What follows belongs to an exercise in optimizing a design on an open flow for small area, a short achievable clock period and few clock cycles per item; a production flow would make more cautious choices. Where RTL was checked, it was by simulation tests only, not by an equivalence proof against the original. Not every run is shown, and edits may drop behaviour that the tests do not exercise. The RTL of runs 1 to 3 was laid out without a check of its function.

## flow/design.v in outline (module list and top-level ports)
// module cordic_final: 1353 lines
// module cf_fa: 4 lines
// module cf_ha: 4 lines
module cordic_final (
    input  wire        clk,
    input  wire        rst_n,
    input  wire        start,
    input  wire [31:0] x_in,
    input  wire        func_select,
    output wire        busy,
    output reg         done,
    output wire [32:0] result
);
  // ...
==> flow/flow/run.sh <==
#!/bin/bash
set -euo pipefail
bash standard.sh SETUP_SLACK_MARGIN=8.5 finish > standard_flow.log 2>&1
==> flow/standard.sh <==
#!/bin/bash
# synth_recipe.tcl (not shown) runs the flow's synth.tcl, then flattens the netlist and writes it again
# the make line also repeats each setting of config.mk as NAME=value (left out here)
make -C /OpenROAD-flow-scripts/flow DESIGN_CONFIG=/design/flow/config.mk WORK_HOME=/design/flow/orfs CLKGATE_MAP_FILE= SYNTH_SCRIPT=/design/flow/synth_recipe.tcl "${@:-finish}"
==> flow/config.mk <==
export PLATFORM = sky130hd
export DESIGN_NAME = cordic_final
export DESIGN_NICKNAME = cordic_final
export VERILOG_FILES = /design/flow/design.v
export SDC_FILE = /design/flow/constraint.sdc
export NUM_CORES = 4
export LEC_CHECK = 0
export CAP_MARGIN = 20
export CORE_MARGIN = 2
export CORE_UTILIZATION = 40
export CTS_CLUSTER_DIAMETER = 80
export CTS_CLUSTER_SIZE = 28
export SLEW_MARGIN = 20
==> flow/constraint.sdc <==
create_clock -name core_clock -period 12.0 [get_ports {clk}]
set_input_delay 2.4000 -clock core_clock [delete_from_list [all_inputs] [get_ports {clk}]]
set_output_delay 2.4000 -clock core_clock [all_outputs]
set_load 0.01 [all_outputs]
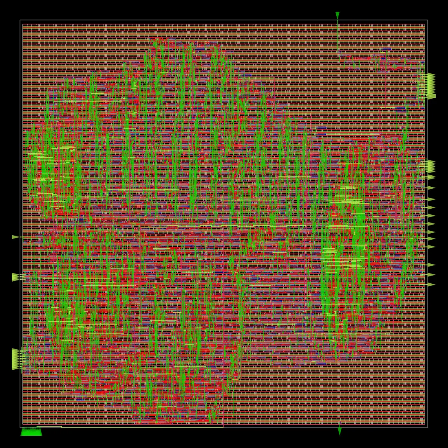
**Above:** run 1 (signal routing as the flow saved it).
routed wirelength normalized by instance count: 14.5 um
vias after detailed routing: 27800
post-detailed-routing wire length: 81600 um
combined global-route utilization of all metal layers: 14.2%

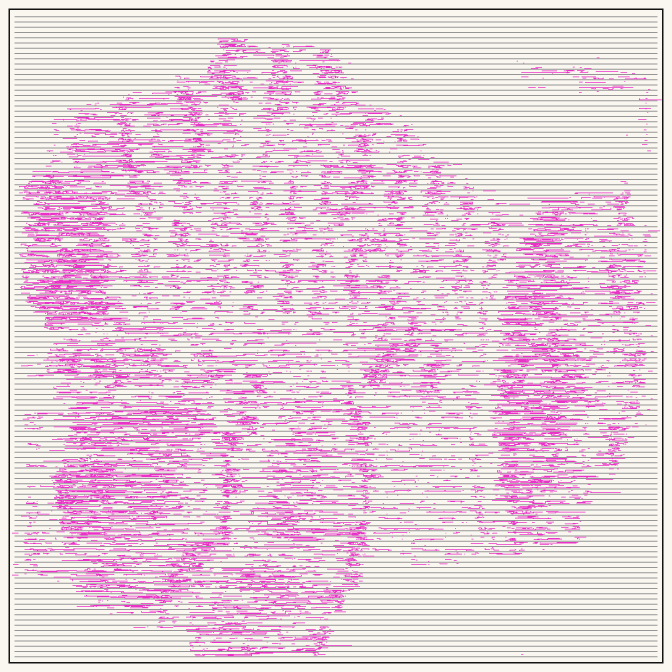
**Above:** run 1 (signal wires on met1).
Supply wires on this layer in gray.
main direction: horizontal
wire length on this layer: 36.1 mm
met1 demand-to-capacity share in global routing: 17.6%

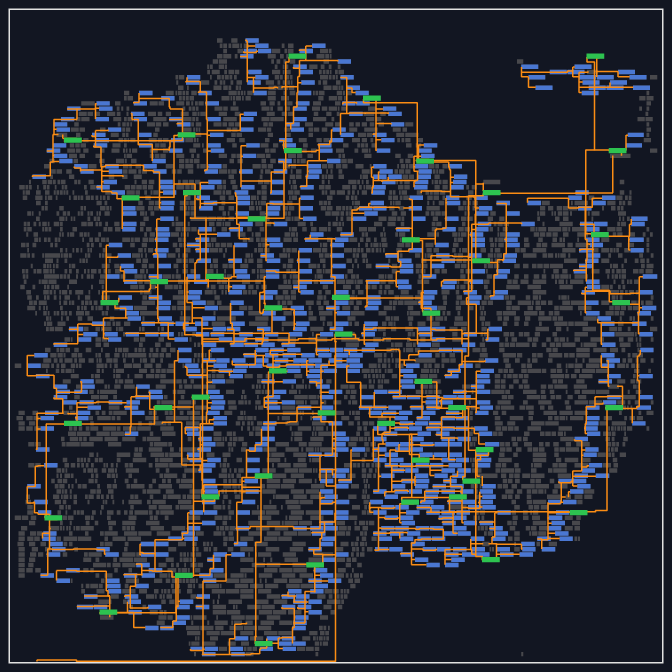
**Above:** run 1 (clock distribution).
[flip-flops] blue | count: 841
[clock-net drivers] green | count: 46
[clock wires] orange | length: 9180 um
routed clock nets: 47
clock tree skew after final layout: 36.4 ps
latest clock arrival within the worst-skew pair: 660 ps

==> results.toml, run 1 <==
[run_status]
outcome = "timing/DRC/antenna clean"

[finish]
area_growth_syn_to_layout_pct = 8.09
nFillCells = 10500
fraction_of_layout_instances_using_a_drive_strength_above_1_pct = 5.00
antenna_fix_cells = 0
utilization_pct = 43.6

[critical_path]
critical_path_depth_in_cells = 1
critical_path_class = "flip-flop to output port"
timing.critical_path.arrival_ps = 1140
timing.reg2reg.worst_path_depth = 15
startpoint_class_of_the_critical_path = "flip-flop"

[synthesis]
synth.cell_area_mm2 = 0.0447
yosys_warn_count = 1
synthesis.nets = 4879
synth_largest_area_cell = "sky130_fd_sc_hd__dfxtp_1"
postSynth.topFlopCell = "sky130_fd_sc_hd__dfxtp_1"
postSynthAreaPerCell_um2 = 10.7
number_of_flops_mapped_to_enable_cells_by_yosys = 0
cell_types_with_the_largest_area_share_after_synthesis = "sky130_fd_sc_hd__dfxtp_1 37%, sky130_fd_sc_hd__fa_1 14%, sky130_fd_sc_hd__xnor2_1 9.9%"
synth_seq_area_share_pct = 37.9

[detailed_routing]
antenna_left = 0
dr.first_iter.drc_count = 1348
top_layer_used = "met4"
wirelength_met1_um = 36100

[worst_hold_path]
holdCritPathClass = "flip-flop to flip-flop"

[clock_network]
cts_htree_levels = 2
cts_max_path_buffers = 3
cts.sinks = 841

[global_routing]
globalRouteMet2Util_pct = 25.4
global_route_wire_length_before_repair_um = 137000
first_global_vias = 27900
grt_antenna_before_repair = 1

[place]
io_buffers = 53
pre_cts_slack_ps = 7980
placed_area_mm2 = 0.0465

[timing]
final.min_clock_period_ps = 3540
slew_headroom_pct = 27.9
finalHoldViolations = 0

[floorplan]
initial_core_utilization_pct = 40.3
==> run 1: what timing repair did <==
action,in CTS,in global routing
endpoints found under the setup margin,38,43
pin swaps,5,7
buffers inserted,5,2
resized for setup,157,21
==> run 1: final cells by class <==
cell class | count | area, um2 | area share (%)
Clock buffer | 51 | 1250 | 2.60
Multi-Input combinational cell | 2963 | 26400 | 54.8
Tap cell | 1488 | 1860 | 3.86
Timing Repair Buffer | 71 | 569 | 1.18
Inverter | 203 | 762 | 1.58
Clock inverter | 30 | 420 | 0.871
Sequential cell | 841 | 16900 | 35.1
==> run 1: cell usage in the layout, fill, tap and decap left out, types with 21 or more instances in the layout <==
cell type,synthesis,routed
sky130_fd_sc_hd__o21ai_0,145,144
sky130_fd_sc_hd__a211oi_1,23,23
sky130_fd_sc_hd__nand2b_1,23,23
sky130_fd_sc_hd__o211ai_1,33,33
sky130_fd_sc_hd__nor2_1,153,153
sky130_fd_sc_hd__nand4_1,22,22
sky130_fd_sc_hd__nand2_1,166,166
sky130_fd_sc_hd__a21o_1,108,108
sky130_fd_sc_hd__nand3_1,85,85
sky130_fd_sc_hd__o21bai_1,36,35
sky130_fd_sc_hd__nor3_1,65,65
sky130_fd_sc_hd__xnor2_1,506,504
sky130_fd_sc_hd__clkbuf_16,0,49
sky130_fd_sc_hd__a22oi_1,110,110
sky130_fd_sc_hd__and2_1,125,125
sky130_fd_sc_hd__nor2b_1,34,34
sky130_fd_sc_hd__xor2_1,167,158
sky130_fd_sc_hd__a21oi_1,227,226
sky130_fd_sc_hd__dfxtp_1,825,807
sky130_fd_sc_hd__buf_2,0,21
sky130_fd_sc_hd__fa_1,319,318
sky130_fd_sc_hd__mux2i_1,23,23
sky130_fd_sc_hd__ha_1,346,344
sky130_fd_sc_hd__inv_1,200,198
sky130_fd_sc_hd__and3_1,45,45
==> run 1: cell families after synthesis <==
family / Yosys count / synth area share, %
and+or+nand+nor: 769 / 8.69
DFF: 841 / 37.9
muxes: 26 / 0.642
other: 1 / 0.00840
xor gates and xnor gates: 673 / 13.2
buffers and inverters: 374 / 3.30
adders and majority gates: 665 / 24.0
AOI/OAI and AO/OA: 829 / 12.3
**Run 1: clock routing**

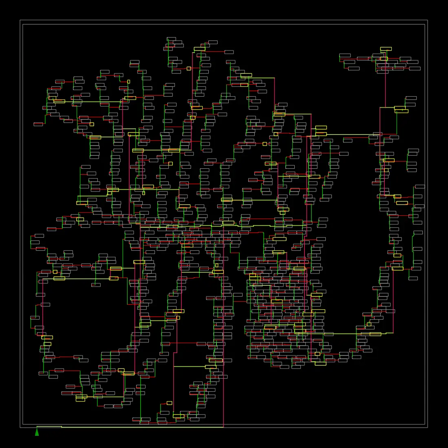

==> inputs of run 2 (changes only) <==
--- a/flow/design.v
+++ b/flow/design.v
@@ -64,11 +64,12 @@
     always @(posedge clk) stq <= st;
-    wire d5s3 = satq ? stq : dq[10];
-    wire [5:0] d05 = {d5s3, dtq};
-    wire [14:0] xt6 = (d05[5] ? (d05[4] ? (d05[3] ? (d05[2] ? (d05[1] ? (d05[0] ? 15'd27053 : 15'd24565) : (d05[0] ? 15'd24565 : 15'd22461)) : (d05[1] ? (d05[0] ? 15'd22446 : 15'd20698) : (d05[0] ? 15'd20698 : 15'd19275))) : (d05[2] ? (d05[1] ? (d05[0] ? 15'd19180 : 15'd18080) : (d05[0] ? 15'd18080 : 15'd17264)) : (d05[1] ? (d05[0] ? 15'd17257 : 15'd16713) : (d05[0] ? 15'd16714 : 15'd16434)))) : (d05[3] ? (d05[2] ? (d05[1] ? (d05[0] ? 15'd16386 : 15'd16540) : (d05[0] ? 15'd16539 : 15'd16953)) : (d05[1] ? (d05[0] ? 15'd16956 : 15'd17638) : (d05[0] ? 15'd17638 : 15'd18596))) : (d05[2] ? (d05[1] ? (d05[0] ? 15'd18675 : 15'd19946) : (d05[0] ? 15'd19946 : 15'd21532)) : (d05[1] ? (d05[0] ? 15'd21543 : 15'd23469) : (d05[0] ? 15'd23469 : 15'd25763))))) : (d05[4] ? (d05[3] ? (d05[2] ? (d05[1] ? (d05[0] ? 15'd25761 : 15'd23469) : (d05[0] ? 15'd23469 : 15'd21545)) : (d05[1] ? (d05[0] ? 15'd21532 : 15'd19948) : (d05[0] ? 15'd19948 : 15'd18679))) : (d05[2] ? (d05[1] ? (d05[0] ? 15'd18594 : 15'd17638) : (d05[0] ? 15'd17638 : 15'd16958)) : (d05[1] ? (d05[0] ? 15'd16953 : 15'd16541) : (d05[0] ? 15'd16542 : 15'd16390)))) : (d05[3] ? (d05[2] ? (d05[1] ? (d05[0] ? 15'd16432 : 15'd16714) : (d05[0] ? 15'd16713 : 15'd17259)) : (d05[1] ? (d05[0] ? 15'd17264 : 15'd18082) : (d05[0] ? 15'd18082 : 15'd19184))) : (d05[2] ? (d05[1] ? (d05[0] ? 15'd19273 : 15'd20698) : (d05[0] ? 15'd20698 : 15'd22448)) : (d05[1] ? (d05[0] ? 15'd22461 : 15'd24567) : (d05[0] ? 15'd24567 : 15'd27057))))));
-    wire [15:0] yt6 = (d05[5] ? (d05[4] ? (d05[3] ? (d05[2] ? (d05[1] ? (d05[0] ? 16'd21526 : 16'd18301) : (d05[0] ? 16'd18302 : 16'd15363)) : (d05[1] ? (d05[0] ? 16'd15340 : 16'd12644) : (d05[0] ? 16'd12644 : 16'd10146))) : (d05[2] ? (d05[1] ? (d05[0] ? 16'd9967 : 16'd7639) : (d05[0] ? 16'd7639 : 16'd5431)) : (d05[1] ? (d05[0] ? 16'd5414 : 16'd3291) : (d05[0] ? 16'd3291 : 16'd1220)))) : (d05[3] ? (d05[2] ? (d05[1] ? (d05[0] ? 16'd65340 : 16'd63283) : (d05[0] ? 16'd63283 : 16'd61190)) : (d05[1] ? (d05[0] ? 16'd61173 : 16'd59013) : (d05[0] ? 16'd59013 : 16'd56749))) : (d05[2] ? (d05[1] ? (d05[0] ? 16'd56575 : 16'd54162) : (d05[0] ? 16'd54162 : 16'd51570)) : (d05[1] ? (d05[0] ? 16'd51548 : 16'd48735) : (d05[0] ? 16'd48734 : 16'd45659))))) : (d05[4] ? (d05[3] ? (d05[2] ? (d05[1] ? (d05[0] ? 16'd19876 : 16'd16801) : (d05[0] ? 16'd16802 : 16'd13989)) : (d05[1] ? (d05[0] ? 16'd13966 : 16'd11374) : (d05[0] ? 16'd11374 : 16'd8960))) : (d05[2] ? (d05[1] ? (d05[0] ? 16'd8787 : 16'd6523) : (d05[0] ? 16'd6523 : 16'd4363)) : (d05[1] ? (d05[0] ? 16'd4346 : 16'd2253) : (d05[0] ? 16'd2253 : 16'd196)))) : (d05[3] ? (d05[2] ? (d05[1] ? (d05[0] ? 16'd64316 : 16'd62245) : (d05[0] ? 16'd62245 : 16'd60122)) : (d05[1] ? (d05[0] ? 16'd60105 : 16'd57897) : (d05[0] ? 16'd57897 : 16'd55569))) : (d05[2] ? (d05[1] ? (d05[0] ? 16'd55391 : 16'd52892) : (d05[0] ? 16'd52892 : 16'd50196)) : (d05[1] ? (d05[0] ? 16'd50174 : 16'd47235) : (d05[0] ? 16'd47234 : 16'd44009))))));
-    reg [14:0] xs6;
-    always @(posedge clk) xs6 <= xt6;
     wire d6s3 = satq ? stq : dq[9];
-    reg [15:0] ys6;
-    always @(posedge clk) ys6 <= yt6 ^ {16{~d6s3}};
+    wire d5s3 = satq ? stq : dq[10];
+    wire [6:0] dix = {d6s3, d5s3, dtq};
+    wire [14:0] xtk = (dix[6] ? (dix[5] ? (dix[4] ? (dix[3] ? (dix[2] ? (dix[1] ? (dix[0] ? 15'd27389 : 15'd24850) : (dix[0] ? 15'd24850 : 15'd22701)) : (dix[1] ? (dix[0] ? 15'd22685 : 15'd20895) : (dix[0] ? 15'd20895 : 15'd19433))) : (dix[2] ? (dix[1] ? (dix[0] ? 15'd19335 : 15'd18199) : (dix[0] ? 15'd18199 : 15'd17348)) : (dix[1] ? (dix[0] ? 15'd17341 : 15'd16764) : (dix[0] ? 15'd16765 : 15'd16453)))) : (dix[3] ? (dix[2] ? (dix[1] ? (dix[0] ? 15'd16382 : 15'd16504) : (dix[0] ? 15'd16503 : 15'd16885)) : (dix[1] ? (dix[0] ? 15'd16887 : 15'd17536) : (dix[0] ? 15'd17536 : 15'd18458))) : (dix[2] ? (dix[1] ? (dix[0] ? 15'd18534 : 15'd19768) : (dix[0] ? 15'd19768 : 15'd21313)) : (dix[1] ? (dix[0] ? 15'd21324 : 15'd23206) : (dix[0] ? 15'd23206 : 15'd25452))))) : (dix[4] ? (dix[3] ? (dix[2] ? (dix[1] ? (dix[0] ? 15'd26071 : 15'd23731) : (dix[0] ? 15'd23731 : 15'd21763)) : (dix[1] ? (dix[0] ? 15'd21750 : 15'd20125) : (dix[0] ? 15'd20125 : 15'd18819))) : (dix[2] ? (dix[1] ? (dix[0] ? 15'd18731 : 15'd17739) : (dix[0] ? 15'd17739 : 15'd17026)) : (dix[1] ? (dix[0] ? 15'd17020 : 15'd16576) : (dix[0] ? 15'd16577 : 15'd16393)))) : (dix[3] ? (dix[2] ? (dix[1] ? (dix[0] ? 15'd16412 : 15'd16662) : (dix[0] ? 15'd16661 : 15'd17174)) : (dix[1] ? (dix[0] ? 15'd17179 : 15'd17962) : (dix[0] ? 15'd17962 : 15'd19028))) : (dix[2] ? (dix[1] ? (dix[0] ? 15'd19114 : 15'd20500) : (dix[0] ? 15'd20500 : 15'd22208)) : (dix[1] ? (dix[0] ? 15'd22220 : 15'd24281) : (dix[0] ? 15'd24281 : 15'd26720)))))) : (dix[5] ? (dix[4] ? (dix[3] ? (dix[2] ? (dix[1] ? (dix[0] ? 15'd26717 : 15'd24280) : (dix[0] ? 15'd24280 : 15'd22221)) : (dix[1] ? (dix[0] ? 15'd22207 : 15'd20501) : (dix[0] ? 15'd20501 : 15'd19117))) : (dix[2] ? (dix[1] ? (dix[0] ? 15'd19025 : 15'd17961) : (dix[0] ? 15'd17961 : 15'd17180)) : (dix[1] ? (dix[0] ? 15'd17173 : 15'd16662) : (dix[0] ? 15'd16663 : 15'd16415)))) : (dix[3] ? (dix[2] ? (dix[1] ? (dix[0] ? 15'd16390 : 15'd16576) : (dix[0] ? 15'd16575 : 15'd17021)) : (dix[1] ? (dix[0] ? 15'd17025 : 15'd17740) : (dix[0] ? 15'd17740 : 15'd18734))) : (dix[2] ? (dix[1] ? (dix[0] ? 15'd18816 : 15'd20124) : (dix[0] ? 15'd20124 : 15'd21751)) : (dix[1] ? (dix[0] ? 15'd21762 : 15'd23732) : (dix[0] ? 15'd23732 : 15'd26074))))) : (dix[4] ? (dix[3] ? (dix[2] ? (dix[1] ? (dix[0] ? 15'd25451 : 15'd23207) : (dix[0] ? 15'd23207 : 15'd21327)) : (dix[1] ? (dix[0] ? 15'd21314 : 15'd19771) : (dix[0] ? 15'd19771 : 15'd18539))) : (dix[2] ? (dix[1] ? (dix[0] ? 15'd18457 : 15'd17537) : (dix[0] ? 15'd17537 : 15'd16890)) : (dix[1] ? (dix[0] ? 15'd16886 : 15'd16506) : (dix[0] ? 15'd16507 : 15'd16387)))) : (dix[3] ? (dix[2] ? (dix[1] ? (dix[0] ? 15'd16452 : 15'd16766) : (dix[0] ? 15'd16765 : 15'd17344)) : (dix[1] ? (dix[0] ? 15'd17349 : 15'd18202) : (dix[0] ? 15'd18202 : 15'd19340))) : (dix[2] ? (dix[1] ? (dix[0] ? 15'd19432 : 15'd20896) : (dix[0] ? 15'd20896 : 15'd22688)) : (dix[1] ? (dix[0] ? 15'd22702 : 15'd24853) : (dix[0] ? 15'd24853 : 15'd27394)))))));
+    wire [15:0] ytk = (dix[6] ? (dix[5] ? (dix[4] ? (dix[3] ? (dix[2] ? (dix[1] ? (dix[0] ? 16'd21948 : 16'd18684) : (dix[0] ? 16'd18685 : 16'd15713)) : (dix[1] ? (dix[0] ? 16'd15690 : 16'd12967) : (dix[0] ? 16'd12967 : 16'd10447))) : (dix[2] ? (dix[1] ? (dix[0] ? 16'd10266 : 16'd7921) : (dix[0] ? 16'd7921 : 16'd5700)) : (dix[1] ? (dix[0] ? 16'd5683 : 16'd3552) : (dix[0] ? 16'd3552 : 16'd1476)))) : (dix[3] ? (dix[2] ? (dix[1] ? (dix[0] ? 16'd60 : 16'd63541) : (dix[0] ? 16'd63541 : 16'd61454)) : (dix[1] ? (dix[0] ? 16'd61437 : 16'd59288) : (dix[0] ? 16'd59288 : 16'd57039))) : (dix[2] ? (dix[1] ? (dix[0] ? 16'd56866 : 16'd54473) : (dix[0] ? 16'd54473 : 16'd51906)) : (dix[1] ? (dix[0] ? 16'd51884 : 16'd49101) : (dix[0] ? 16'd49100 : 16'd46061))))) : (dix[4] ? (dix[3] ? (dix[2] ? (dix[1] ? (dix[0] ? 16'd20278 : 16'd17167) : (dix[0] ? 16'd17168 : 16'd14325)) : (dix[1] ? (dix[0] ? 16'd14302 : 16'd11685) : (dix[0] ? 16'd11685 : 16'd9251))) : (dix[2] ? (dix[1] ? (dix[0] ? 16'd9077 : 16'd6798) : (dix[0] ? 16'd6798 : 16'd4627)) : (dix[1] ? (dix[0] ? 16'd4610 : 16'd2511) : (dix[0] ? 16'd2511 : 16'd452)))) : (dix[3] ? (dix[2] ? (dix[1] ? (dix[0] ? 16'd64572 : 16'd62506) : (dix[0] ? 16'd62506 : 16'd60391)) : (dix[1] ? (dix[0] ? 16'd60374 : 16'd58179) : (dix[0] ? 16'd58179 : 16'd55868))) : (dix[2] ? (dix[1] ? (dix[0] ? 16'd55692 : 16'd53215) : (dix[0] ? 16'd53215 : 16'd50546)) : (dix[1] ? (dix[0] ? 16'd50524 : 16'd47618) : (dix[0] ? 16'd47617 : 16'd44431)))))) : (dix[5] ? (dix[4] ? (dix[3] ? (dix[2] ? (dix[1] ? (dix[0] ? 16'd21104 : 16'd17918) : (dix[0] ? 16'd17919 : 16'd15013)) : (dix[1] ? (dix[0] ? 16'd14990 : 16'd12321) : (dix[0] ? 16'd12321 : 16'd9845))) : (dix[2] ? (dix[1] ? (dix[0] ? 16'd9668 : 16'd7357) : (dix[0] ? 16'd7357 : 16'd5162)) : (dix[1] ? (dix[0] ? 16'd5145 : 16'd3030) : (dix[0] ? 16'd3030 : 16'd964)))) : (dix[3] ? (dix[2] ? (dix[1] ? (dix[0] ? 16'd65084 : 16'd63025) : (dix[0] ? 16'd63025 : 16'd60926)) : (dix[1] ? (dix[0] ? 16'd60909 : 16'd58738) : (dix[0] ? 16'd58738 : 16'd56459))) : (dix[2] ? (dix[1] ? (dix[0] ? 16'd56284 : 16'd53851) : (dix[0] ? 16'd53851 : 16'd51234)) : (dix[1] ? (dix[0] ? 16'd51212 : 16'd48369) : (dix[0] ? 16'd48368 : 16'd45257))))) : (dix[4] ? (dix[3] ? (dix[2] ? (dix[1] ? (dix[0] ? 16'd19474 : 16'd16435) : (dix[0] ? 16'd16436 : 16'd13653)) : (dix[1] ? (dix[0] ? 16'd13630 : 16'd11063) : (dix[0] ? 16'd11063 : 16'd8669))) : (dix[2] ? (dix[1] ? (dix[0] ? 16'd8497 : 16'd6248) : (dix[0] ? 16'd6248 : 16'd4099)) : (dix[1] ? (dix[0] ? 16'd4082 : 16'd1995) : (dix[0] ? 16'd1995 : 16'd65476)))) : (dix[3] ? (dix[2] ? (dix[1] ? (dix[0] ? 16'd64060 : 16'd61984) : (dix[0] ? 16'd61984 : 16'd59853)) : (dix[1] ? (dix[0] ? 16'd59836 : 16'd57615) : (dix[0] ? 16'd57615 : 16'd55270))) : (dix[2] ? (dix[1] ? (dix[0] ? 16'd55090 : 16'd52569) : (dix[0] ? 16'd52569 : 16'd49846)) : (dix[1] ? (dix[0] ? 16'd49824 : 16'd46852) : (dix[0] ? 16'd46851 : 16'd43587)))))));
+    reg [14:0] xs7;
+    always @(posedge clk) xs7 <= xtk;
+    wire d7s3 = satq ? stq : dq[8];
+    reg [15:0] ys7;
+    always @(posedge clk) ys7 <= ytk ^ {16{~d7s3}};
     reg [10:0] dq_p4;
@@ -78,18 +79,6 @@
     always @(posedge clk) dqs <= dsat;
-    wire [15:0] ysh6 = {{6{ys6[15]}}, ys6[15:6]};
-    wire [15:0] xsh6 = {7'd0, xs6[14:6]};
-    wire [15:0] xn7 = {1'b0, xs6} + ysh6 + {15'd0, ~dqs[9]};
-    wire [15:0] yn7 = (ys6 + xsh6) ^ {16{dqs[9] ^ dqs[8]}};
-    reg [14:0] xs7;
-    always @(posedge clk) xs7 <= xn7[14:0];
-    reg [15:0] ys7;
-    always @(posedge clk) ys7 <= yn7;
-    reg [10:0] dq_p5;
-    always @(posedge clk) dq_p5 <= dq_p4;
-    reg [10:0] dqs_p5;
-    always @(posedge clk) dqs_p5 <= dqs;
     wire [15:0] ysh7 = {{7{ys7[15]}}, ys7[15:7]};
     wire [15:0] xsh7 = {8'd0, xs7[14:7]};
-    wire [15:0] xn8 = {1'b0, xs7} + ysh7 + {15'd0, ~dqs_p5[8]};
-    wire [15:0] yn8 = (ys7 + xsh7) ^ {16{dqs_p5[8] ^ dqs_p5[7]}};
+    wire [15:0] xn8 = {1'b0, xs7} + ysh7 + {15'd0, ~dqs[8]};
+    wire [15:0] yn8 = (ys7 + xsh7) ^ {16{dqs[8] ^ dqs[7]}};
     reg [14:0] xs8;
@@ -98,10 +87,10 @@
     always @(posedge clk) ys8 <= yn8;
-    reg [10:0] dq_p6;
-    always @(posedge clk) dq_p6 <= dq_p5;
-    reg [10:0] dqs_p6;
-    always @(posedge clk) dqs_p6 <= dqs_p5;
+    reg [10:0] dq_p5;
+    always @(posedge clk) dq_p5 <= dq_p4;
+    reg [10:0] dqs_p5;
+    always @(posedge clk) dqs_p5 <= dqs;
     wire [15:0] ysh8 = {{8{ys8[15]}}, ys8[15:8]};
     wire [15:0] xsh8 = {9'd0, xs8[14:8]};
-    wire [15:0] xn9 = {1'b0, xs8} + ysh8 + {15'd0, ~dqs_p6[7]};
-    wire [15:0] yn9 = (ys8 + xsh8) ^ {16{dqs_p6[7] ^ dqs_p6[6]}};
+    wire [15:0] xn9 = {1'b0, xs8} + ysh8 + {15'd0, ~dqs_p5[7]};
+    wire [15:0] yn9 = (ys8 + xsh8) ^ {16{dqs_p5[7] ^ dqs_p5[6]}};
     reg [14:0] xs9;
@@ -110,10 +99,10 @@
     always @(posedge clk) ys9 <= yn9;
-    reg [10:0] dq_p7;
-    always @(posedge clk) dq_p7 <= dq_p6;
-    reg [10:0] dqs_p7;
-    always @(posedge clk) dqs_p7 <= dqs_p6;
+    reg [10:0] dq_p6;
+    always @(posedge clk) dq_p6 <= dq_p5;
+    reg [10:0] dqs_p6;
+    always @(posedge clk) dqs_p6 <= dqs_p5;
     wire [15:0] ysh9 = {{9{ys9[15]}}, ys9[15:9]};
     wire [15:0] xsh9 = {10'd0, xs9[14:9]};
-    wire [15:0] xn10 = {1'b0, xs9} + ysh9 + {15'd0, ~dqs_p7[6]};
-    wire [15:0] yn10 = (ys9 + xsh9) ^ {16{dqs_p7[6] ^ dqs_p7[5]}};
+    wire [15:0] xn10 = {1'b0, xs9} + ysh9 + {15'd0, ~dqs_p6[6]};
+    wire [15:0] yn10 = (ys9 + xsh9) ^ {16{dqs_p6[6] ^ dqs_p6[5]}};
     reg [14:0] xs10;
@@ -122,10 +111,10 @@
     always @(posedge clk) ys10 <= yn10;
-    reg [10:0] dq_p8;
-    always @(posedge clk) dq_p8 <= dq_p7;
-    reg [10:0] dqs_p8;
-    always @(posedge clk) dqs_p8 <= dqs_p7;
+    reg [10:0] dq_p7;
+    always @(posedge clk) dq_p7 <= dq_p6;
+    reg [10:0] dqs_p7;
+    always @(posedge clk) dqs_p7 <= dqs_p6;
     wire [15:0] ysh10 = {{10{ys10[15]}}, ys10[15:10]};
     wire [15:0] xsh10 = {11'd0, xs10[14:10]};
-    wire [15:0] xn11 = {1'b0, xs10} + ysh10 + {15'd0, ~dqs_p8[5]};
-    wire [15:0] yn11 = (ys10 + xsh10) ^ {16{dqs_p8[5] ^ dqs_p8[4]}};
+    wire [15:0] xn11 = {1'b0, xs10} + ysh10 + {15'd0, ~dqs_p7[5]};
+    wire [15:0] yn11 = (ys10 + xsh10) ^ {16{dqs_p7[5] ^ dqs_p7[4]}};
     reg [14:0] xs11;
@@ -134,10 +123,10 @@
     always @(posedge clk) ys11 <= yn11;
-    reg [10:0] dq_p9;
-    always @(posedge clk) dq_p9 <= dq_p8;
-    reg [10:0] dqs_p9;
-    always @(posedge clk) dqs_p9 <= dqs_p8;
+    reg [10:0] dq_p8;
+    always @(posedge clk) dq_p8 <= dq_p7;
+    reg [10:0] dqs_p8;
+    always @(posedge clk) dqs_p8 <= dqs_p7;
     wire [15:0] ysh11 = {{11{ys11[15]}}, ys11[15:11]};
     wire [15:0] xsh11 = {12'd0, xs11[14:11]};
-    wire [15:0] xn12 = {1'b0, xs11} + ysh11 + {15'd0, ~dqs_p9[4]};
-    wire [15:0] yn12 = (ys11 + xsh11) ^ {16{dqs_p9[4] ^ dqs_p9[3]}};
+    wire [15:0] xn12 = {1'b0, xs11} + ysh11 + {15'd0, ~dqs_p8[4]};
+    wire [15:0] yn12 = (ys11 + xsh11) ^ {16{dqs_p8[4] ^ dqs_p8[3]}};
     reg [14:0] xs12;
@@ -146,10 +135,10 @@
     always @(posedge clk) ys12 <= yn12;
-    reg [10:0] dq_p10;
-    always @(posedge clk) dq_p10 <= dq_p9;
-    reg [10:0] dqs_p10;
-    always @(posedge clk) dqs_p10 <= dqs_p9;
+    reg [10:0] dq_p9;
+    always @(posedge clk) dq_p9 <= dq_p8;
+    reg [10:0] dqs_p9;
+    always @(posedge clk) dqs_p9 <= dqs_p8;
     wire [15:0] ysh12 = {{12{ys12[15]}}, ys12[15:12]};
     wire [15:0] xsh12 = {13'd0, xs12[14:12]};
-    wire [15:0] xn13 = {1'b0, xs12} + ysh12 + {15'd0, ~dqs_p10[3]};
-    wire [15:0] yn13 = (ys12 + xsh12) ^ {16{dqs_p10[3] ^ dqs_p10[2]}};
+    wire [15:0] xn13 = {1'b0, xs12} + ysh12 + {15'd0, ~dqs_p9[3]};
+    wire [15:0] yn13 = (ys12 + xsh12) ^ {16{dqs_p9[3] ^ dqs_p9[2]}};
     reg [14:0] xs13;
@@ -158,10 +147,10 @@
     always @(posedge clk) ys13 <= yn13;
-    reg [10:0] dq_p11;
-    always @(posedge clk) dq_p11 <= dq_p10;
-    reg [10:0] dqs_p11;
-    always @(posedge clk) dqs_p11 <= dqs_p10;
+    reg [10:0] dq_p10;
+    always @(posedge clk) dq_p10 <= dq_p9;
+    reg [10:0] dqs_p10;
+    always @(posedge clk) dqs_p10 <= dqs_p9;
     wire [15:0] ysh13 = {{13{ys13[15]}}, ys13[15:13]};
     wire [15:0] xsh13 = {14'd0, xs13[14:13]};
-    wire [15:0] xn14 = {1'b0, xs13} + ysh13 + {15'd0, ~dqs_p11[2]};
-    wire [15:0] yn14 = (ys13 + xsh13) ^ {16{dqs_p11[2] ^ dqs_p11[1]}};
+    wire [15:0] xn14 = {1'b0, xs13} + ysh13 + {15'd0, ~dqs_p10[2]};
+    wire [15:0] yn14 = (ys13 + xsh13) ^ {16{dqs_p10[2] ^ dqs_p10[1]}};
     reg [14:0] xs14;
@@ -170,10 +159,10 @@
     always @(posedge clk) ys14 <= yn14;
-    reg [10:0] dq_p12;
-    always @(posedge clk) dq_p12 <= dq_p11;
-    reg [10:0] dqs_p12;
-    always @(posedge clk) dqs_p12 <= dqs_p11;
+    reg [10:0] dq_p11;
+    always @(posedge clk) dq_p11 <= dq_p10;
+    reg [10:0] dqs_p11;
+    always @(posedge clk) dqs_p11 <= dqs_p10;
     wire [15:0] ysh14 = {{13{ys14[15]}}, ys14[15:13]};
     wire [15:0] xsh14 = {14'd0, xs14[14:13]};
-    wire [15:0] xn15 = {1'b0, xs14} + ysh14 + {15'd0, ~dqs_p12[1]};
-    wire [15:0] yn15 = (ys14 + xsh14) ^ {16{dqs_p12[1] ^ dqs_p12[0]}};
+    wire [15:0] xn15 = {1'b0, xs14} + ysh14 + {15'd0, ~dqs_p11[1]};
+    wire [15:0] yn15 = (ys14 + xsh14) ^ {16{dqs_p11[1] ^ dqs_p11[0]}};
     reg [14:0] xs15;
@@ -182,9 +171,9 @@
     always @(posedge clk) ys15 <= yn15;
-    reg [10:0] dq_p13;
-    always @(posedge clk) dq_p13 <= dq_p12;
-    reg [10:0] dqs_p13;
-    always @(posedge clk) dqs_p13 <= dqs_p12;
+    reg [10:0] dq_p12;
+    always @(posedge clk) dq_p12 <= dq_p11;
+    reg [10:0] dqs_p12;
+    always @(posedge clk) dqs_p12 <= dqs_p11;
     wire [15:0] ysh15 = {{14{ys15[15]}}, ys15[15:14]};
     wire [15:0] xsh15 = {15'd0, xs15[14:14]};
-    wire [15:0] yn16 = (ys15 + xsh15) ^ {16{~dqs_p13[0]}};
+    wire [15:0] yn16 = (ys15 + xsh15) ^ {16{~dqs_p12[0]}};
     reg [15:0] ys16;
@@ -913,4 +902,2 @@
     always @(posedge clk) fsr_p13 <= fsr_p12;
-    reg [0:0] fsr_p14;
-    always @(posedge clk) fsr_p14 <= fsr_p13;
     reg [14:0] cf_p6;
@@ -929,28 +916,26 @@
     always @(posedge clk) cf_p12 <= cf_p11;
-    reg [14:0] cf_p13;
-    always @(posedge clk) cf_p13 <= cf_p12;
-    wire bo0 = cf_p13[0] ^ 1'b0;
-    wire bt0 = (cf_p13[1] & ~cf_p13[0] & ~1'b0) | (~cf_p13[1] & cf_p13[0] & 1'b0);
-    wire bn0 = ~cf_p13[1];
-    wire bo1 = cf_p13[2] ^ cf_p13[1];
-    wire bt1 = (cf_p13[3] & ~cf_p13[2] & ~cf_p13[1]) | (~cf_p13[3] & cf_p13[2] & cf_p13[1]);
-    wire bn1 = ~cf_p13[3];
-    wire bo2 = cf_p13[4] ^ cf_p13[3];
-    wire bt2 = (cf_p13[5] & ~cf_p13[4] & ~cf_p13[3]) | (~cf_p13[5] & cf_p13[4] & cf_p13[3]);
-    wire bn2 = ~cf_p13[5];
-    wire bo3 = cf_p13[6] ^ cf_p13[5];
-    wire bt3 = (cf_p13[7] & ~cf_p13[6] & ~cf_p13[5]) | (~cf_p13[7] & cf_p13[6] & cf_p13[5]);
-    wire bn3 = ~cf_p13[7];
-    wire bo4 = cf_p13[8] ^ cf_p13[7];
-    wire bt4 = (cf_p13[9] & ~cf_p13[8] & ~cf_p13[7]) | (~cf_p13[9] & cf_p13[8] & cf_p13[7]);
-    wire bn4 = ~cf_p13[9];
-    wire bo5 = cf_p13[10] ^ cf_p13[9];
-    wire bt5 = (cf_p13[11] & ~cf_p13[10] & ~cf_p13[9]) | (~cf_p13[11] & cf_p13[10] & cf_p13[9]);
-    wire bn5 = ~cf_p13[11];
-    wire bo6 = cf_p13[12] ^ cf_p13[11];
-    wire bt6 = (cf_p13[13] & ~cf_p13[12] & ~cf_p13[11]) | (~cf_p13[13] & cf_p13[12] & cf_p13[11]);
-    wire bn6 = ~cf_p13[13];
-    wire bo7 = ~(cf_p13[14] ^ cf_p13[13]);    
+    wire bo0 = cf_p12[0] ^ 1'b0;
+    wire bt0 = (cf_p12[1] & ~cf_p12[0] & ~1'b0) | (~cf_p12[1] & cf_p12[0] & 1'b0);
+    wire bn0 = ~cf_p12[1];
+    wire bo1 = cf_p12[2] ^ cf_p12[1];
+    wire bt1 = (cf_p12[3] & ~cf_p12[2] & ~cf_p12[1]) | (~cf_p12[3] & cf_p12[2] & cf_p12[1]);
+    wire bn1 = ~cf_p12[3];
+    wire bo2 = cf_p12[4] ^ cf_p12[3];
+    wire bt2 = (cf_p12[5] & ~cf_p12[4] & ~cf_p12[3]) | (~cf_p12[5] & cf_p12[4] & cf_p12[3]);
+    wire bn2 = ~cf_p12[5];
+    wire bo3 = cf_p12[6] ^ cf_p12[5];
+    wire bt3 = (cf_p12[7] & ~cf_p12[6] & ~cf_p12[5]) | (~cf_p12[7] & cf_p12[6] & cf_p12[5]);
+    wire bn3 = ~cf_p12[7];
+    wire bo4 = cf_p12[8] ^ cf_p12[7];
+    wire bt4 = (cf_p12[9] & ~cf_p12[8] & ~cf_p12[7]) | (~cf_p12[9] & cf_p12[8] & cf_p12[7]);
+    wire bn4 = ~cf_p12[9];
+    wire bo5 = cf_p12[10] ^ cf_p12[9];
+    wire bt5 = (cf_p12[11] & ~cf_p12[10] & ~cf_p12[9]) | (~cf_p12[11] & cf_p12[10] & cf_p12[9]);
+    wire bn5 = ~cf_p12[11];
+    wire bo6 = cf_p12[12] ^ cf_p12[11];
+    wire bt6 = (cf_p12[13] & ~cf_p12[12] & ~cf_p12[11]) | (~cf_p12[13] & cf_p12[12] & cf_p12[11]);
+    wire bn6 = ~cf_p12[13];
+    wire bo7 = ~(cf_p12[14] ^ cf_p12[13]);    
     wire bt7 = 1'b0;
-    wire bn7 = cf_p13[14] & cf_p13[13];
+    wire bn7 = cf_p12[14] & cf_p12[13];
     reg [7:0] bone;
@@ -1105,3 +1090,3 @@
     wire mu_144 = ~mu_143;
-    wire mu_145 = ~fsr_p14;
+    wire mu_145 = ~fsr_p13;
     wire mu_146 = mu_11 ^ mu_27;
@@ -1336,6 +1321,6 @@
     always @(posedge clk) mrb <= {mu_284, mu_283s, mu_281, mu_280s, mu_278, mu_277s, mu_276s, mu_275s, mu_274s, mu_273s, mu_272s, mu_271s, mu_270s, mu_269s, mu_268s, mu_267s, mu_266s, mu_265s, mu_264s, mu_263s, mu_262s, mu_261s, mu_260s, mu_259s, mu_258s, mu_257s, mu_255, bneg[1], 1'b0, bneg[0]};
-    reg [0:0] fsr_p15;
-    always @(posedge clk) fsr_p15 <= fsr_p14;
+    reg [0:0] fsr_p14;
+    always @(posedge clk) fsr_p14 <= fsr_p13;
     wire [29:0] fp = mra + mrb;
-    wire [14:0] rr = fsr_p15 ? fp[28:14] : fp[29:15];
+    wire [14:0] rr = fsr_p14 ? fp[28:14] : fp[29:15];
     reg [14:0] res;
@@ -1343,10 +1328,10 @@
     reg [0:0] rsa;
-    always @(posedge clk) rsa <= fsr_p15 & fp[28];
+    always @(posedge clk) rsa <= fsr_p14 & fp[28];
     reg [0:0] rsb;
-    always @(posedge clk) rsb <= fsr_p15 & fp[29];
+    always @(posedge clk) rsb <= fsr_p14 & fp[29];
     assign result = {{6{rsb}}, {6{rsa}}, {7{res[14]}}, res[13:0]};
-    reg [14:0] vld;
+    reg [13:0] vld;
     always @(posedge clk or negedge rst_n) begin
         if (!rst_n) begin vld <= 0; done <= 1'b0; end
-        else begin vld <= {vld[13:0], start}; done <= vld[14]; end
+        else begin vld <= {vld[12:0], start}; done <= vld[13]; end
     end
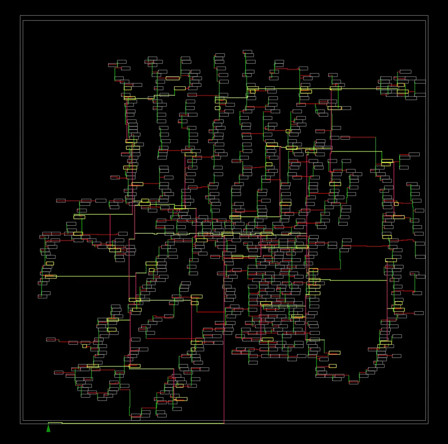
**Above:** run 2 (clock routing).
clock tree sinks: 784
latest clock arrival within the worst-skew pair: 630 ps
clock buffer instance count of the final layout: 47
number of sequential cells: 784

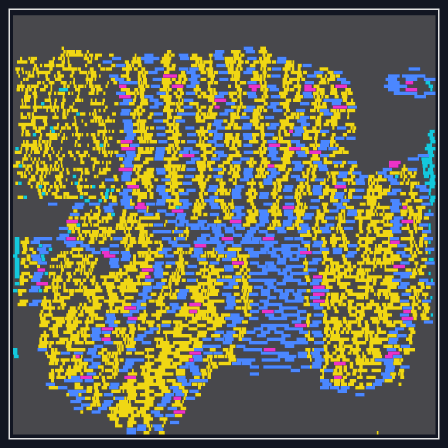
**Above:** run 2 (placement by cell class).
Fill, decap, tap and diode cells in gray.
[remaining buffers and delay cells] cyan | cells: 94 | share of their area: 1.8%
[sequential cells] blue | cells: 784 | share of their area: 34%
[clock drivers and dummy loads] magenta | cells: 75 | share of their area: 3.6%
[remaining logic cells] yellow | cells: 3315 | share of their area: 60%
utilization of the core after routing: 43.8%
Placeable Area: 0.109 mm2
Seq/total area: 33.1%

==> results.toml, run 2 <==
[run_status]
outcome = "timing/DRC/antenna clean"

[timing]
finalHoldViolations = 0
finalSetupViolCount = 0
finalCritPeriodShare_pct = 30.3
slew_headroom_pct = 27.2
final.min_clock_period_ps = 3630
fin_skew_ps = 29.0

[place]
io_buffers = 53
routabilityCongestion = 0.956

[synthesis]
postSynthAreaPerCell_um2 = 10.2
synth_seq_area_share_pct = 35.8
synth_largest_area_cell = "sky130_fd_sc_hd__dfxtp_1"
synthesis.nets = 4999
yosys_warn_count = 1
cell_types_with_the_largest_area_share_after_synthesis = "sky130_fd_sc_hd__dfxtp_1 35%, sky130_fd_sc_hd__fa_1 14%, sky130_fd_sc_hd__ha_1 9.3%"
synth.cell_area_mm2 = 0.0441
number_of_flops_mapped_to_enable_cells_by_yosys = 0
synth_top_cells_by_count = "769 x sky130_fd_sc_hd__dfxtp_1, 464 x sky130_fd_sc_hd__xnor2_1, 328 x sky130_fd_sc_hd__ha_1"
postSynth.topFlopCell = "sky130_fd_sc_hd__dfxtp_1"

[detailed_routing]
vias_per_cell = 5.09
antenna_left = 0
drt_drc_violations_left = 0
routed_wire_length_per_instance_um = 15.8
wl_um = 90900
dr_total_vias = 29200
dr.first_iter.drc_count = 1723

[critical_path]
startpoint_class_of_the_critical_path = "flip-flop"
timing.critical_path.arrival_ps = 1230
critical_path_depth_in_cells = 2
critical_path_class = "flip-flop to output port"
timing.reg2reg.worst_path_depth = 9

[finish]
most_frequent_standard_cell_in_the_layout_excluding_fill_and_tap_cells = "sky130_fd_sc_hd__dfxtp_1"
layout.cells.most_common_list = "745 x sky130_fd_sc_hd__dfxtp_1, 463 x sky130_fd_sc_hd__xnor2_1, 324 x sky130_fd_sc_hd__ha_1, 314 x sky130_fd_sc_hd__fa_1, 222 x sky130_fd_sc_hd__a21oi_1"
flip_flop_count_of_the_largest_register_all_copies_and_words_added = 35
fraction_of_layout_instances_using_a_drive_strength_above_1_pct = 6.12
nFillCells = 10400
area_growth_syn_to_layout_pct = 8.33

[clock_network]
cts_max_path_buffers = 3
cts_htree_levels = 2
numCtsBuffers = 45

[global_routing]
grt_antenna_before_repair = 0
grt_start_max_net_pins = 95
global_route_wire_length_before_repair_um = 149000
global_route.usage.total_pct = 16.0
first_global_vias = 29100

[worst_hold_path]
holdCritPathClass = "flip-flop to flip-flop"

[floorplan]
initial_core_utilization_pct = 40.4
[run 2: logic make-up (layout without fill, tap and decap cells)]
kind of cell / after synthesis / count (layout) / synth area share [%]
mux: 26 / 26 / 0.636
fa+ha+maj: 644 / 644 / 23.7
buf+inv: 401 / 350 / 3.62
compound gates: 893 / 893 / 13.2
simple gates: 937 / 937 / 10.5
xor+xnor: 633 / 633 / 12.6
other cells: 1 / 2 / 0.00851
flops: 784 / 784 / 35.8
[run 2: repair_timing]
item | in CTS | in global routing
pin swaps | 3 | 7
hold buffers | 0 | 0
endpoints found under the setup margin | 66 | 62
resized for setup | 174 | 41
cloned | 1 | 0
setup buffers | 8 | 7
[run 2: layout make-up]
type / instances / area, um2 / share of cell area, %
clock buffer: 47 / 1160 / 2.44
timing repair inverter: 1 / 5.00 / 0.0105
timing repair buffer: 94 / 836 / 1.75
clock inverter: 28 / 488 / 1.02
antenna: 1 / 2.50 / 0.00524
sequential: 784 / 15800 / 33.1
multi-input combinational: 3134 / 26900 / 56.4
tap: 1476 / 1850 / 3.87
inverter: 180 / 683 / 1.43
[run 2: worst register-to-register path: cells and delay by family (launching register included)]
family	cells	cell delay [ps]
muxes	1	580
DFF	1	440
buffers and inverters	2	500
adders and majority gates	2	1140
xor gates and xnor gates	1	160
AOI/OAI and AO/OA	2	330
and+or+nand+nor	1	140
[run 2: per-stage QoR]
step / worst slack (ps) / cell area [um2] / utilization [%]
floorplan: 8580 / 44100 / -
global placement: 7880 / 45800 / 42.0
detailed placement: 7930 / 45800 / 42.0
CTS: 8240 / 47600 / 43.6
global route: 8300 / 47800 / 43.8
finish: 8370 / 47800 / 43.8
[run 2: routing by layer]
| layer | global-route usage (%) | vias up | routed length [um] |
|---|---|---|---|
| met5 | 0 | - | 0 |
| met4 | 5.92 | 0 | 2990 |
| met1 | 20.2 | 13700 | 39700 |
| li1 | - | 14600 | - |
| met2 | 28.0 | 727 | 43600 |
| met3 | 2.07 | 172 | 4530 |
==> inputs of run 3 (changes only) <==
--- a/flow/design.v
+++ b/flow/design.v
@@ -1317,9 +1317,15 @@
     wire mu_285 = mu_252 | mu_142;
-    reg [29:0] mra;
-    always @(posedge clk) mra <= {mu_283c, mu_282, mu_280c, mu_279, mu_277c, mu_276c, mu_275c, mu_274c, mu_273c, mu_272c, mu_271c, mu_270c, mu_269c, mu_268c, mu_267c, mu_266c, mu_265c, mu_264c, mu_263c, mu_262c, mu_261c, mu_260c, mu_259c, mu_258c, mu_257c, mu_256, mu_254, mu_253, mu_2, mu_1};
-    reg [29:0] mrb;
-    always @(posedge clk) mrb <= {mu_284, mu_283s, mu_281, mu_280s, mu_278, mu_277s, mu_276s, mu_275s, mu_274s, mu_273s, mu_272s, mu_271s, mu_270s, mu_269s, mu_268s, mu_267s, mu_266s, mu_265s, mu_264s, mu_263s, mu_262s, mu_261s, mu_260s, mu_259s, mu_258s, mu_257s, mu_255, bneg[1], 1'b0, bneg[0]};
+    wire [9:0] mla = {mu_261c, mu_260c, mu_259c, mu_258c, mu_257c, mu_256, mu_254, mu_253, mu_2, mu_1};
+    wire [9:0] mlb = {mu_262s, mu_261s, mu_260s, mu_259s, mu_258s, mu_257s, mu_255, bneg[1], 1'b0, bneg[0]};
+    wire [10:0] mls = {1'b0, mla} + {1'b0, mlb};    
+    reg [19:0] mra;
+    always @(posedge clk) mra <= {mu_283c, mu_282, mu_280c, mu_279, mu_277c, mu_276c, mu_275c, mu_274c, mu_273c, mu_272c, mu_271c, mu_270c, mu_269c, mu_268c, mu_267c, mu_266c, mu_265c, mu_264c, mu_263c, mu_262c};
+    reg [19:0] mrb;
+    always @(posedge clk) mrb <= {mu_284, mu_283s, mu_281, mu_280s, mu_278, mu_277s, mu_276s, mu_275s, mu_274s, mu_273s, mu_272s, mu_271s, mu_270s, mu_269s, mu_268s, mu_267s, mu_266s, mu_265s, mu_264s, mu_263s};
+    reg [0:0] mrc;
+    always @(posedge clk) mrc <= mls[10];
     reg [0:0] fsr_p14;
     always @(posedge clk) fsr_p14 <= fsr_p13;
-    wire [29:0] fp = mra + mrb;
+    wire [19:0] fph = mra + mrb + {19'd0, mrc};
+    wire [29:0] fp = {fph, 10'd0};
     wire [14:0] rr = fsr_p14 ? fp[28:14] : fp[29:15];
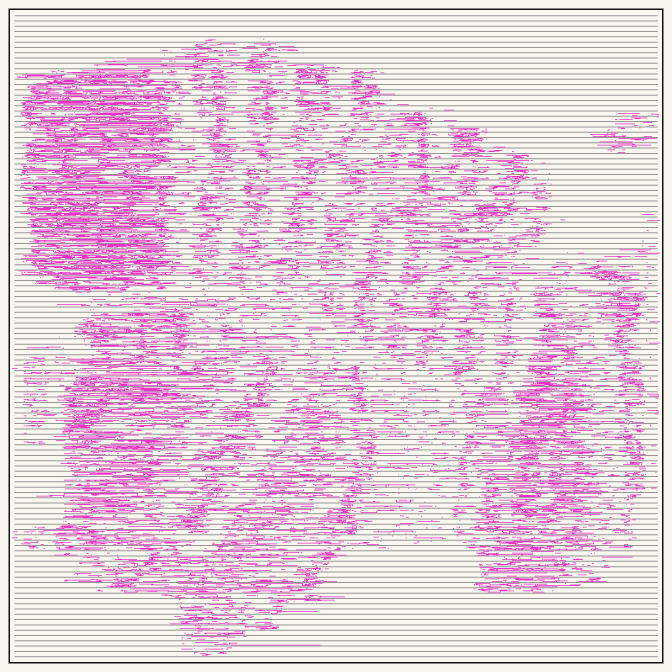
**Above:** run 3 (signal wires on met1).
Supply wires on this layer in gray.
longest straight run: 73.8 um
main direction: horizontal
share of all routed wire: 44%
nets with wire on the layer: 4574
vias after detailed routing: 29100
post-detailed-routing wire length: 91100 um

==> results.toml, run 3 <==
[synthesis]
synthSimpleGateAreaFrac_pct = 10.1
synth.cell_area_mm2 = 0.0438
synth_largest_area_cell = "sky130_fd_sc_hd__dfxtp_1"
cell_types_with_the_largest_area_share_after_synthesis = "sky130_fd_sc_hd__dfxtp_1 34%, sky130_fd_sc_hd__fa_1 14%, sky130_fd_sc_hd__ha_1 9.4%"
post_synth_fa_ha_maj_area_fraction_pct = 23.8
synthesis.nets = 4965
dominant_combinational_cell_family_by_area_after_synthesis = "adder cells"
postSynth.topFlopCell = "sky130_fd_sc_hd__dfxtp_1"
synth_seq_area_share_pct = 35.2
yosys_warn_count = 1
postSynthAreaPerCell_um2 = 10.2
synth_compound_area_share_pct = 14.2
number_of_flops_mapped_to_enable_cells_by_yosys = 0

[critical_path]
timing.critical_path.arrival_ps = 1240
timing.reg2reg.worst_path_depth = 7
critical_path_class = "flip-flop to output port"
startpoint_class_of_the_critical_path = "flip-flop"

[clock_network]
cts_max_path_buffers = 3
numCtsBuffers = 45
cts.sinks = 766
cts_hold_buffers = 0

[detailed_routing]
drt_drc_violations_left = 0
dr.first_iter.drc_count = 1749
antenna_left = 0
routed_wire_length_per_instance_um = 16.1

[place]
io_buffers = 53
pre_cts_slack_ps = 7970
routabilityCongestion = 0.925

[global_routing]
global_route.usage.total_pct = 16.1
grt_antenna_before_repair = 0
grt_start_max_net_pins = 85
global_route_wire_length_before_repair_um = 150000
first_global_vias = 29200

[finish]
area_growth_syn_to_layout_pct = 7.97
fraction_of_layout_instances_using_a_drive_strength_above_1_pct = 5.78
nFillCells = 10400
antenna_fix_cells = 0
most_frequent_standard_cell_in_the_layout_excluding_fill_and_tap_cells = "sky130_fd_sc_hd__dfxtp_1"
flip_flop_count_of_the_largest_register_all_copies_and_words_added = 35

[worst_hold_path]
holdCritPathClass = "flip-flop to flip-flop"

[floorplan]
core_mm2 = 0.109

[run_status]
outcome = "timing/DRC/antenna clean"

[timing]
finalHoldViolations = 0
slew_headroom_pct = 28.8
final.min_clock_period_ps = 3640
setup_ws_ps = 8360
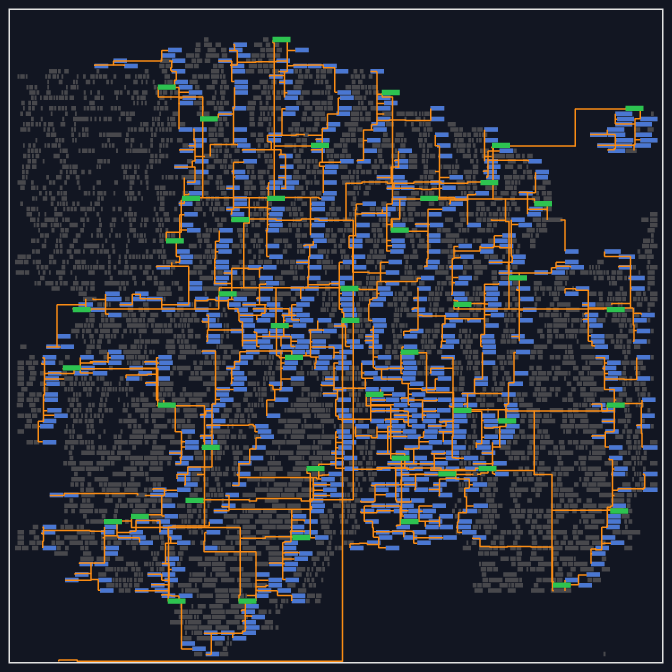
**Above:** run 3 (clock distribution).
[clock wires] orange | length: 8410 um
[flip-flops] blue | count: 766
[clock-net drivers] green | count: 45
routed clock nets: 46
clock tree skew after final layout: 36.7 ps
latest clock arrival within the worst-skew pair: 660 ps

-- run 3: cell types whose count changed in the layout (fill, tap and decap cells not counted), sizes merged, moves of 14 or more --
| cell | before | now |
|---|---|---|
| a31oi | 49 | 28 |
| or2 | 27 | 12 |
| a21oi | 227 | 247 |
| nand3 | 93 | 78 |
| dfxtp | 769 | 751 |
| nor2 | 205 | 191 |
| a2111oi | 1 | 15 |
-- run 3: layout make-up --
cell class | count | area, um2 | area share (%)
flip-flops and latches | 766 | 15500 | 32.7
clock inverters | 26 | 415 | 0.879
well taps | 1414 | 1770 | 3.74
multi-input cells | 3135 | 27000 | 57.2
clock buffers | 50 | 1170 | 2.49
repair buffers | 89 | 752 | 1.59
inverters | 171 | 646 | 1.37
-- run 3: through the flow --
step,hold slack (ps),instance area (um2),cells
floorplan,310,43800,4285
global placement,310,45500,5565
detailed placement,312,45500,5565
CTS,331,47000,5647
global route,337,47200,5651
finish,326,47200,5651
-- run 3: metal layers --
| metal | vias up | GRT usage (%) | part of all wire, % |
|---|---|---|---|
| met2 | 664 | 28.1 | 48 |
| met3 | 162 | 2.46 | 4.9 |
| met5 | - | 0 | 0 |
| met1 | 13700 | 20.3 | 44 |
| li1 | 14600 | - | - |
| met4 | 0 | 5.50 | 3.1 |
-- run 3: what timing repair did --
action,CTS,global route
setup endpoints to repair,46,58
setup buffers,6,4
cloned,0,0
resized for setup,147,62
pin swaps,0,5
-- run 3: logic make-up after synthesis --
family,count (synthesis)
and+or+nand+nor,896
xor gates and xnor gates,616
adders and majority gates,644
AOI/OAI and AO/OA,947
buffers and inverters,384
muxes,31
other,1
DFF,766
==> inputs of run 4 (changes only) <==
--- a/flow/design.v
+++ b/flow/design.v
@@ -1337,3 +1337,7 @@
     always @(posedge clk) rsb <= fsr_p14 & fp[29];
-    assign result = {{6{rsb}}, {6{rsa}}, {7{res[14]}}, res[13:0]};
+    reg [0:0] rsc;
+    always @(posedge clk) rsc <= fsr_p14 & fp[28] & fp[29];
+    reg [0:0] rsd;
+    always @(posedge clk) rsd <= fsr_p14 & (fp[28] | fp[29]);
+    assign result = {{5{rsd}}, {5{rsc}}, {4{rsb}}, {4{rsa}}, res};
     reg [13:0] vld;
==> results.toml, run 4 <==
[run_status]
outcome = "timing/DRC/antenna clean"

[critical_path]
timing.critical_path.arrival_ps = 1110
startpoint_class_of_the_critical_path = "flip-flop"
critical_path_class = "flip-flop to output port"
timing.reg2reg.worst_path_depth = 13

[clock_network]
cts_hold_buffers = 0
numCtsBuffers = 43
cts_max_path_buffers = 3
insertion_delay_ps = 620
cts.sinks = 768

[synthesis]
synth.cell_area_mm2 = 0.0437
number_of_flops_mapped_to_enable_cells_by_yosys = 0
synth_seq_area_share_pct = 35.3
synthesis.nets = 4993
postSynth.topFlopCell = "sky130_fd_sc_hd__dfxtp_1"
synth_largest_area_cell = "sky130_fd_sc_hd__dfxtp_1"
cell_types_with_the_largest_area_share_after_synthesis = "sky130_fd_sc_hd__dfxtp_1 34%, sky130_fd_sc_hd__fa_1 14%, sky130_fd_sc_hd__ha_1 9.4%"

[place]
io_buffers = 53
place_inst = 5593
pre_cts_slack_ps = 8010
routabilityCongestion = 0.934

[detailed_routing]
vias_per_cell = 5.17
dr.first_iter.drc_count = 1890
wl_um = 90800
drt_drc_violations_left = 0
antenna_left = 0

[worst_hold_path]
holdCritPathClass = "flip-flop to flip-flop"

[timing]
finalHoldViolations = 0
final.hold.worst_slack_ps = 321
setup_ws_ps = 8490
fin_skew_ps = 29.0

[global_routing]
grt_start_max_net_pins = 96
first_global_vias = 29000
global_route.usage.total_pct = 16.2

[finish]
fin_cells = 5669
antenna_fix_cells = 0
area_growth_syn_to_layout_pct = 7.64
Testbench counts for the RTL of run 4, summed over its fixed seeds: cycles 2,168, items 2,048.
==> run 4: cell count changes in the layout (fill, tap and decap cells not counted), moves of 12 or more <==
cell | previous run | this run
sky130_fd_sc_hd__or3_1 | 11 | 28
sky130_fd_sc_hd__dfxtp_2 | 26 | 10
sky130_fd_sc_hd__nor2_1 | 189 | 218
sky130_fd_sc_hd__a21oi_1 | 244 | 227
sky130_fd_sc_hd__dfxtp_1 | 720 | 736
sky130_fd_sc_hd__a31oi_1 | 28 | 45
sky130_fd_sc_hd__or2_2 | 11 | 23
sky130_fd_sc_hd__a311oi_1 | 20 | 8
sky130_fd_sc_hd__nand2b_1 | 43 | 26
==> run 4: cell families after synthesis <==
family,after synthesis,share of synthesized area (%)
other,1,0.00857
DFF,768,35.3
adders and majority gates,644,23.8
and+or+nand+nor,933,10.4
xor gates and xnor gates,628,12.6
AOI/OAI and AO/OA,917,13.6
muxes,27,0.741
buffers and inverters,395,3.55
==> run 4: cell type report <==
| class | instances | area (um2) | share of cell area [%] |
|---|---|---|---|
| Clock buffer | 45 | 1130 | 2.39 |
| Sequential cell | 768 | 15500 | 32.9 |
| Tap cell | 1414 | 1770 | 3.76 |
| Timing Repair inverter | 1 | 5.00 | 0.0106 |
| Inverter | 181 | 683 | 1.45 |
| Multi-Input combinational cell | 3150 | 26900 | 57.0 |
| Clock inverter | 27 | 435 | 0.925 |
| Timing Repair Buffer | 83 | 718 | 1.53 |
==> run 4: routing by layer <==
metal  routed length [um]  track usage (%)  vias up
met2                43700             28.3      699
li1                     -                -    14600
met1                39800             20.4    13800
met5                    0                0        -
met4                 3210             5.89        0
met3                 4110             1.89      185
==> run 4: repair_timing <==
action                                  in CTS  in global routing
buffers inserted                             0                  3
cloned                                       0                  1
hold endpoints to repair                     0                  0
resized for setup                          153                 34
endpoints found under the setup margin      53                 46
==> run 4: per-stage QoR <==
stage / instance area (um2)
CTS: 46900
detailed placement: 45500
global route: 47100
floorplan: 43700
global placement: 45500
finish: 47100
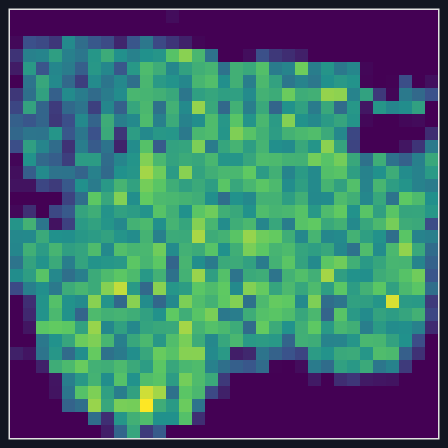
**Above:** run 4 (cell density map).
The die is cut into 33 by 33 equal tiles; dark purple is low, yellow is high, 0 to 100% covered.
fullest tile: 100%
emptiest ninth of the die: north-east
tiles over 75% full: 6.4%
mean over tiles: 41%
nearly empty tiles: 23%
utilization of the core after routing: 43.3%
initial core utilization: 40.2%
Placeable Area: 0.109 mm2

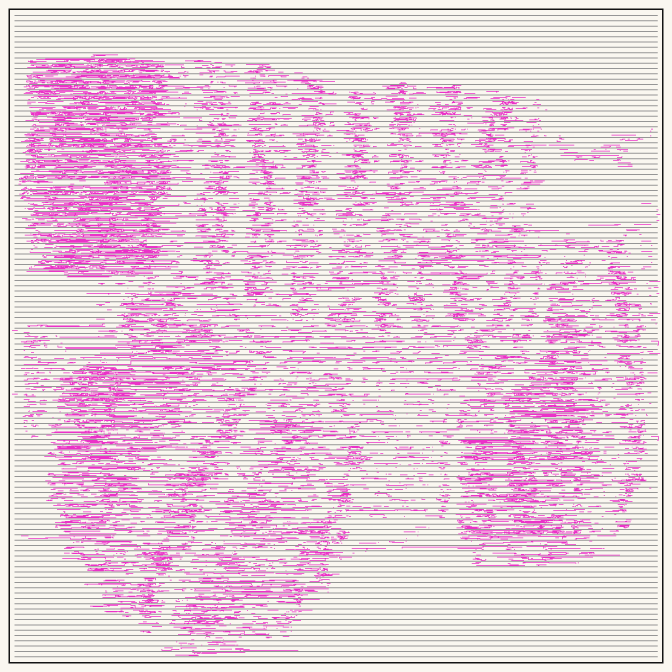
**Above:** run 4 (signal wires on met1).
Supply wires on this layer in gray.
main direction: horizontal
longest straight run: 60.0 um
vias after detailed routing: 29300
met1 demand-to-capacity share in global routing: 20.4%

==> inputs of run 5 (changes only) <==
==> flow/flow/run.sh (replaced) <==
#!/bin/bash
set -euo pipefail
bash standard.sh SETUP_SLACK_MARGIN=8.4 finish > standard_flow.log 2>&1
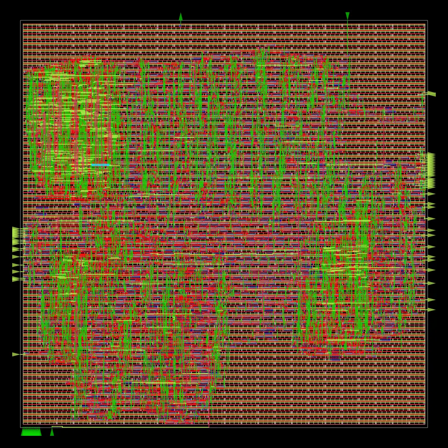
**Above:** run 5 (signal routing as the flow saved it).
total routed wire length on the met1 layer: 39700 um
Met3 Routed Length: 4220 um

==> results.toml, run 5 <==
[finish]
most_frequent_standard_cell_in_the_layout_excluding_fill_and_tap_cells = "sky130_fd_sc_hd__dfxtp_1"
area_growth_syn_to_layout_pct = 7.83
layout.cells.most_common_list = "741 x sky130_fd_sc_hd__dfxtp_1, 458 x sky130_fd_sc_hd__xnor2_1, 325 x sky130_fd_sc_hd__ha_1, 316 x sky130_fd_sc_hd__fa_1, 233 x sky130_fd_sc_hd__nand2_1"
antenna_fix_cells = 0
flip_flop_count_of_the_largest_register_all_copies_and_words_added = 35
fraction_of_layout_instances_using_a_drive_strength_above_1_pct = 5.06
utilization_pct = 43.4
stdcell_area_mm2 = 0.0472

[detailed_routing]
antenna_left = 0
wl_um = 90700
top_layer_used = "met5"
drt_drc_violations_left = 0
vias_per_cell = 5.14
routed_wire_length_per_instance_um = 16.0
dr.first_iter.drc_count = 1720

[clock_network]
cts_max_path_buffers = 3
cts_hold_buffers = 0
insertion_delay_ps = 620
numCtsBuffers = 46
cts_htree_levels = 2
cts.sinks = 768

[synthesis]
synth_largest_area_cell = "sky130_fd_sc_hd__dfxtp_1"
synth_top_cells_by_count = "753 x sky130_fd_sc_hd__dfxtp_1, 458 x sky130_fd_sc_hd__xnor2_1, 328 x sky130_fd_sc_hd__ha_1"
cell_types_with_the_largest_area_share_after_synthesis = "sky130_fd_sc_hd__dfxtp_1 34%, sky130_fd_sc_hd__fa_1 14%, sky130_fd_sc_hd__ha_1 9.4%"
yosys_warn_count = 1
synth.cell_area_mm2 = 0.0437
synth_seq_area_share_pct = 35.3
postSynthAreaPerCell_um2 = 10.1
synthesis.nets = 4993
postSynth.topFlopCell = "sky130_fd_sc_hd__dfxtp_1"
number_of_flops_mapped_to_enable_cells_by_yosys = 0

[global_routing]
grt_antenna_before_repair = 1
global_route_wire_length_before_repair_um = 150000
global_route.usage.total_pct = 16.1
grt_start_max_net_pins = 79

[timing]
finalHoldViolations = 0
finalSetupViolCount = 0
final.min_clock_period_ps = 3570
setup_ws_ps = 8430
finalCritPeriodShare_pct = 29.8
slew_headroom_pct = 29.6

[critical_path]
timing.reg2reg.worst_path_depth = 9
cpPeakStageDelay_ps = 340
critical_path_class = "flip-flop to output port"
startpoint_class_of_the_critical_path = "flip-flop"
cp_common_cell = "sky130_fd_sc_hd__buf_6"

[place]
pre_cts_slack_ps = 8040
routabilityCongestion = 0.936
io_buffers = 53

[floorplan]
initial_core_utilization_pct = 40.2
core_mm2 = 0.109

[run_status]
outcome = "timing/DRC/antenna clean"

[worst_hold_path]
holdCritPathClass = "flip-flop to flip-flop"
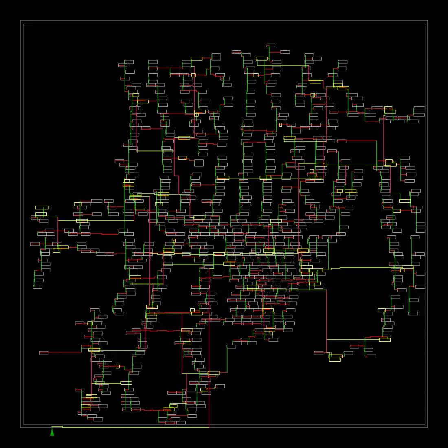
**Above:** run 5 (clock routing).
clock buffer instance count of the final layout: 50
clock tree skew after final layout: 28.4 ps

-- run 5: cell counts after synthesis --
No cell type changed its count.
-- run 5: area by class of cell --
| type | count | area (um2) |
|---|---|---|
| clock inverter | 30 | 447 |
| fill | 10400 | 61500 |
| tap | 1414 | 1770 |
| clock buffer | 50 | 1240 |
| inverter | 181 | 683 |
| sequential | 768 | 15500 |
| multi-input combinational | 3150 | 26900 |
| timing repair inverter | 1 | 5.00 |
| timing repair buffer | 87 | 699 |
-- run 5: worst max-delay path: cells and delay by family (launching register included) --
kind	cells	cell delay, ps
flops	1	340
buf+inv	2	230
-- run 5: routing by layer --
layer,vias up,global-route usage [%]
li1,14600,-
met3,191,1.95
met4,2,5.30
met2,657,28.6
met1,13800,20.3
met5,-,0
-- run 5: cell families after synthesis --
logic type | count (synthesis) | synth area share (%)
DFF | 768 | 35.3
adders and majority gates | 644 | 23.8
other | 1 | 0.00857
and+or+nand+nor | 933 | 10.4
AOI/OAI and AO/OA | 917 | 13.6
muxes | 27 | 0.741
xor gates and xnor gates | 628 | 12.6
buffers and inverters | 395 | 3.55
-- run 5: what timing repair did --
item	4_1_cts	5_1_grt
setup buffers	2	0
gates cloned	0	1
resized for setup	121	29
endpoints found under the setup margin	46	34
-- run 5: stage by stage --
step                cells  hold slack [ps]
floorplan            4313              310
global placement     5597              310
detailed placement   5598              312
CTS                  5680              324
global route         5681              327
finish               5681              326
==> inputs of run 6 (changes only) <==
==> flow/flow/run.sh (replaced) <==
#!/bin/bash
set -euo pipefail
bash standard.sh SETUP_SLACK_MARGIN=8.65 finish > standard_flow.log 2>&1
==> results.toml, run 6 <==
[run_status]
outcome = "timing/DRC/antenna clean"

[critical_path]
timing.critical_path.buf_inv = 1
critical_path_depth_in_cells = 1
timing.critical_path.arrival_ps = 1120
startpoint_class_of_the_critical_path = "flip-flop"

[synthesis]
synthesis.nets = 4993
multiplexer_area_fraction_after_synthesis_pct = 0.741
synth_xor_xnor_area_share_pct = 12.6
postSynth.topFlopCell = "sky130_fd_sc_hd__dfxtp_1"
synth_compound_area_share_pct = 13.6
dominant_combinational_cell_family_by_area_after_synthesis = "adder cells"
synth_top_cells_by_count = "753 x sky130_fd_sc_hd__dfxtp_1, 458 x sky130_fd_sc_hd__xnor2_1, 328 x sky130_fd_sc_hd__ha_1"
number_of_flops_mapped_to_enable_cells_by_yosys = 0
yosys_warn_count = 1
cell_types_with_the_largest_area_share_after_synthesis = "sky130_fd_sc_hd__dfxtp_1 34%, sky130_fd_sc_hd__fa_1 14%, sky130_fd_sc_hd__ha_1 9.4%"
synth.cell_area_mm2 = 0.0437

[place]
placed_area_mm2 = 0.0455
routabilityCongestion = 0.926

[detailed_routing]
drt_drc_violations_left = 0
wl_um = 91000
dr.first_iter.drc_count = 1649
antenna_left = 0
routed_wire_length_per_instance_um = 16.1
vias_per_cell = 5.14
dr_total_vias = 29200

[timing]
fin_skew_ps = 22.4
finalCritPeriodShare_pct = 29.3
final.min_clock_period_ps = 3520

[global_routing]
groute.layer.met3.usage_pct = 2.00
globalRouteMet2Util_pct = 28.1
grt_start_max_net_pins = 85
global_route_wire_length_before_repair_um = 150000
global_route_hottest_layer = "met2"
grt_antenna_before_repair = 0

[worst_hold_path]
holdCritPathClass = "flip-flop to flip-flop"

[finish]
most_frequent_standard_cell_in_the_layout_excluding_fill_and_tap_cells = "sky130_fd_sc_hd__dfxtp_1"
area_growth_syn_to_layout_pct = 7.53
layout.cells.most_common_list = "707 x sky130_fd_sc_hd__dfxtp_1, 458 x sky130_fd_sc_hd__xnor2_1, 326 x sky130_fd_sc_hd__ha_1, 314 x sky130_fd_sc_hd__fa_1, 233 x sky130_fd_sc_hd__nand2_1"
fraction_of_layout_instances_using_a_drive_strength_above_1_pct = 5.74

[clock_network]
cts_max_path_buffers = 3
insertion_delay_ps = 630
cts_htree_levels = 2
numCtsBuffers = 42
post-cts-setup-buffer-count = 0

[floorplan]
core_mm2 = 0.109
initial_core_utilization_pct = 40.2
==> run 6: cell counts after synthesis <==
No cell type changed its count.
==> run 6: repair_timing <==
action / in CTS / in global routing
pin swaps: 1 / 3
cloned: 0 / 0
hold buffers: 0 / 0
endpoints found under the setup margin: 70 / 94
gates resized for setup: 159 / 71
==> run 6: cell families after synthesis <==
logic type | count (synthesis)
AO/OA/AOI/OAI | 917
XOR/XNOR | 628
adder cells (fa/ha/maj) | 644
buffers and inverters | 395
flip-flops | 768
multiplexers | 27
other | 1
AND/OR/NAND/NOR | 933
==> run 6: per-layer routing <==
layer,routed length (um),vias to the layer above
li1,-,14600
met1,40100,13600
met2,43500,772
met3,4390,180
met4,3090,0
met5,0,-
==> run 6: through the flow <==
step                hold WS (ps)  setup slack, ps  cells  util [%]
floorplan                    310             8670   4313         -
CTS                          308             8410   5666      43.1
finish                       319             8480   5666      43.3
global route                 318             8400   5666      43.3
detailed placement           312             8020   5593      41.8
global placement             310             8040   5593      41.8
==> run 6: area by class of cell <==
| class | count | area, um2 |
|---|---|---|
| Clock buffer | 46 | 1100 |
| Inverter | 181 | 687 |
| Clock inverter | 27 | 379 |
| Fill cell | 10400 | 61700 |
| Timing Repair Buffer | 80 | 673 |
| Sequential cell | 768 | 15500 |
| Tap cell | 1414 | 1770 |
| Multi-Input combinational cell | 3150 | 26900 |
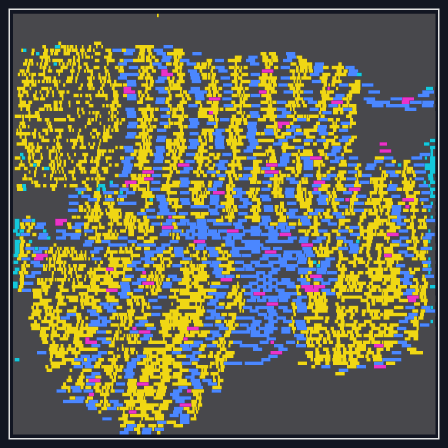
**Above:** run 6 (placement by cell class).
Fill, decap, tap and diode cells in gray.
[remaining logic cells] yellow | cells: 3331 | share of their area: 61%
[sequential cells] blue | cells: 768 | share of their area: 34%
[remaining buffers and delay cells] cyan | cells: 80 | share of their area: 1.5%
[clock drivers and dummy loads] magenta | cells: 73 | share of their area: 3.3%
utilization of the core after routing: 43.3%
Placement Rows: 121
final std cell area, no fill: 0.0470 mm2

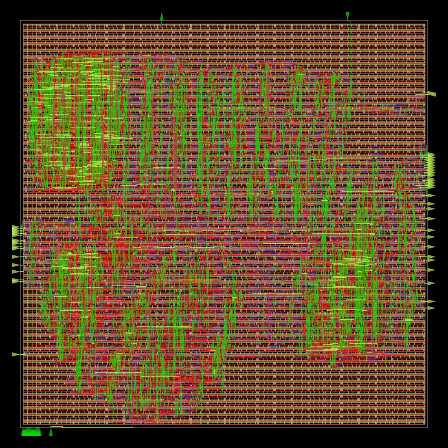
**Above:** run 6 (signal routing as the flow saved it).
combined global-route utilization of all metal layers: 16.2%
Met3 Routed Length: 4390 um
top layer in use: met4
total routed wire length on the met1 layer: 40100 um

==> inputs of run 7 (changes only) <==
--- a/flow/config.mk
+++ b/flow/config.mk
@@ -11,3 +11,3 @@
 export CTS_CLUSTER_DIAMETER = 80
-export CTS_CLUSTER_SIZE = 28
+export CTS_CLUSTER_SIZE = 35
 export SLEW_MARGIN = 20
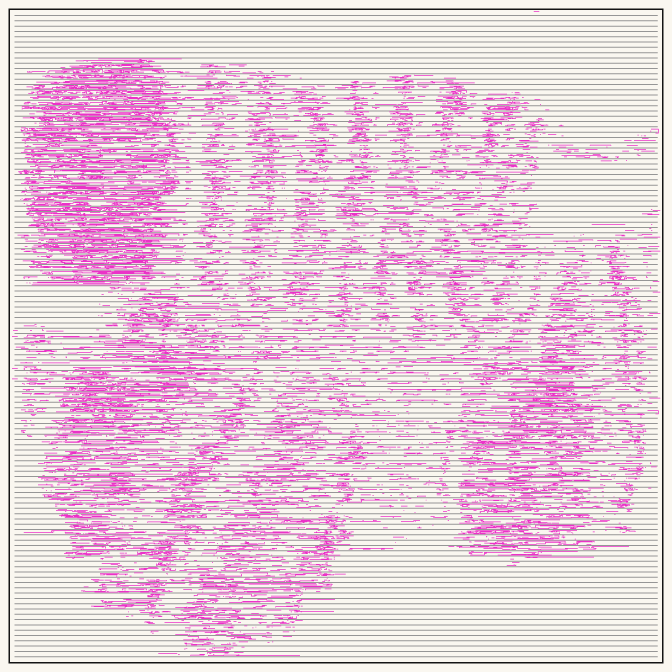
**Above:** run 7 (signal wires on met1).
Supply wires on this layer in gray.
wire length on this layer: 40.1 mm
main direction: horizontal
share of all routed wire: 44%
longest straight run: 49.2 um
post-detailed-routing wire length: 91100 um
vias after detailed routing: 29100

==> results.toml, run 7 <==
[timing]
fin_skew_ps = 31.8
finalSetupViolCount = 0
slew_headroom_pct = 29.0
final.min_clock_period_ps = 3530

[global_routing]
grt_antenna_before_repair = 0
global_route_wire_length_before_repair_um = 150000
grt_start_max_net_pins = 85
global_route.usage.total_pct = 16.2

[finish]
fin_cells = 5667
stdcell_area_mm2 = 0.0472
nFillCells = 10400
fraction_of_layout_instances_using_a_drive_strength_above_1_pct = 5.83
layout.cells.most_common_list = "707 x sky130_fd_sc_hd__dfxtp_1, 458 x sky130_fd_sc_hd__xnor2_1, 325 x sky130_fd_sc_hd__ha_1, 315 x sky130_fd_sc_hd__fa_1, 233 x sky130_fd_sc_hd__nand2_1"
most_frequent_standard_cell_in_the_layout_excluding_fill_and_tap_cells = "sky130_fd_sc_hd__dfxtp_1"

[critical_path]
cpPeakStageDelay_ps = 400
critical_path_class = "flip-flop to output port"
cp_top_family = "flip-flops"
timing.critical_path.arrival_ps = 1130
timing.critical_path.buf_inv = 1
critical_path_depth_in_cells = 1
startpoint_class_of_the_critical_path = "flip-flop"

[synthesis]
synth_seq_area_share_pct = 35.3
yosys_warn_count = 1
postSynth.topFlopCell = "sky130_fd_sc_hd__dfxtp_1"
synthesis.nets = 4993
synth_largest_area_cell = "sky130_fd_sc_hd__dfxtp_1"

[floorplan]
initial_core_utilization_pct = 40.2
floorplan.rows = 121
core_mm2 = 0.109

[place]
placed_area_mm2 = 0.0455
routabilityCongestion = 0.926

[worst_hold_path]
holdCritPathClass = "flip-flop to flip-flop"

[clock_network]
cts_max_path_buffers = 3
insertion_delay_ps = 620
numCtsBuffers = 41

[detailed_routing]
antenna_left = 0
drt_drc_violations_left = 0
vias_per_cell = 5.14
dr.first_iter.drc_count = 1610

[run_status]
outcome = "timing/DRC/antenna clean"
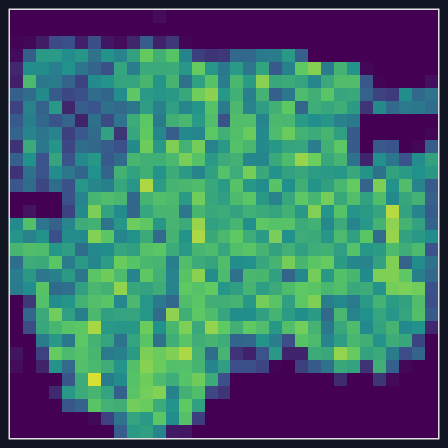
**Above:** run 7 (cell density map).
The die is cut into 33 by 33 equal tiles; dark purple is low, yellow is high, 0 to 100% covered.
fullest tile: 94%
nearly empty tiles: 23%
tiles over 75% full: 6.6%
mean over tiles: 41%
emptiest ninth of the die: north-east
utilization of the core after routing: 43.5%

## run 7: cell counts after synthesis
Identical to the previous run, type by type.
## run 7: per-stage QoR
| step | hold WS [ps] | setup slack, ps | util [%] |
|---|---|---|---|
| after global routing | 318 | 8400 | 43.5 |
| final | 316 | 8470 | 43.5 |
| after floorplan | 310 | 8670 | - |
| after CTS | 309 | 8400 | 43.3 |
| after detailed placement | 312 | 8020 | 41.8 |
| after global placement | 310 | 8040 | 41.8 |
## run 7: final cells by class
type                    count  area, um2  area share [%]
multi-input cells        3150      26900            57.0
flip-flops and latches    768      15500            32.9
well taps                1414       1770            3.75
clock buffers              43       1050            2.23
inverters                 181        687            1.45
repair buffers             80        642            1.36
clock inverters            31        628            1.33
## run 7: per-layer routing
layer / vias up / track usage [%] / share of wire, %
met5: - / 0 / 0
met4: 0 / 6.05 / 3.5
met3: 176 / 1.93 / 4.6
met2: 714 / 28.1 / 48
met1: 13700 / 20.5 / 44
li1: 14600 / - / -
## run 7: timing repair
action | CTS | global route
cloned | 0 | 0
endpoints found under the setup margin | 72 | 90
resized for setup | 157 | 69
pin swaps | 2 | 3
## run 7: kinds of logic after synthesis
family	share of synthesized area (%)
AO/OA/AOI/OAI	13.6
XOR/XNOR	12.6
adder cells (fa/ha/maj)	23.8
buffers and inverters	3.55
flip-flops	35.3
multiplexers	0.741
other	0.00857
AND/OR/NAND/NOR	10.4
**Run 7: clock routing**

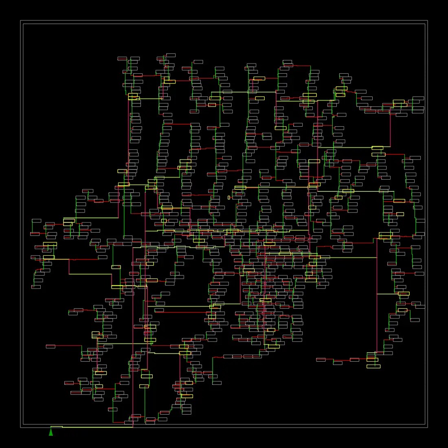

==> inputs of run 8 (changes only) <==
--- a/flow/config.mk
+++ b/flow/config.mk
@@ -11,3 +11,3 @@
 export CTS_CLUSTER_DIAMETER = 80
-export CTS_CLUSTER_SIZE = 35
+export CTS_CLUSTER_SIZE = 22
 export SLEW_MARGIN = 20
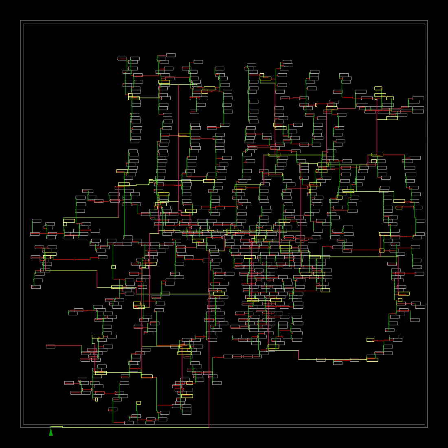
**Above:** run 8 (clock routing).
number of buffers created by CTS: 47
clock tree sinks: 768
number of sequential cells: 768

==> results.toml, run 8 <==
[finish]
fraction_of_layout_instances_using_a_drive_strength_above_1_pct = 5.74
antenna_fix_cells = 0
flip_flop_count_of_the_largest_register_all_copies_and_words_added = 35
stdcell_area_mm2 = 0.0471

[global_routing]
grt_start_max_net_pins = 85
global_route_wire_length_before_repair_um = 150000
first_global_vias = 29100
grt_antenna_before_repair = 0

[clock_network]
cts_max_path_buffers = 3
cts_hold_buffers = 0
post-cts-setup-buffer-count = 0
insertion_delay_ps = 610

[place]
placed_area_mm2 = 0.0455
io_buffers = 53
routabilityCongestion = 0.926

[synthesis]
postSynthAreaPerCell_um2 = 10.1
yosys_warn_count = 1
synth_largest_area_cell = "sky130_fd_sc_hd__dfxtp_1"
number_of_flops_mapped_to_enable_cells_by_yosys = 0
synth.cell_area_mm2 = 0.0437

[run_status]
outcome = "timing/DRC/antenna clean"

[critical_path]
cp_top_family = "flip-flops"
timing.critical_path.arrival_ps = 1110
timing.critical_path.buf_inv = 1
startpoint_class_of_the_critical_path = "flip-flop"
critical_path_class = "flip-flop to output port"

[detailed_routing]
routed_wire_length_per_instance_um = 16.1
drt_drc_violations_left = 0
vias_per_cell = 5.15
dr.first_iter.drc_count = 1620

[timing]
finalHoldViolations = 0

[floorplan]
initial_core_utilization_pct = 40.2
floorplan.rows = 121

[worst_hold_path]
holdCritPathClass = "flip-flop to flip-flop"
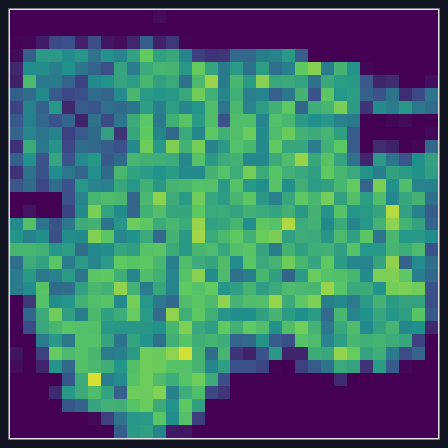
**Above:** run 8 (cell density map).
The die is cut into 33 by 33 equal tiles; dark purple is low, yellow is high, 0 to 100% covered.
mean over tiles: 41%
emptiest ninth of the die: north-east
nearly empty tiles: 23%
fullest tile: 94%
tiles over 75% full: 6.6%
utilization of the core after routing: 43.4%

-- run 8: cell counts after synthesis --
No cell type changed its count.
-- run 8: cell type report --
type	instances	area (um2)	share of cell area [%]
inverter	181	687	1.46
clock inverter	19	256	0.544
tap	1414	1770	3.75
multi-input combinational	3150	26900	57.1
sequential	768	15500	32.9
timing repair buffer	80	673	1.43
clock buffer	56	1290	2.74
-- run 8: timing repair --
action,CTS,global route
setup endpoints to repair,70,92
pin swaps,2,3
gates resized for setup,159,70
-- run 8: per-stage QoR --
stage | instances | setup WS (ps)
detailed placement | 5593 | 8020
floorplan | 4313 | 8670
CTS | 5668 | 8430
global placement | 5593 | 8040
finish | 5668 | 8490
global route | 5668 | 8430
-- run 8: cell families (layout without fill, tap and decap cells) --
| family | after synthesis | after routing | synth area share, % |
|---|---|---|---|
| AO/OA/AOI/OAI | 917 | 917 | 13.6 |
| adder cells (fa/ha/maj) | 644 | 644 | 23.8 |
| AND/OR/NAND/NOR | 933 | 933 | 10.4 |
| multiplexers | 27 | 27 | 0.741 |
| other | 1 | 1 | 0.00857 |
| XOR/XNOR | 628 | 628 | 12.6 |
| buffers and inverters | 395 | 336 | 3.55 |
| flip-flops | 768 | 768 | 35.3 |
-- run 8: worst reg2reg max path, delay by kind of cell (launching register included) --
kind	cells	cell delay (ps)
adder cells (fa/ha/maj)	1	610
AND/OR/NAND/NOR	2	470
buffers and inverters	2	880
AO/OA/AOI/OAI	4	900
flip-flops	1	320
-- run 8: metal layers --
layer  track usage (%)  up-vias  wire length, um
met5                 0        -                0
met2              28.1      722            43600
li1                  -    14600                -
met1              20.4    13700            40200
met4              6.12        0             3210
met3              1.95      189             4160
==> inputs of run 9 (changes only) <==
--- a/flow/config.mk
+++ b/flow/config.mk
@@ -10,2 +10,3 @@
 export CORE_UTILIZATION = 40
+export CTS_BUF_LIST = sky130_fd_sc_hd__clkbuf_8 sky130_fd_sc_hd__clkbuf_16
 export CTS_CLUSTER_DIAMETER = 80
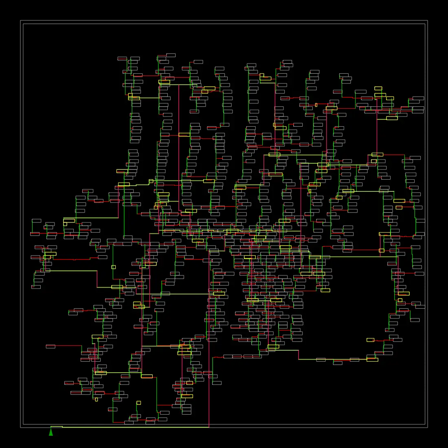
**Above:** run 9 (clock routing).
clock buffer instance count of the final layout: 53
clock tree skew after final layout: 19.2 ps
latest clock arrival within the worst-skew pair: 610 ps

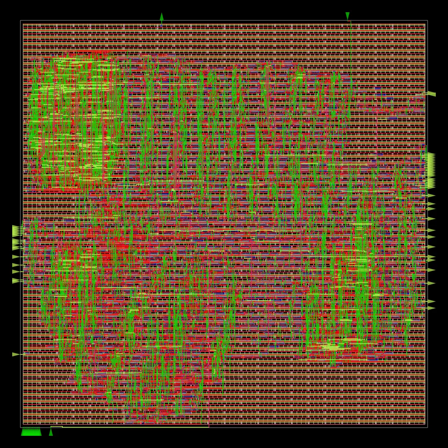
**Above:** run 9 (signal routing as the flow saved it).
total routed wire length on the met1 layer: 40200 um
vias after detailed routing: 29200
post-detailed-routing wire length: 91200 um

==> results.toml, run 9 <==
[run_status]
outcome = "timing/DRC/antenna clean"

[synthesis]
synth_seq_area_share_pct = 35.3
postSynthAreaPerCell_um2 = 10.1
synth_top_cells_by_count = "753 x sky130_fd_sc_hd__dfxtp_1, 458 x sky130_fd_sc_hd__xnor2_1, 328 x sky130_fd_sc_hd__ha_1"
yosys_warn_count = 1
synth_largest_area_cell = "sky130_fd_sc_hd__dfxtp_1"
synth.cell_area_mm2 = 0.0437
synthesis.nets = 4993
cell_types_with_the_largest_area_share_after_synthesis = "sky130_fd_sc_hd__dfxtp_1 34%, sky130_fd_sc_hd__fa_1 14%, sky130_fd_sc_hd__ha_1 9.4%"
postSynth.topFlopCell = "sky130_fd_sc_hd__dfxtp_1"

[timing]
final.min_clock_period_ps = 3510
achievable-frequency_mhz = 285
finalHoldViolations = 0
finalSetupViolCount = 0
finalCritPeriodShare_pct = 29.2
slew_headroom_pct = 28.8

[detailed_routing]
dr.first_iter.drc_count = 1622
vias_per_cell = 5.15
routed_wire_length_per_instance_um = 16.1
drt_drc_violations_left = 0
antenna_left = 0

[worst_hold_path]
holdCritPathClass = "flip-flop to flip-flop"

[finish]
area_growth_syn_to_layout_pct = 7.74
flip_flop_count_of_the_largest_register_all_copies_and_words_added = 35
seq_area_mm2 = 0.0155
multi_input_comb_area_mm2 = 0.0269
most_frequent_standard_cell_in_the_layout_excluding_fill_and_tap_cells = "sky130_fd_sc_hd__dfxtp_1"
antenna_fix_cells = 0
fraction_of_layout_instances_using_a_drive_strength_above_1_pct = 5.74
layout.cells.most_common_list = "711 x sky130_fd_sc_hd__dfxtp_1, 458 x sky130_fd_sc_hd__xnor2_1, 325 x sky130_fd_sc_hd__ha_1, 314 x sky130_fd_sc_hd__fa_1, 233 x sky130_fd_sc_hd__nand2_1"
nFillCells = 10400
fin_cells = 5668

[clock_network]
cts_htree_levels = 2
cts_hold_buffers = 0
post-cts-setup-buffer-count = 0
cts.sinks = 768
numCtsBuffers = 47
cts_max_path_buffers = 3

[critical_path]
critical_path_depth_in_cells = 1
critical_path_class = "flip-flop to output port"
timing.reg2reg.worst_path_depth = 9
timing.critical_path.buf_inv = 1
worst-endpoint-required_ps = 9600
cp_top_family = "flip-flops"
timing.critical_path.arrival_ps = 1110
cpPeakStageDelay_ps = 370

[floorplan]
floorplan.rows = 121
initial_core_utilization_pct = 40.2
core_mm2 = 0.109

[global_routing]
global_route.usage.total_pct = 16.1
first_global_vias = 29100
global_route_wire_length_before_repair_um = 150000
grt_antenna_before_repair = 0
grt_start_max_net_pins = 85

[place]
place_inst = 5593
routabilityCongestion = 0.926
io_buffers = 53
[run 9: worst register-to-register path: cells and delay by family (launching register included)]
family	cells	cell delay, ps
AO/OA/AOI/OAI	4	900
buffers and inverters	2	880
AND/OR/NAND/NOR	2	470
flip-flops	1	320
adder cells (fa/ha/maj)	1	610
[run 9: cells by family (layout without fill, tap and decap cells)]
kind of cell | Yosys count | after routing | synth area share [%]
mux | 27 | 27 | 0.741
flops | 768 | 768 | 35.3
compound gates | 917 | 917 | 13.6
xor+xnor | 628 | 628 | 12.6
fa+ha+maj | 644 | 644 | 23.8
other cells | 1 | 1 | 0.00857
buf+inv | 395 | 336 | 3.55
simple gates | 933 | 933 | 10.4
[run 9: through the flow]
step	hold slack, ps	instance area [um2]	util [%]	setup slack, ps
floorplan	310	43800	-	8670
global placement	310	45500	41.8	8040
detailed placement	312	45500	41.8	8020
CTS	321	46900	43.1	8430
global route	329	47100	43.4	8430
finish	327	47100	43.4	8490
[run 9: area by class of cell]
cell class / count / area share [%]
tap: 1414 / 3.75
clock inverter: 22 / 0.568
multi-input combinational: 3150 / 57.1
sequential: 768 / 32.9
inverter: 181 / 1.46
clock buffer: 53 / 2.72
timing repair buffer: 80 / 1.43
[run 9: routing by layer]
metal  wire [um]  up-vias  global-route usage (%)
li1            -    14600                       -
met1       40200    13700                    20.4
met2       43600      718                    28.1
met3        4160      189                    1.95
met4        3210        0                    6.12
met5           0        -                       0
[run 9: repair_timing]
item	CTS	global route
endpoints found under the setup margin	70	92
pin swaps	2	3
resized for setup	159	70
==> inputs of run 10 (changes only) <==
--- a/flow/config.mk
+++ b/flow/config.mk
@@ -10,5 +10,5 @@
 export CORE_UTILIZATION = 40
-export CTS_BUF_LIST = sky130_fd_sc_hd__clkbuf_8 sky130_fd_sc_hd__clkbuf_16
-export CTS_CLUSTER_DIAMETER = 80
-export CTS_CLUSTER_SIZE = 22
+export CTS_BUF_LIST = sky130_fd_sc_hd__clkbuf_8
+export CTS_CLUSTER_DIAMETER = 60
+export CTS_CLUSTER_SIZE = 14
 export SLEW_MARGIN = 20
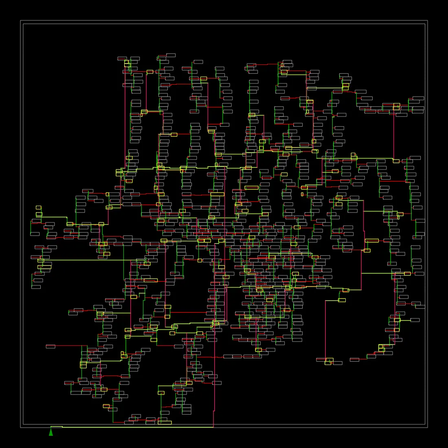
**Above:** run 10 (clock routing).
number of buffers created by CTS: 77
clock buffer instance count of the final layout: 86
latest clock arrival within the worst-skew pair: 720 ps
clock tree skew after final layout: 36.7 ps

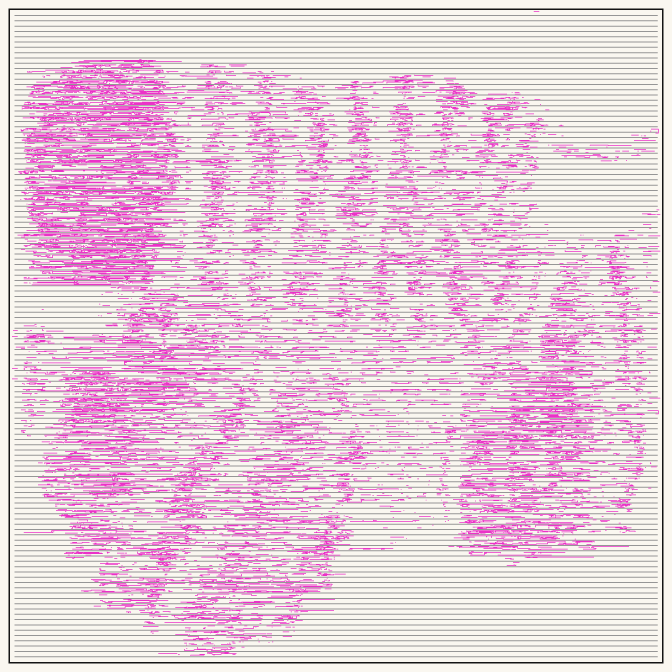
**Above:** run 10 (signal wires on met1).
Supply wires on this layer in gray.
wire length on this layer: 40.2 mm
main direction: horizontal
nets with wire on the layer: 4625
share of all routed wire: 44%
met1 demand-to-capacity share in global routing: 20.5%
vias after detailed routing: 29400
post-detailed-routing wire length: 91700 um

==> results.toml, run 10 <==
[global_routing]
grt_antenna_before_repair = 2
global_route_wire_length_before_repair_um = 151000
first_global_vias = 29200
grt_start_max_net_pins = 85
global_route.usage.total_pct = 16.3

[finish]
utilization_pct = 43.4
fraction_of_layout_instances_using_a_drive_strength_above_1_pct = 6.74
layout.cells.most_common_list = "711 x sky130_fd_sc_hd__dfxtp_1, 458 x sky130_fd_sc_hd__xnor2_1, 325 x sky130_fd_sc_hd__ha_1, 314 x sky130_fd_sc_hd__fa_1, 233 x sky130_fd_sc_hd__nand2_1"
flip_flop_count_of_the_largest_register_all_copies_and_words_added = 35
most_frequent_standard_cell_in_the_layout_excluding_fill_and_tap_cells = "sky130_fd_sc_hd__dfxtp_1"
fin_cells = 5716
area_growth_syn_to_layout_pct = 7.93
nFillCells = 10400

[timing]
setup_ws_ps = 8390
final.min_clock_period_ps = 3610
finalCritPeriodShare_pct = 30.1
achievable-frequency_mhz = 277
finalHoldViolations = 0
slew_headroom_pct = 29.4

[floorplan]
floorplan.rows = 121
initial_core_utilization_pct = 40.2
core_mm2 = 0.109

[critical_path]
timing.reg2reg.worst_path_depth = 9
critical_path_class = "flip-flop to output port"
cp_top_family = "flip-flops"
startpoint_class_of_the_critical_path = "flip-flop"
timing.critical_path.buf_inv = 1
worst-endpoint-required_ps = 9600
cpPeakStageDelay_ps = 390

[synthesis]
synth_largest_area_cell = "sky130_fd_sc_hd__dfxtp_1"
synth_seq_area_share_pct = 35.3
synth.cell_area_mm2 = 0.0437
cell_types_with_the_largest_area_share_after_synthesis = "sky130_fd_sc_hd__dfxtp_1 34%, sky130_fd_sc_hd__fa_1 14%, sky130_fd_sc_hd__ha_1 9.4%"
synthesis.nets = 4993
postSynthAreaPerCell_um2 = 10.1
number_of_flops_mapped_to_enable_cells_by_yosys = 0

[clock_network]
cts.sinks = 768
cts_max_path_buffers = 3
cts_hold_buffers = 0
cts_htree_levels = 3

[place]
pre_cts_slack_ps = 8020
io_buffers = 53
place_inst = 5593
routabilityCongestion = 0.926
placed_area_mm2 = 0.0455

[worst_hold_path]
holdCritPathClass = "flip-flop to flip-flop"

[detailed_routing]
vias_per_cell = 5.14
drt_drc_violations_left = 0
routed_wire_length_per_instance_um = 16.0

[run_status]
outcome = "timing/DRC/antenna clean"
run 10: kinds of logic (layout without fill, tap and decap cells):
kind of cell    after synthesis  after routing  synth area share, %
simple gates                933            933                 10.4
compound gates              917            917                 13.6
flops                       768            768                 35.3
fa+ha+maj                   644            644                 23.8
xor+xnor                    628            628                 12.6
buf+inv                     395            383                 3.55
mux                          27             27                0.741
other cells                   1              2              0.00857
run 10: timing repair:
| action | in CTS | in global routing |
|---|---|---|
| gates resized for setup | 161 | 66 |
| endpoints found under the hold margin | 0 | 0 |
| pin swaps | 3 | 3 |
| buffers inserted | 0 | 0 |
| cloned | 0 | 0 |
| setup endpoints to repair | 67 | 85 |
run 10: area by class of cell:
class | count | area [um2] | share of cell area, %
repair buffers | 80 | 667 | 1.41
clock inverters | 36 | 448 | 0.949
diodes | 1 | 2.50 | 0.00530
clock buffers | 86 | 1180 | 2.51
multi-input cells | 3150 | 26900 | 57.1
flip-flops and latches | 768 | 15500 | 32.9
well taps | 1414 | 1770 | 3.75
inverters | 181 | 687 | 1.45
run 10: metal layers:
| metal | track usage [%] | part of all wire, % | up-vias |
|---|---|---|---|
| met4 | 6.45 | 3.7 | 0 |
| met1 | 20.5 | 44 | 13700 |
| met2 | 27.9 | 47 | 769 |
| li1 | - | - | 14700 |
| met5 | 0 | 0 | - |
| met3 | 2.48 | 5.0 | 200 |
run 10: worst register-to-register path: stages, from the launching register on:
cell and delay, ps:
sky130_fd_sc_hd__dfxtp_2 320, sky130_fd_sc_hd__buf_4 330, sky130_fd_sc_hd__clkinvlp_4 540, sky130_fd_sc_hd__ha_1 620, sky130_fd_sc_hd__nor2_1 310, sky130_fd_sc_hd__nand2_1 160, sky130_fd_sc_hd__a21oi_1 240, sky130_fd_sc_hd__a311oi_1 80
sky130_fd_sc_hd__a2111oi_0 420, sky130_fd_sc_hd__a41oi_1 150

separate check: timing with driven ports:
The results above use ideal ports. As a check the final layouts listed here were re-extracted and re-timed, cells and wires unchanged. Step 1, drivers: a clkbuf_16 drives clk and a buf_2 each remaining input, both assumed. Step 2 also shifts input and output timing later by t, the mid clock arrival at the registers, as if the neighbouring blocks saw the same clock. Slacks: no drivers / after step 1 / after step 2; pairs: no drivers / after step 1.
run	t (ns)	setup WS [ns]	worst slew at a driven data input, ns
run 1	0.693	8.459 / 8.395 / 8.037	0.04
run 2	0.672	8.366 / 8.305 / 8.056	0.03
run 3	0.703	8.359 / 8.296 / 8.012	0.03
run 4	0.671	8.487 / 8.423 / 8.058	0.05
run 5	0.661	8.428 / 8.369 / 8.054	0.04
run 6	0.678	8.479 / 8.411 / 8.099	0.05
run 7	0.683	8.473 / 8.404 / 8.098	0.05
run 8	0.665	8.492 / 8.430 / 8.094	0.05
run 9	0.665	8.492 / 8.430 / 8.094	0.05
run 10	0.756	8.392 / 8.334 / 8.033	0.05
After both steps setup and hold are still met in every run listed. The setup slack of run 4, which loses most, moves by -0.064 ns with the drivers and by -0.429 ns with both steps.
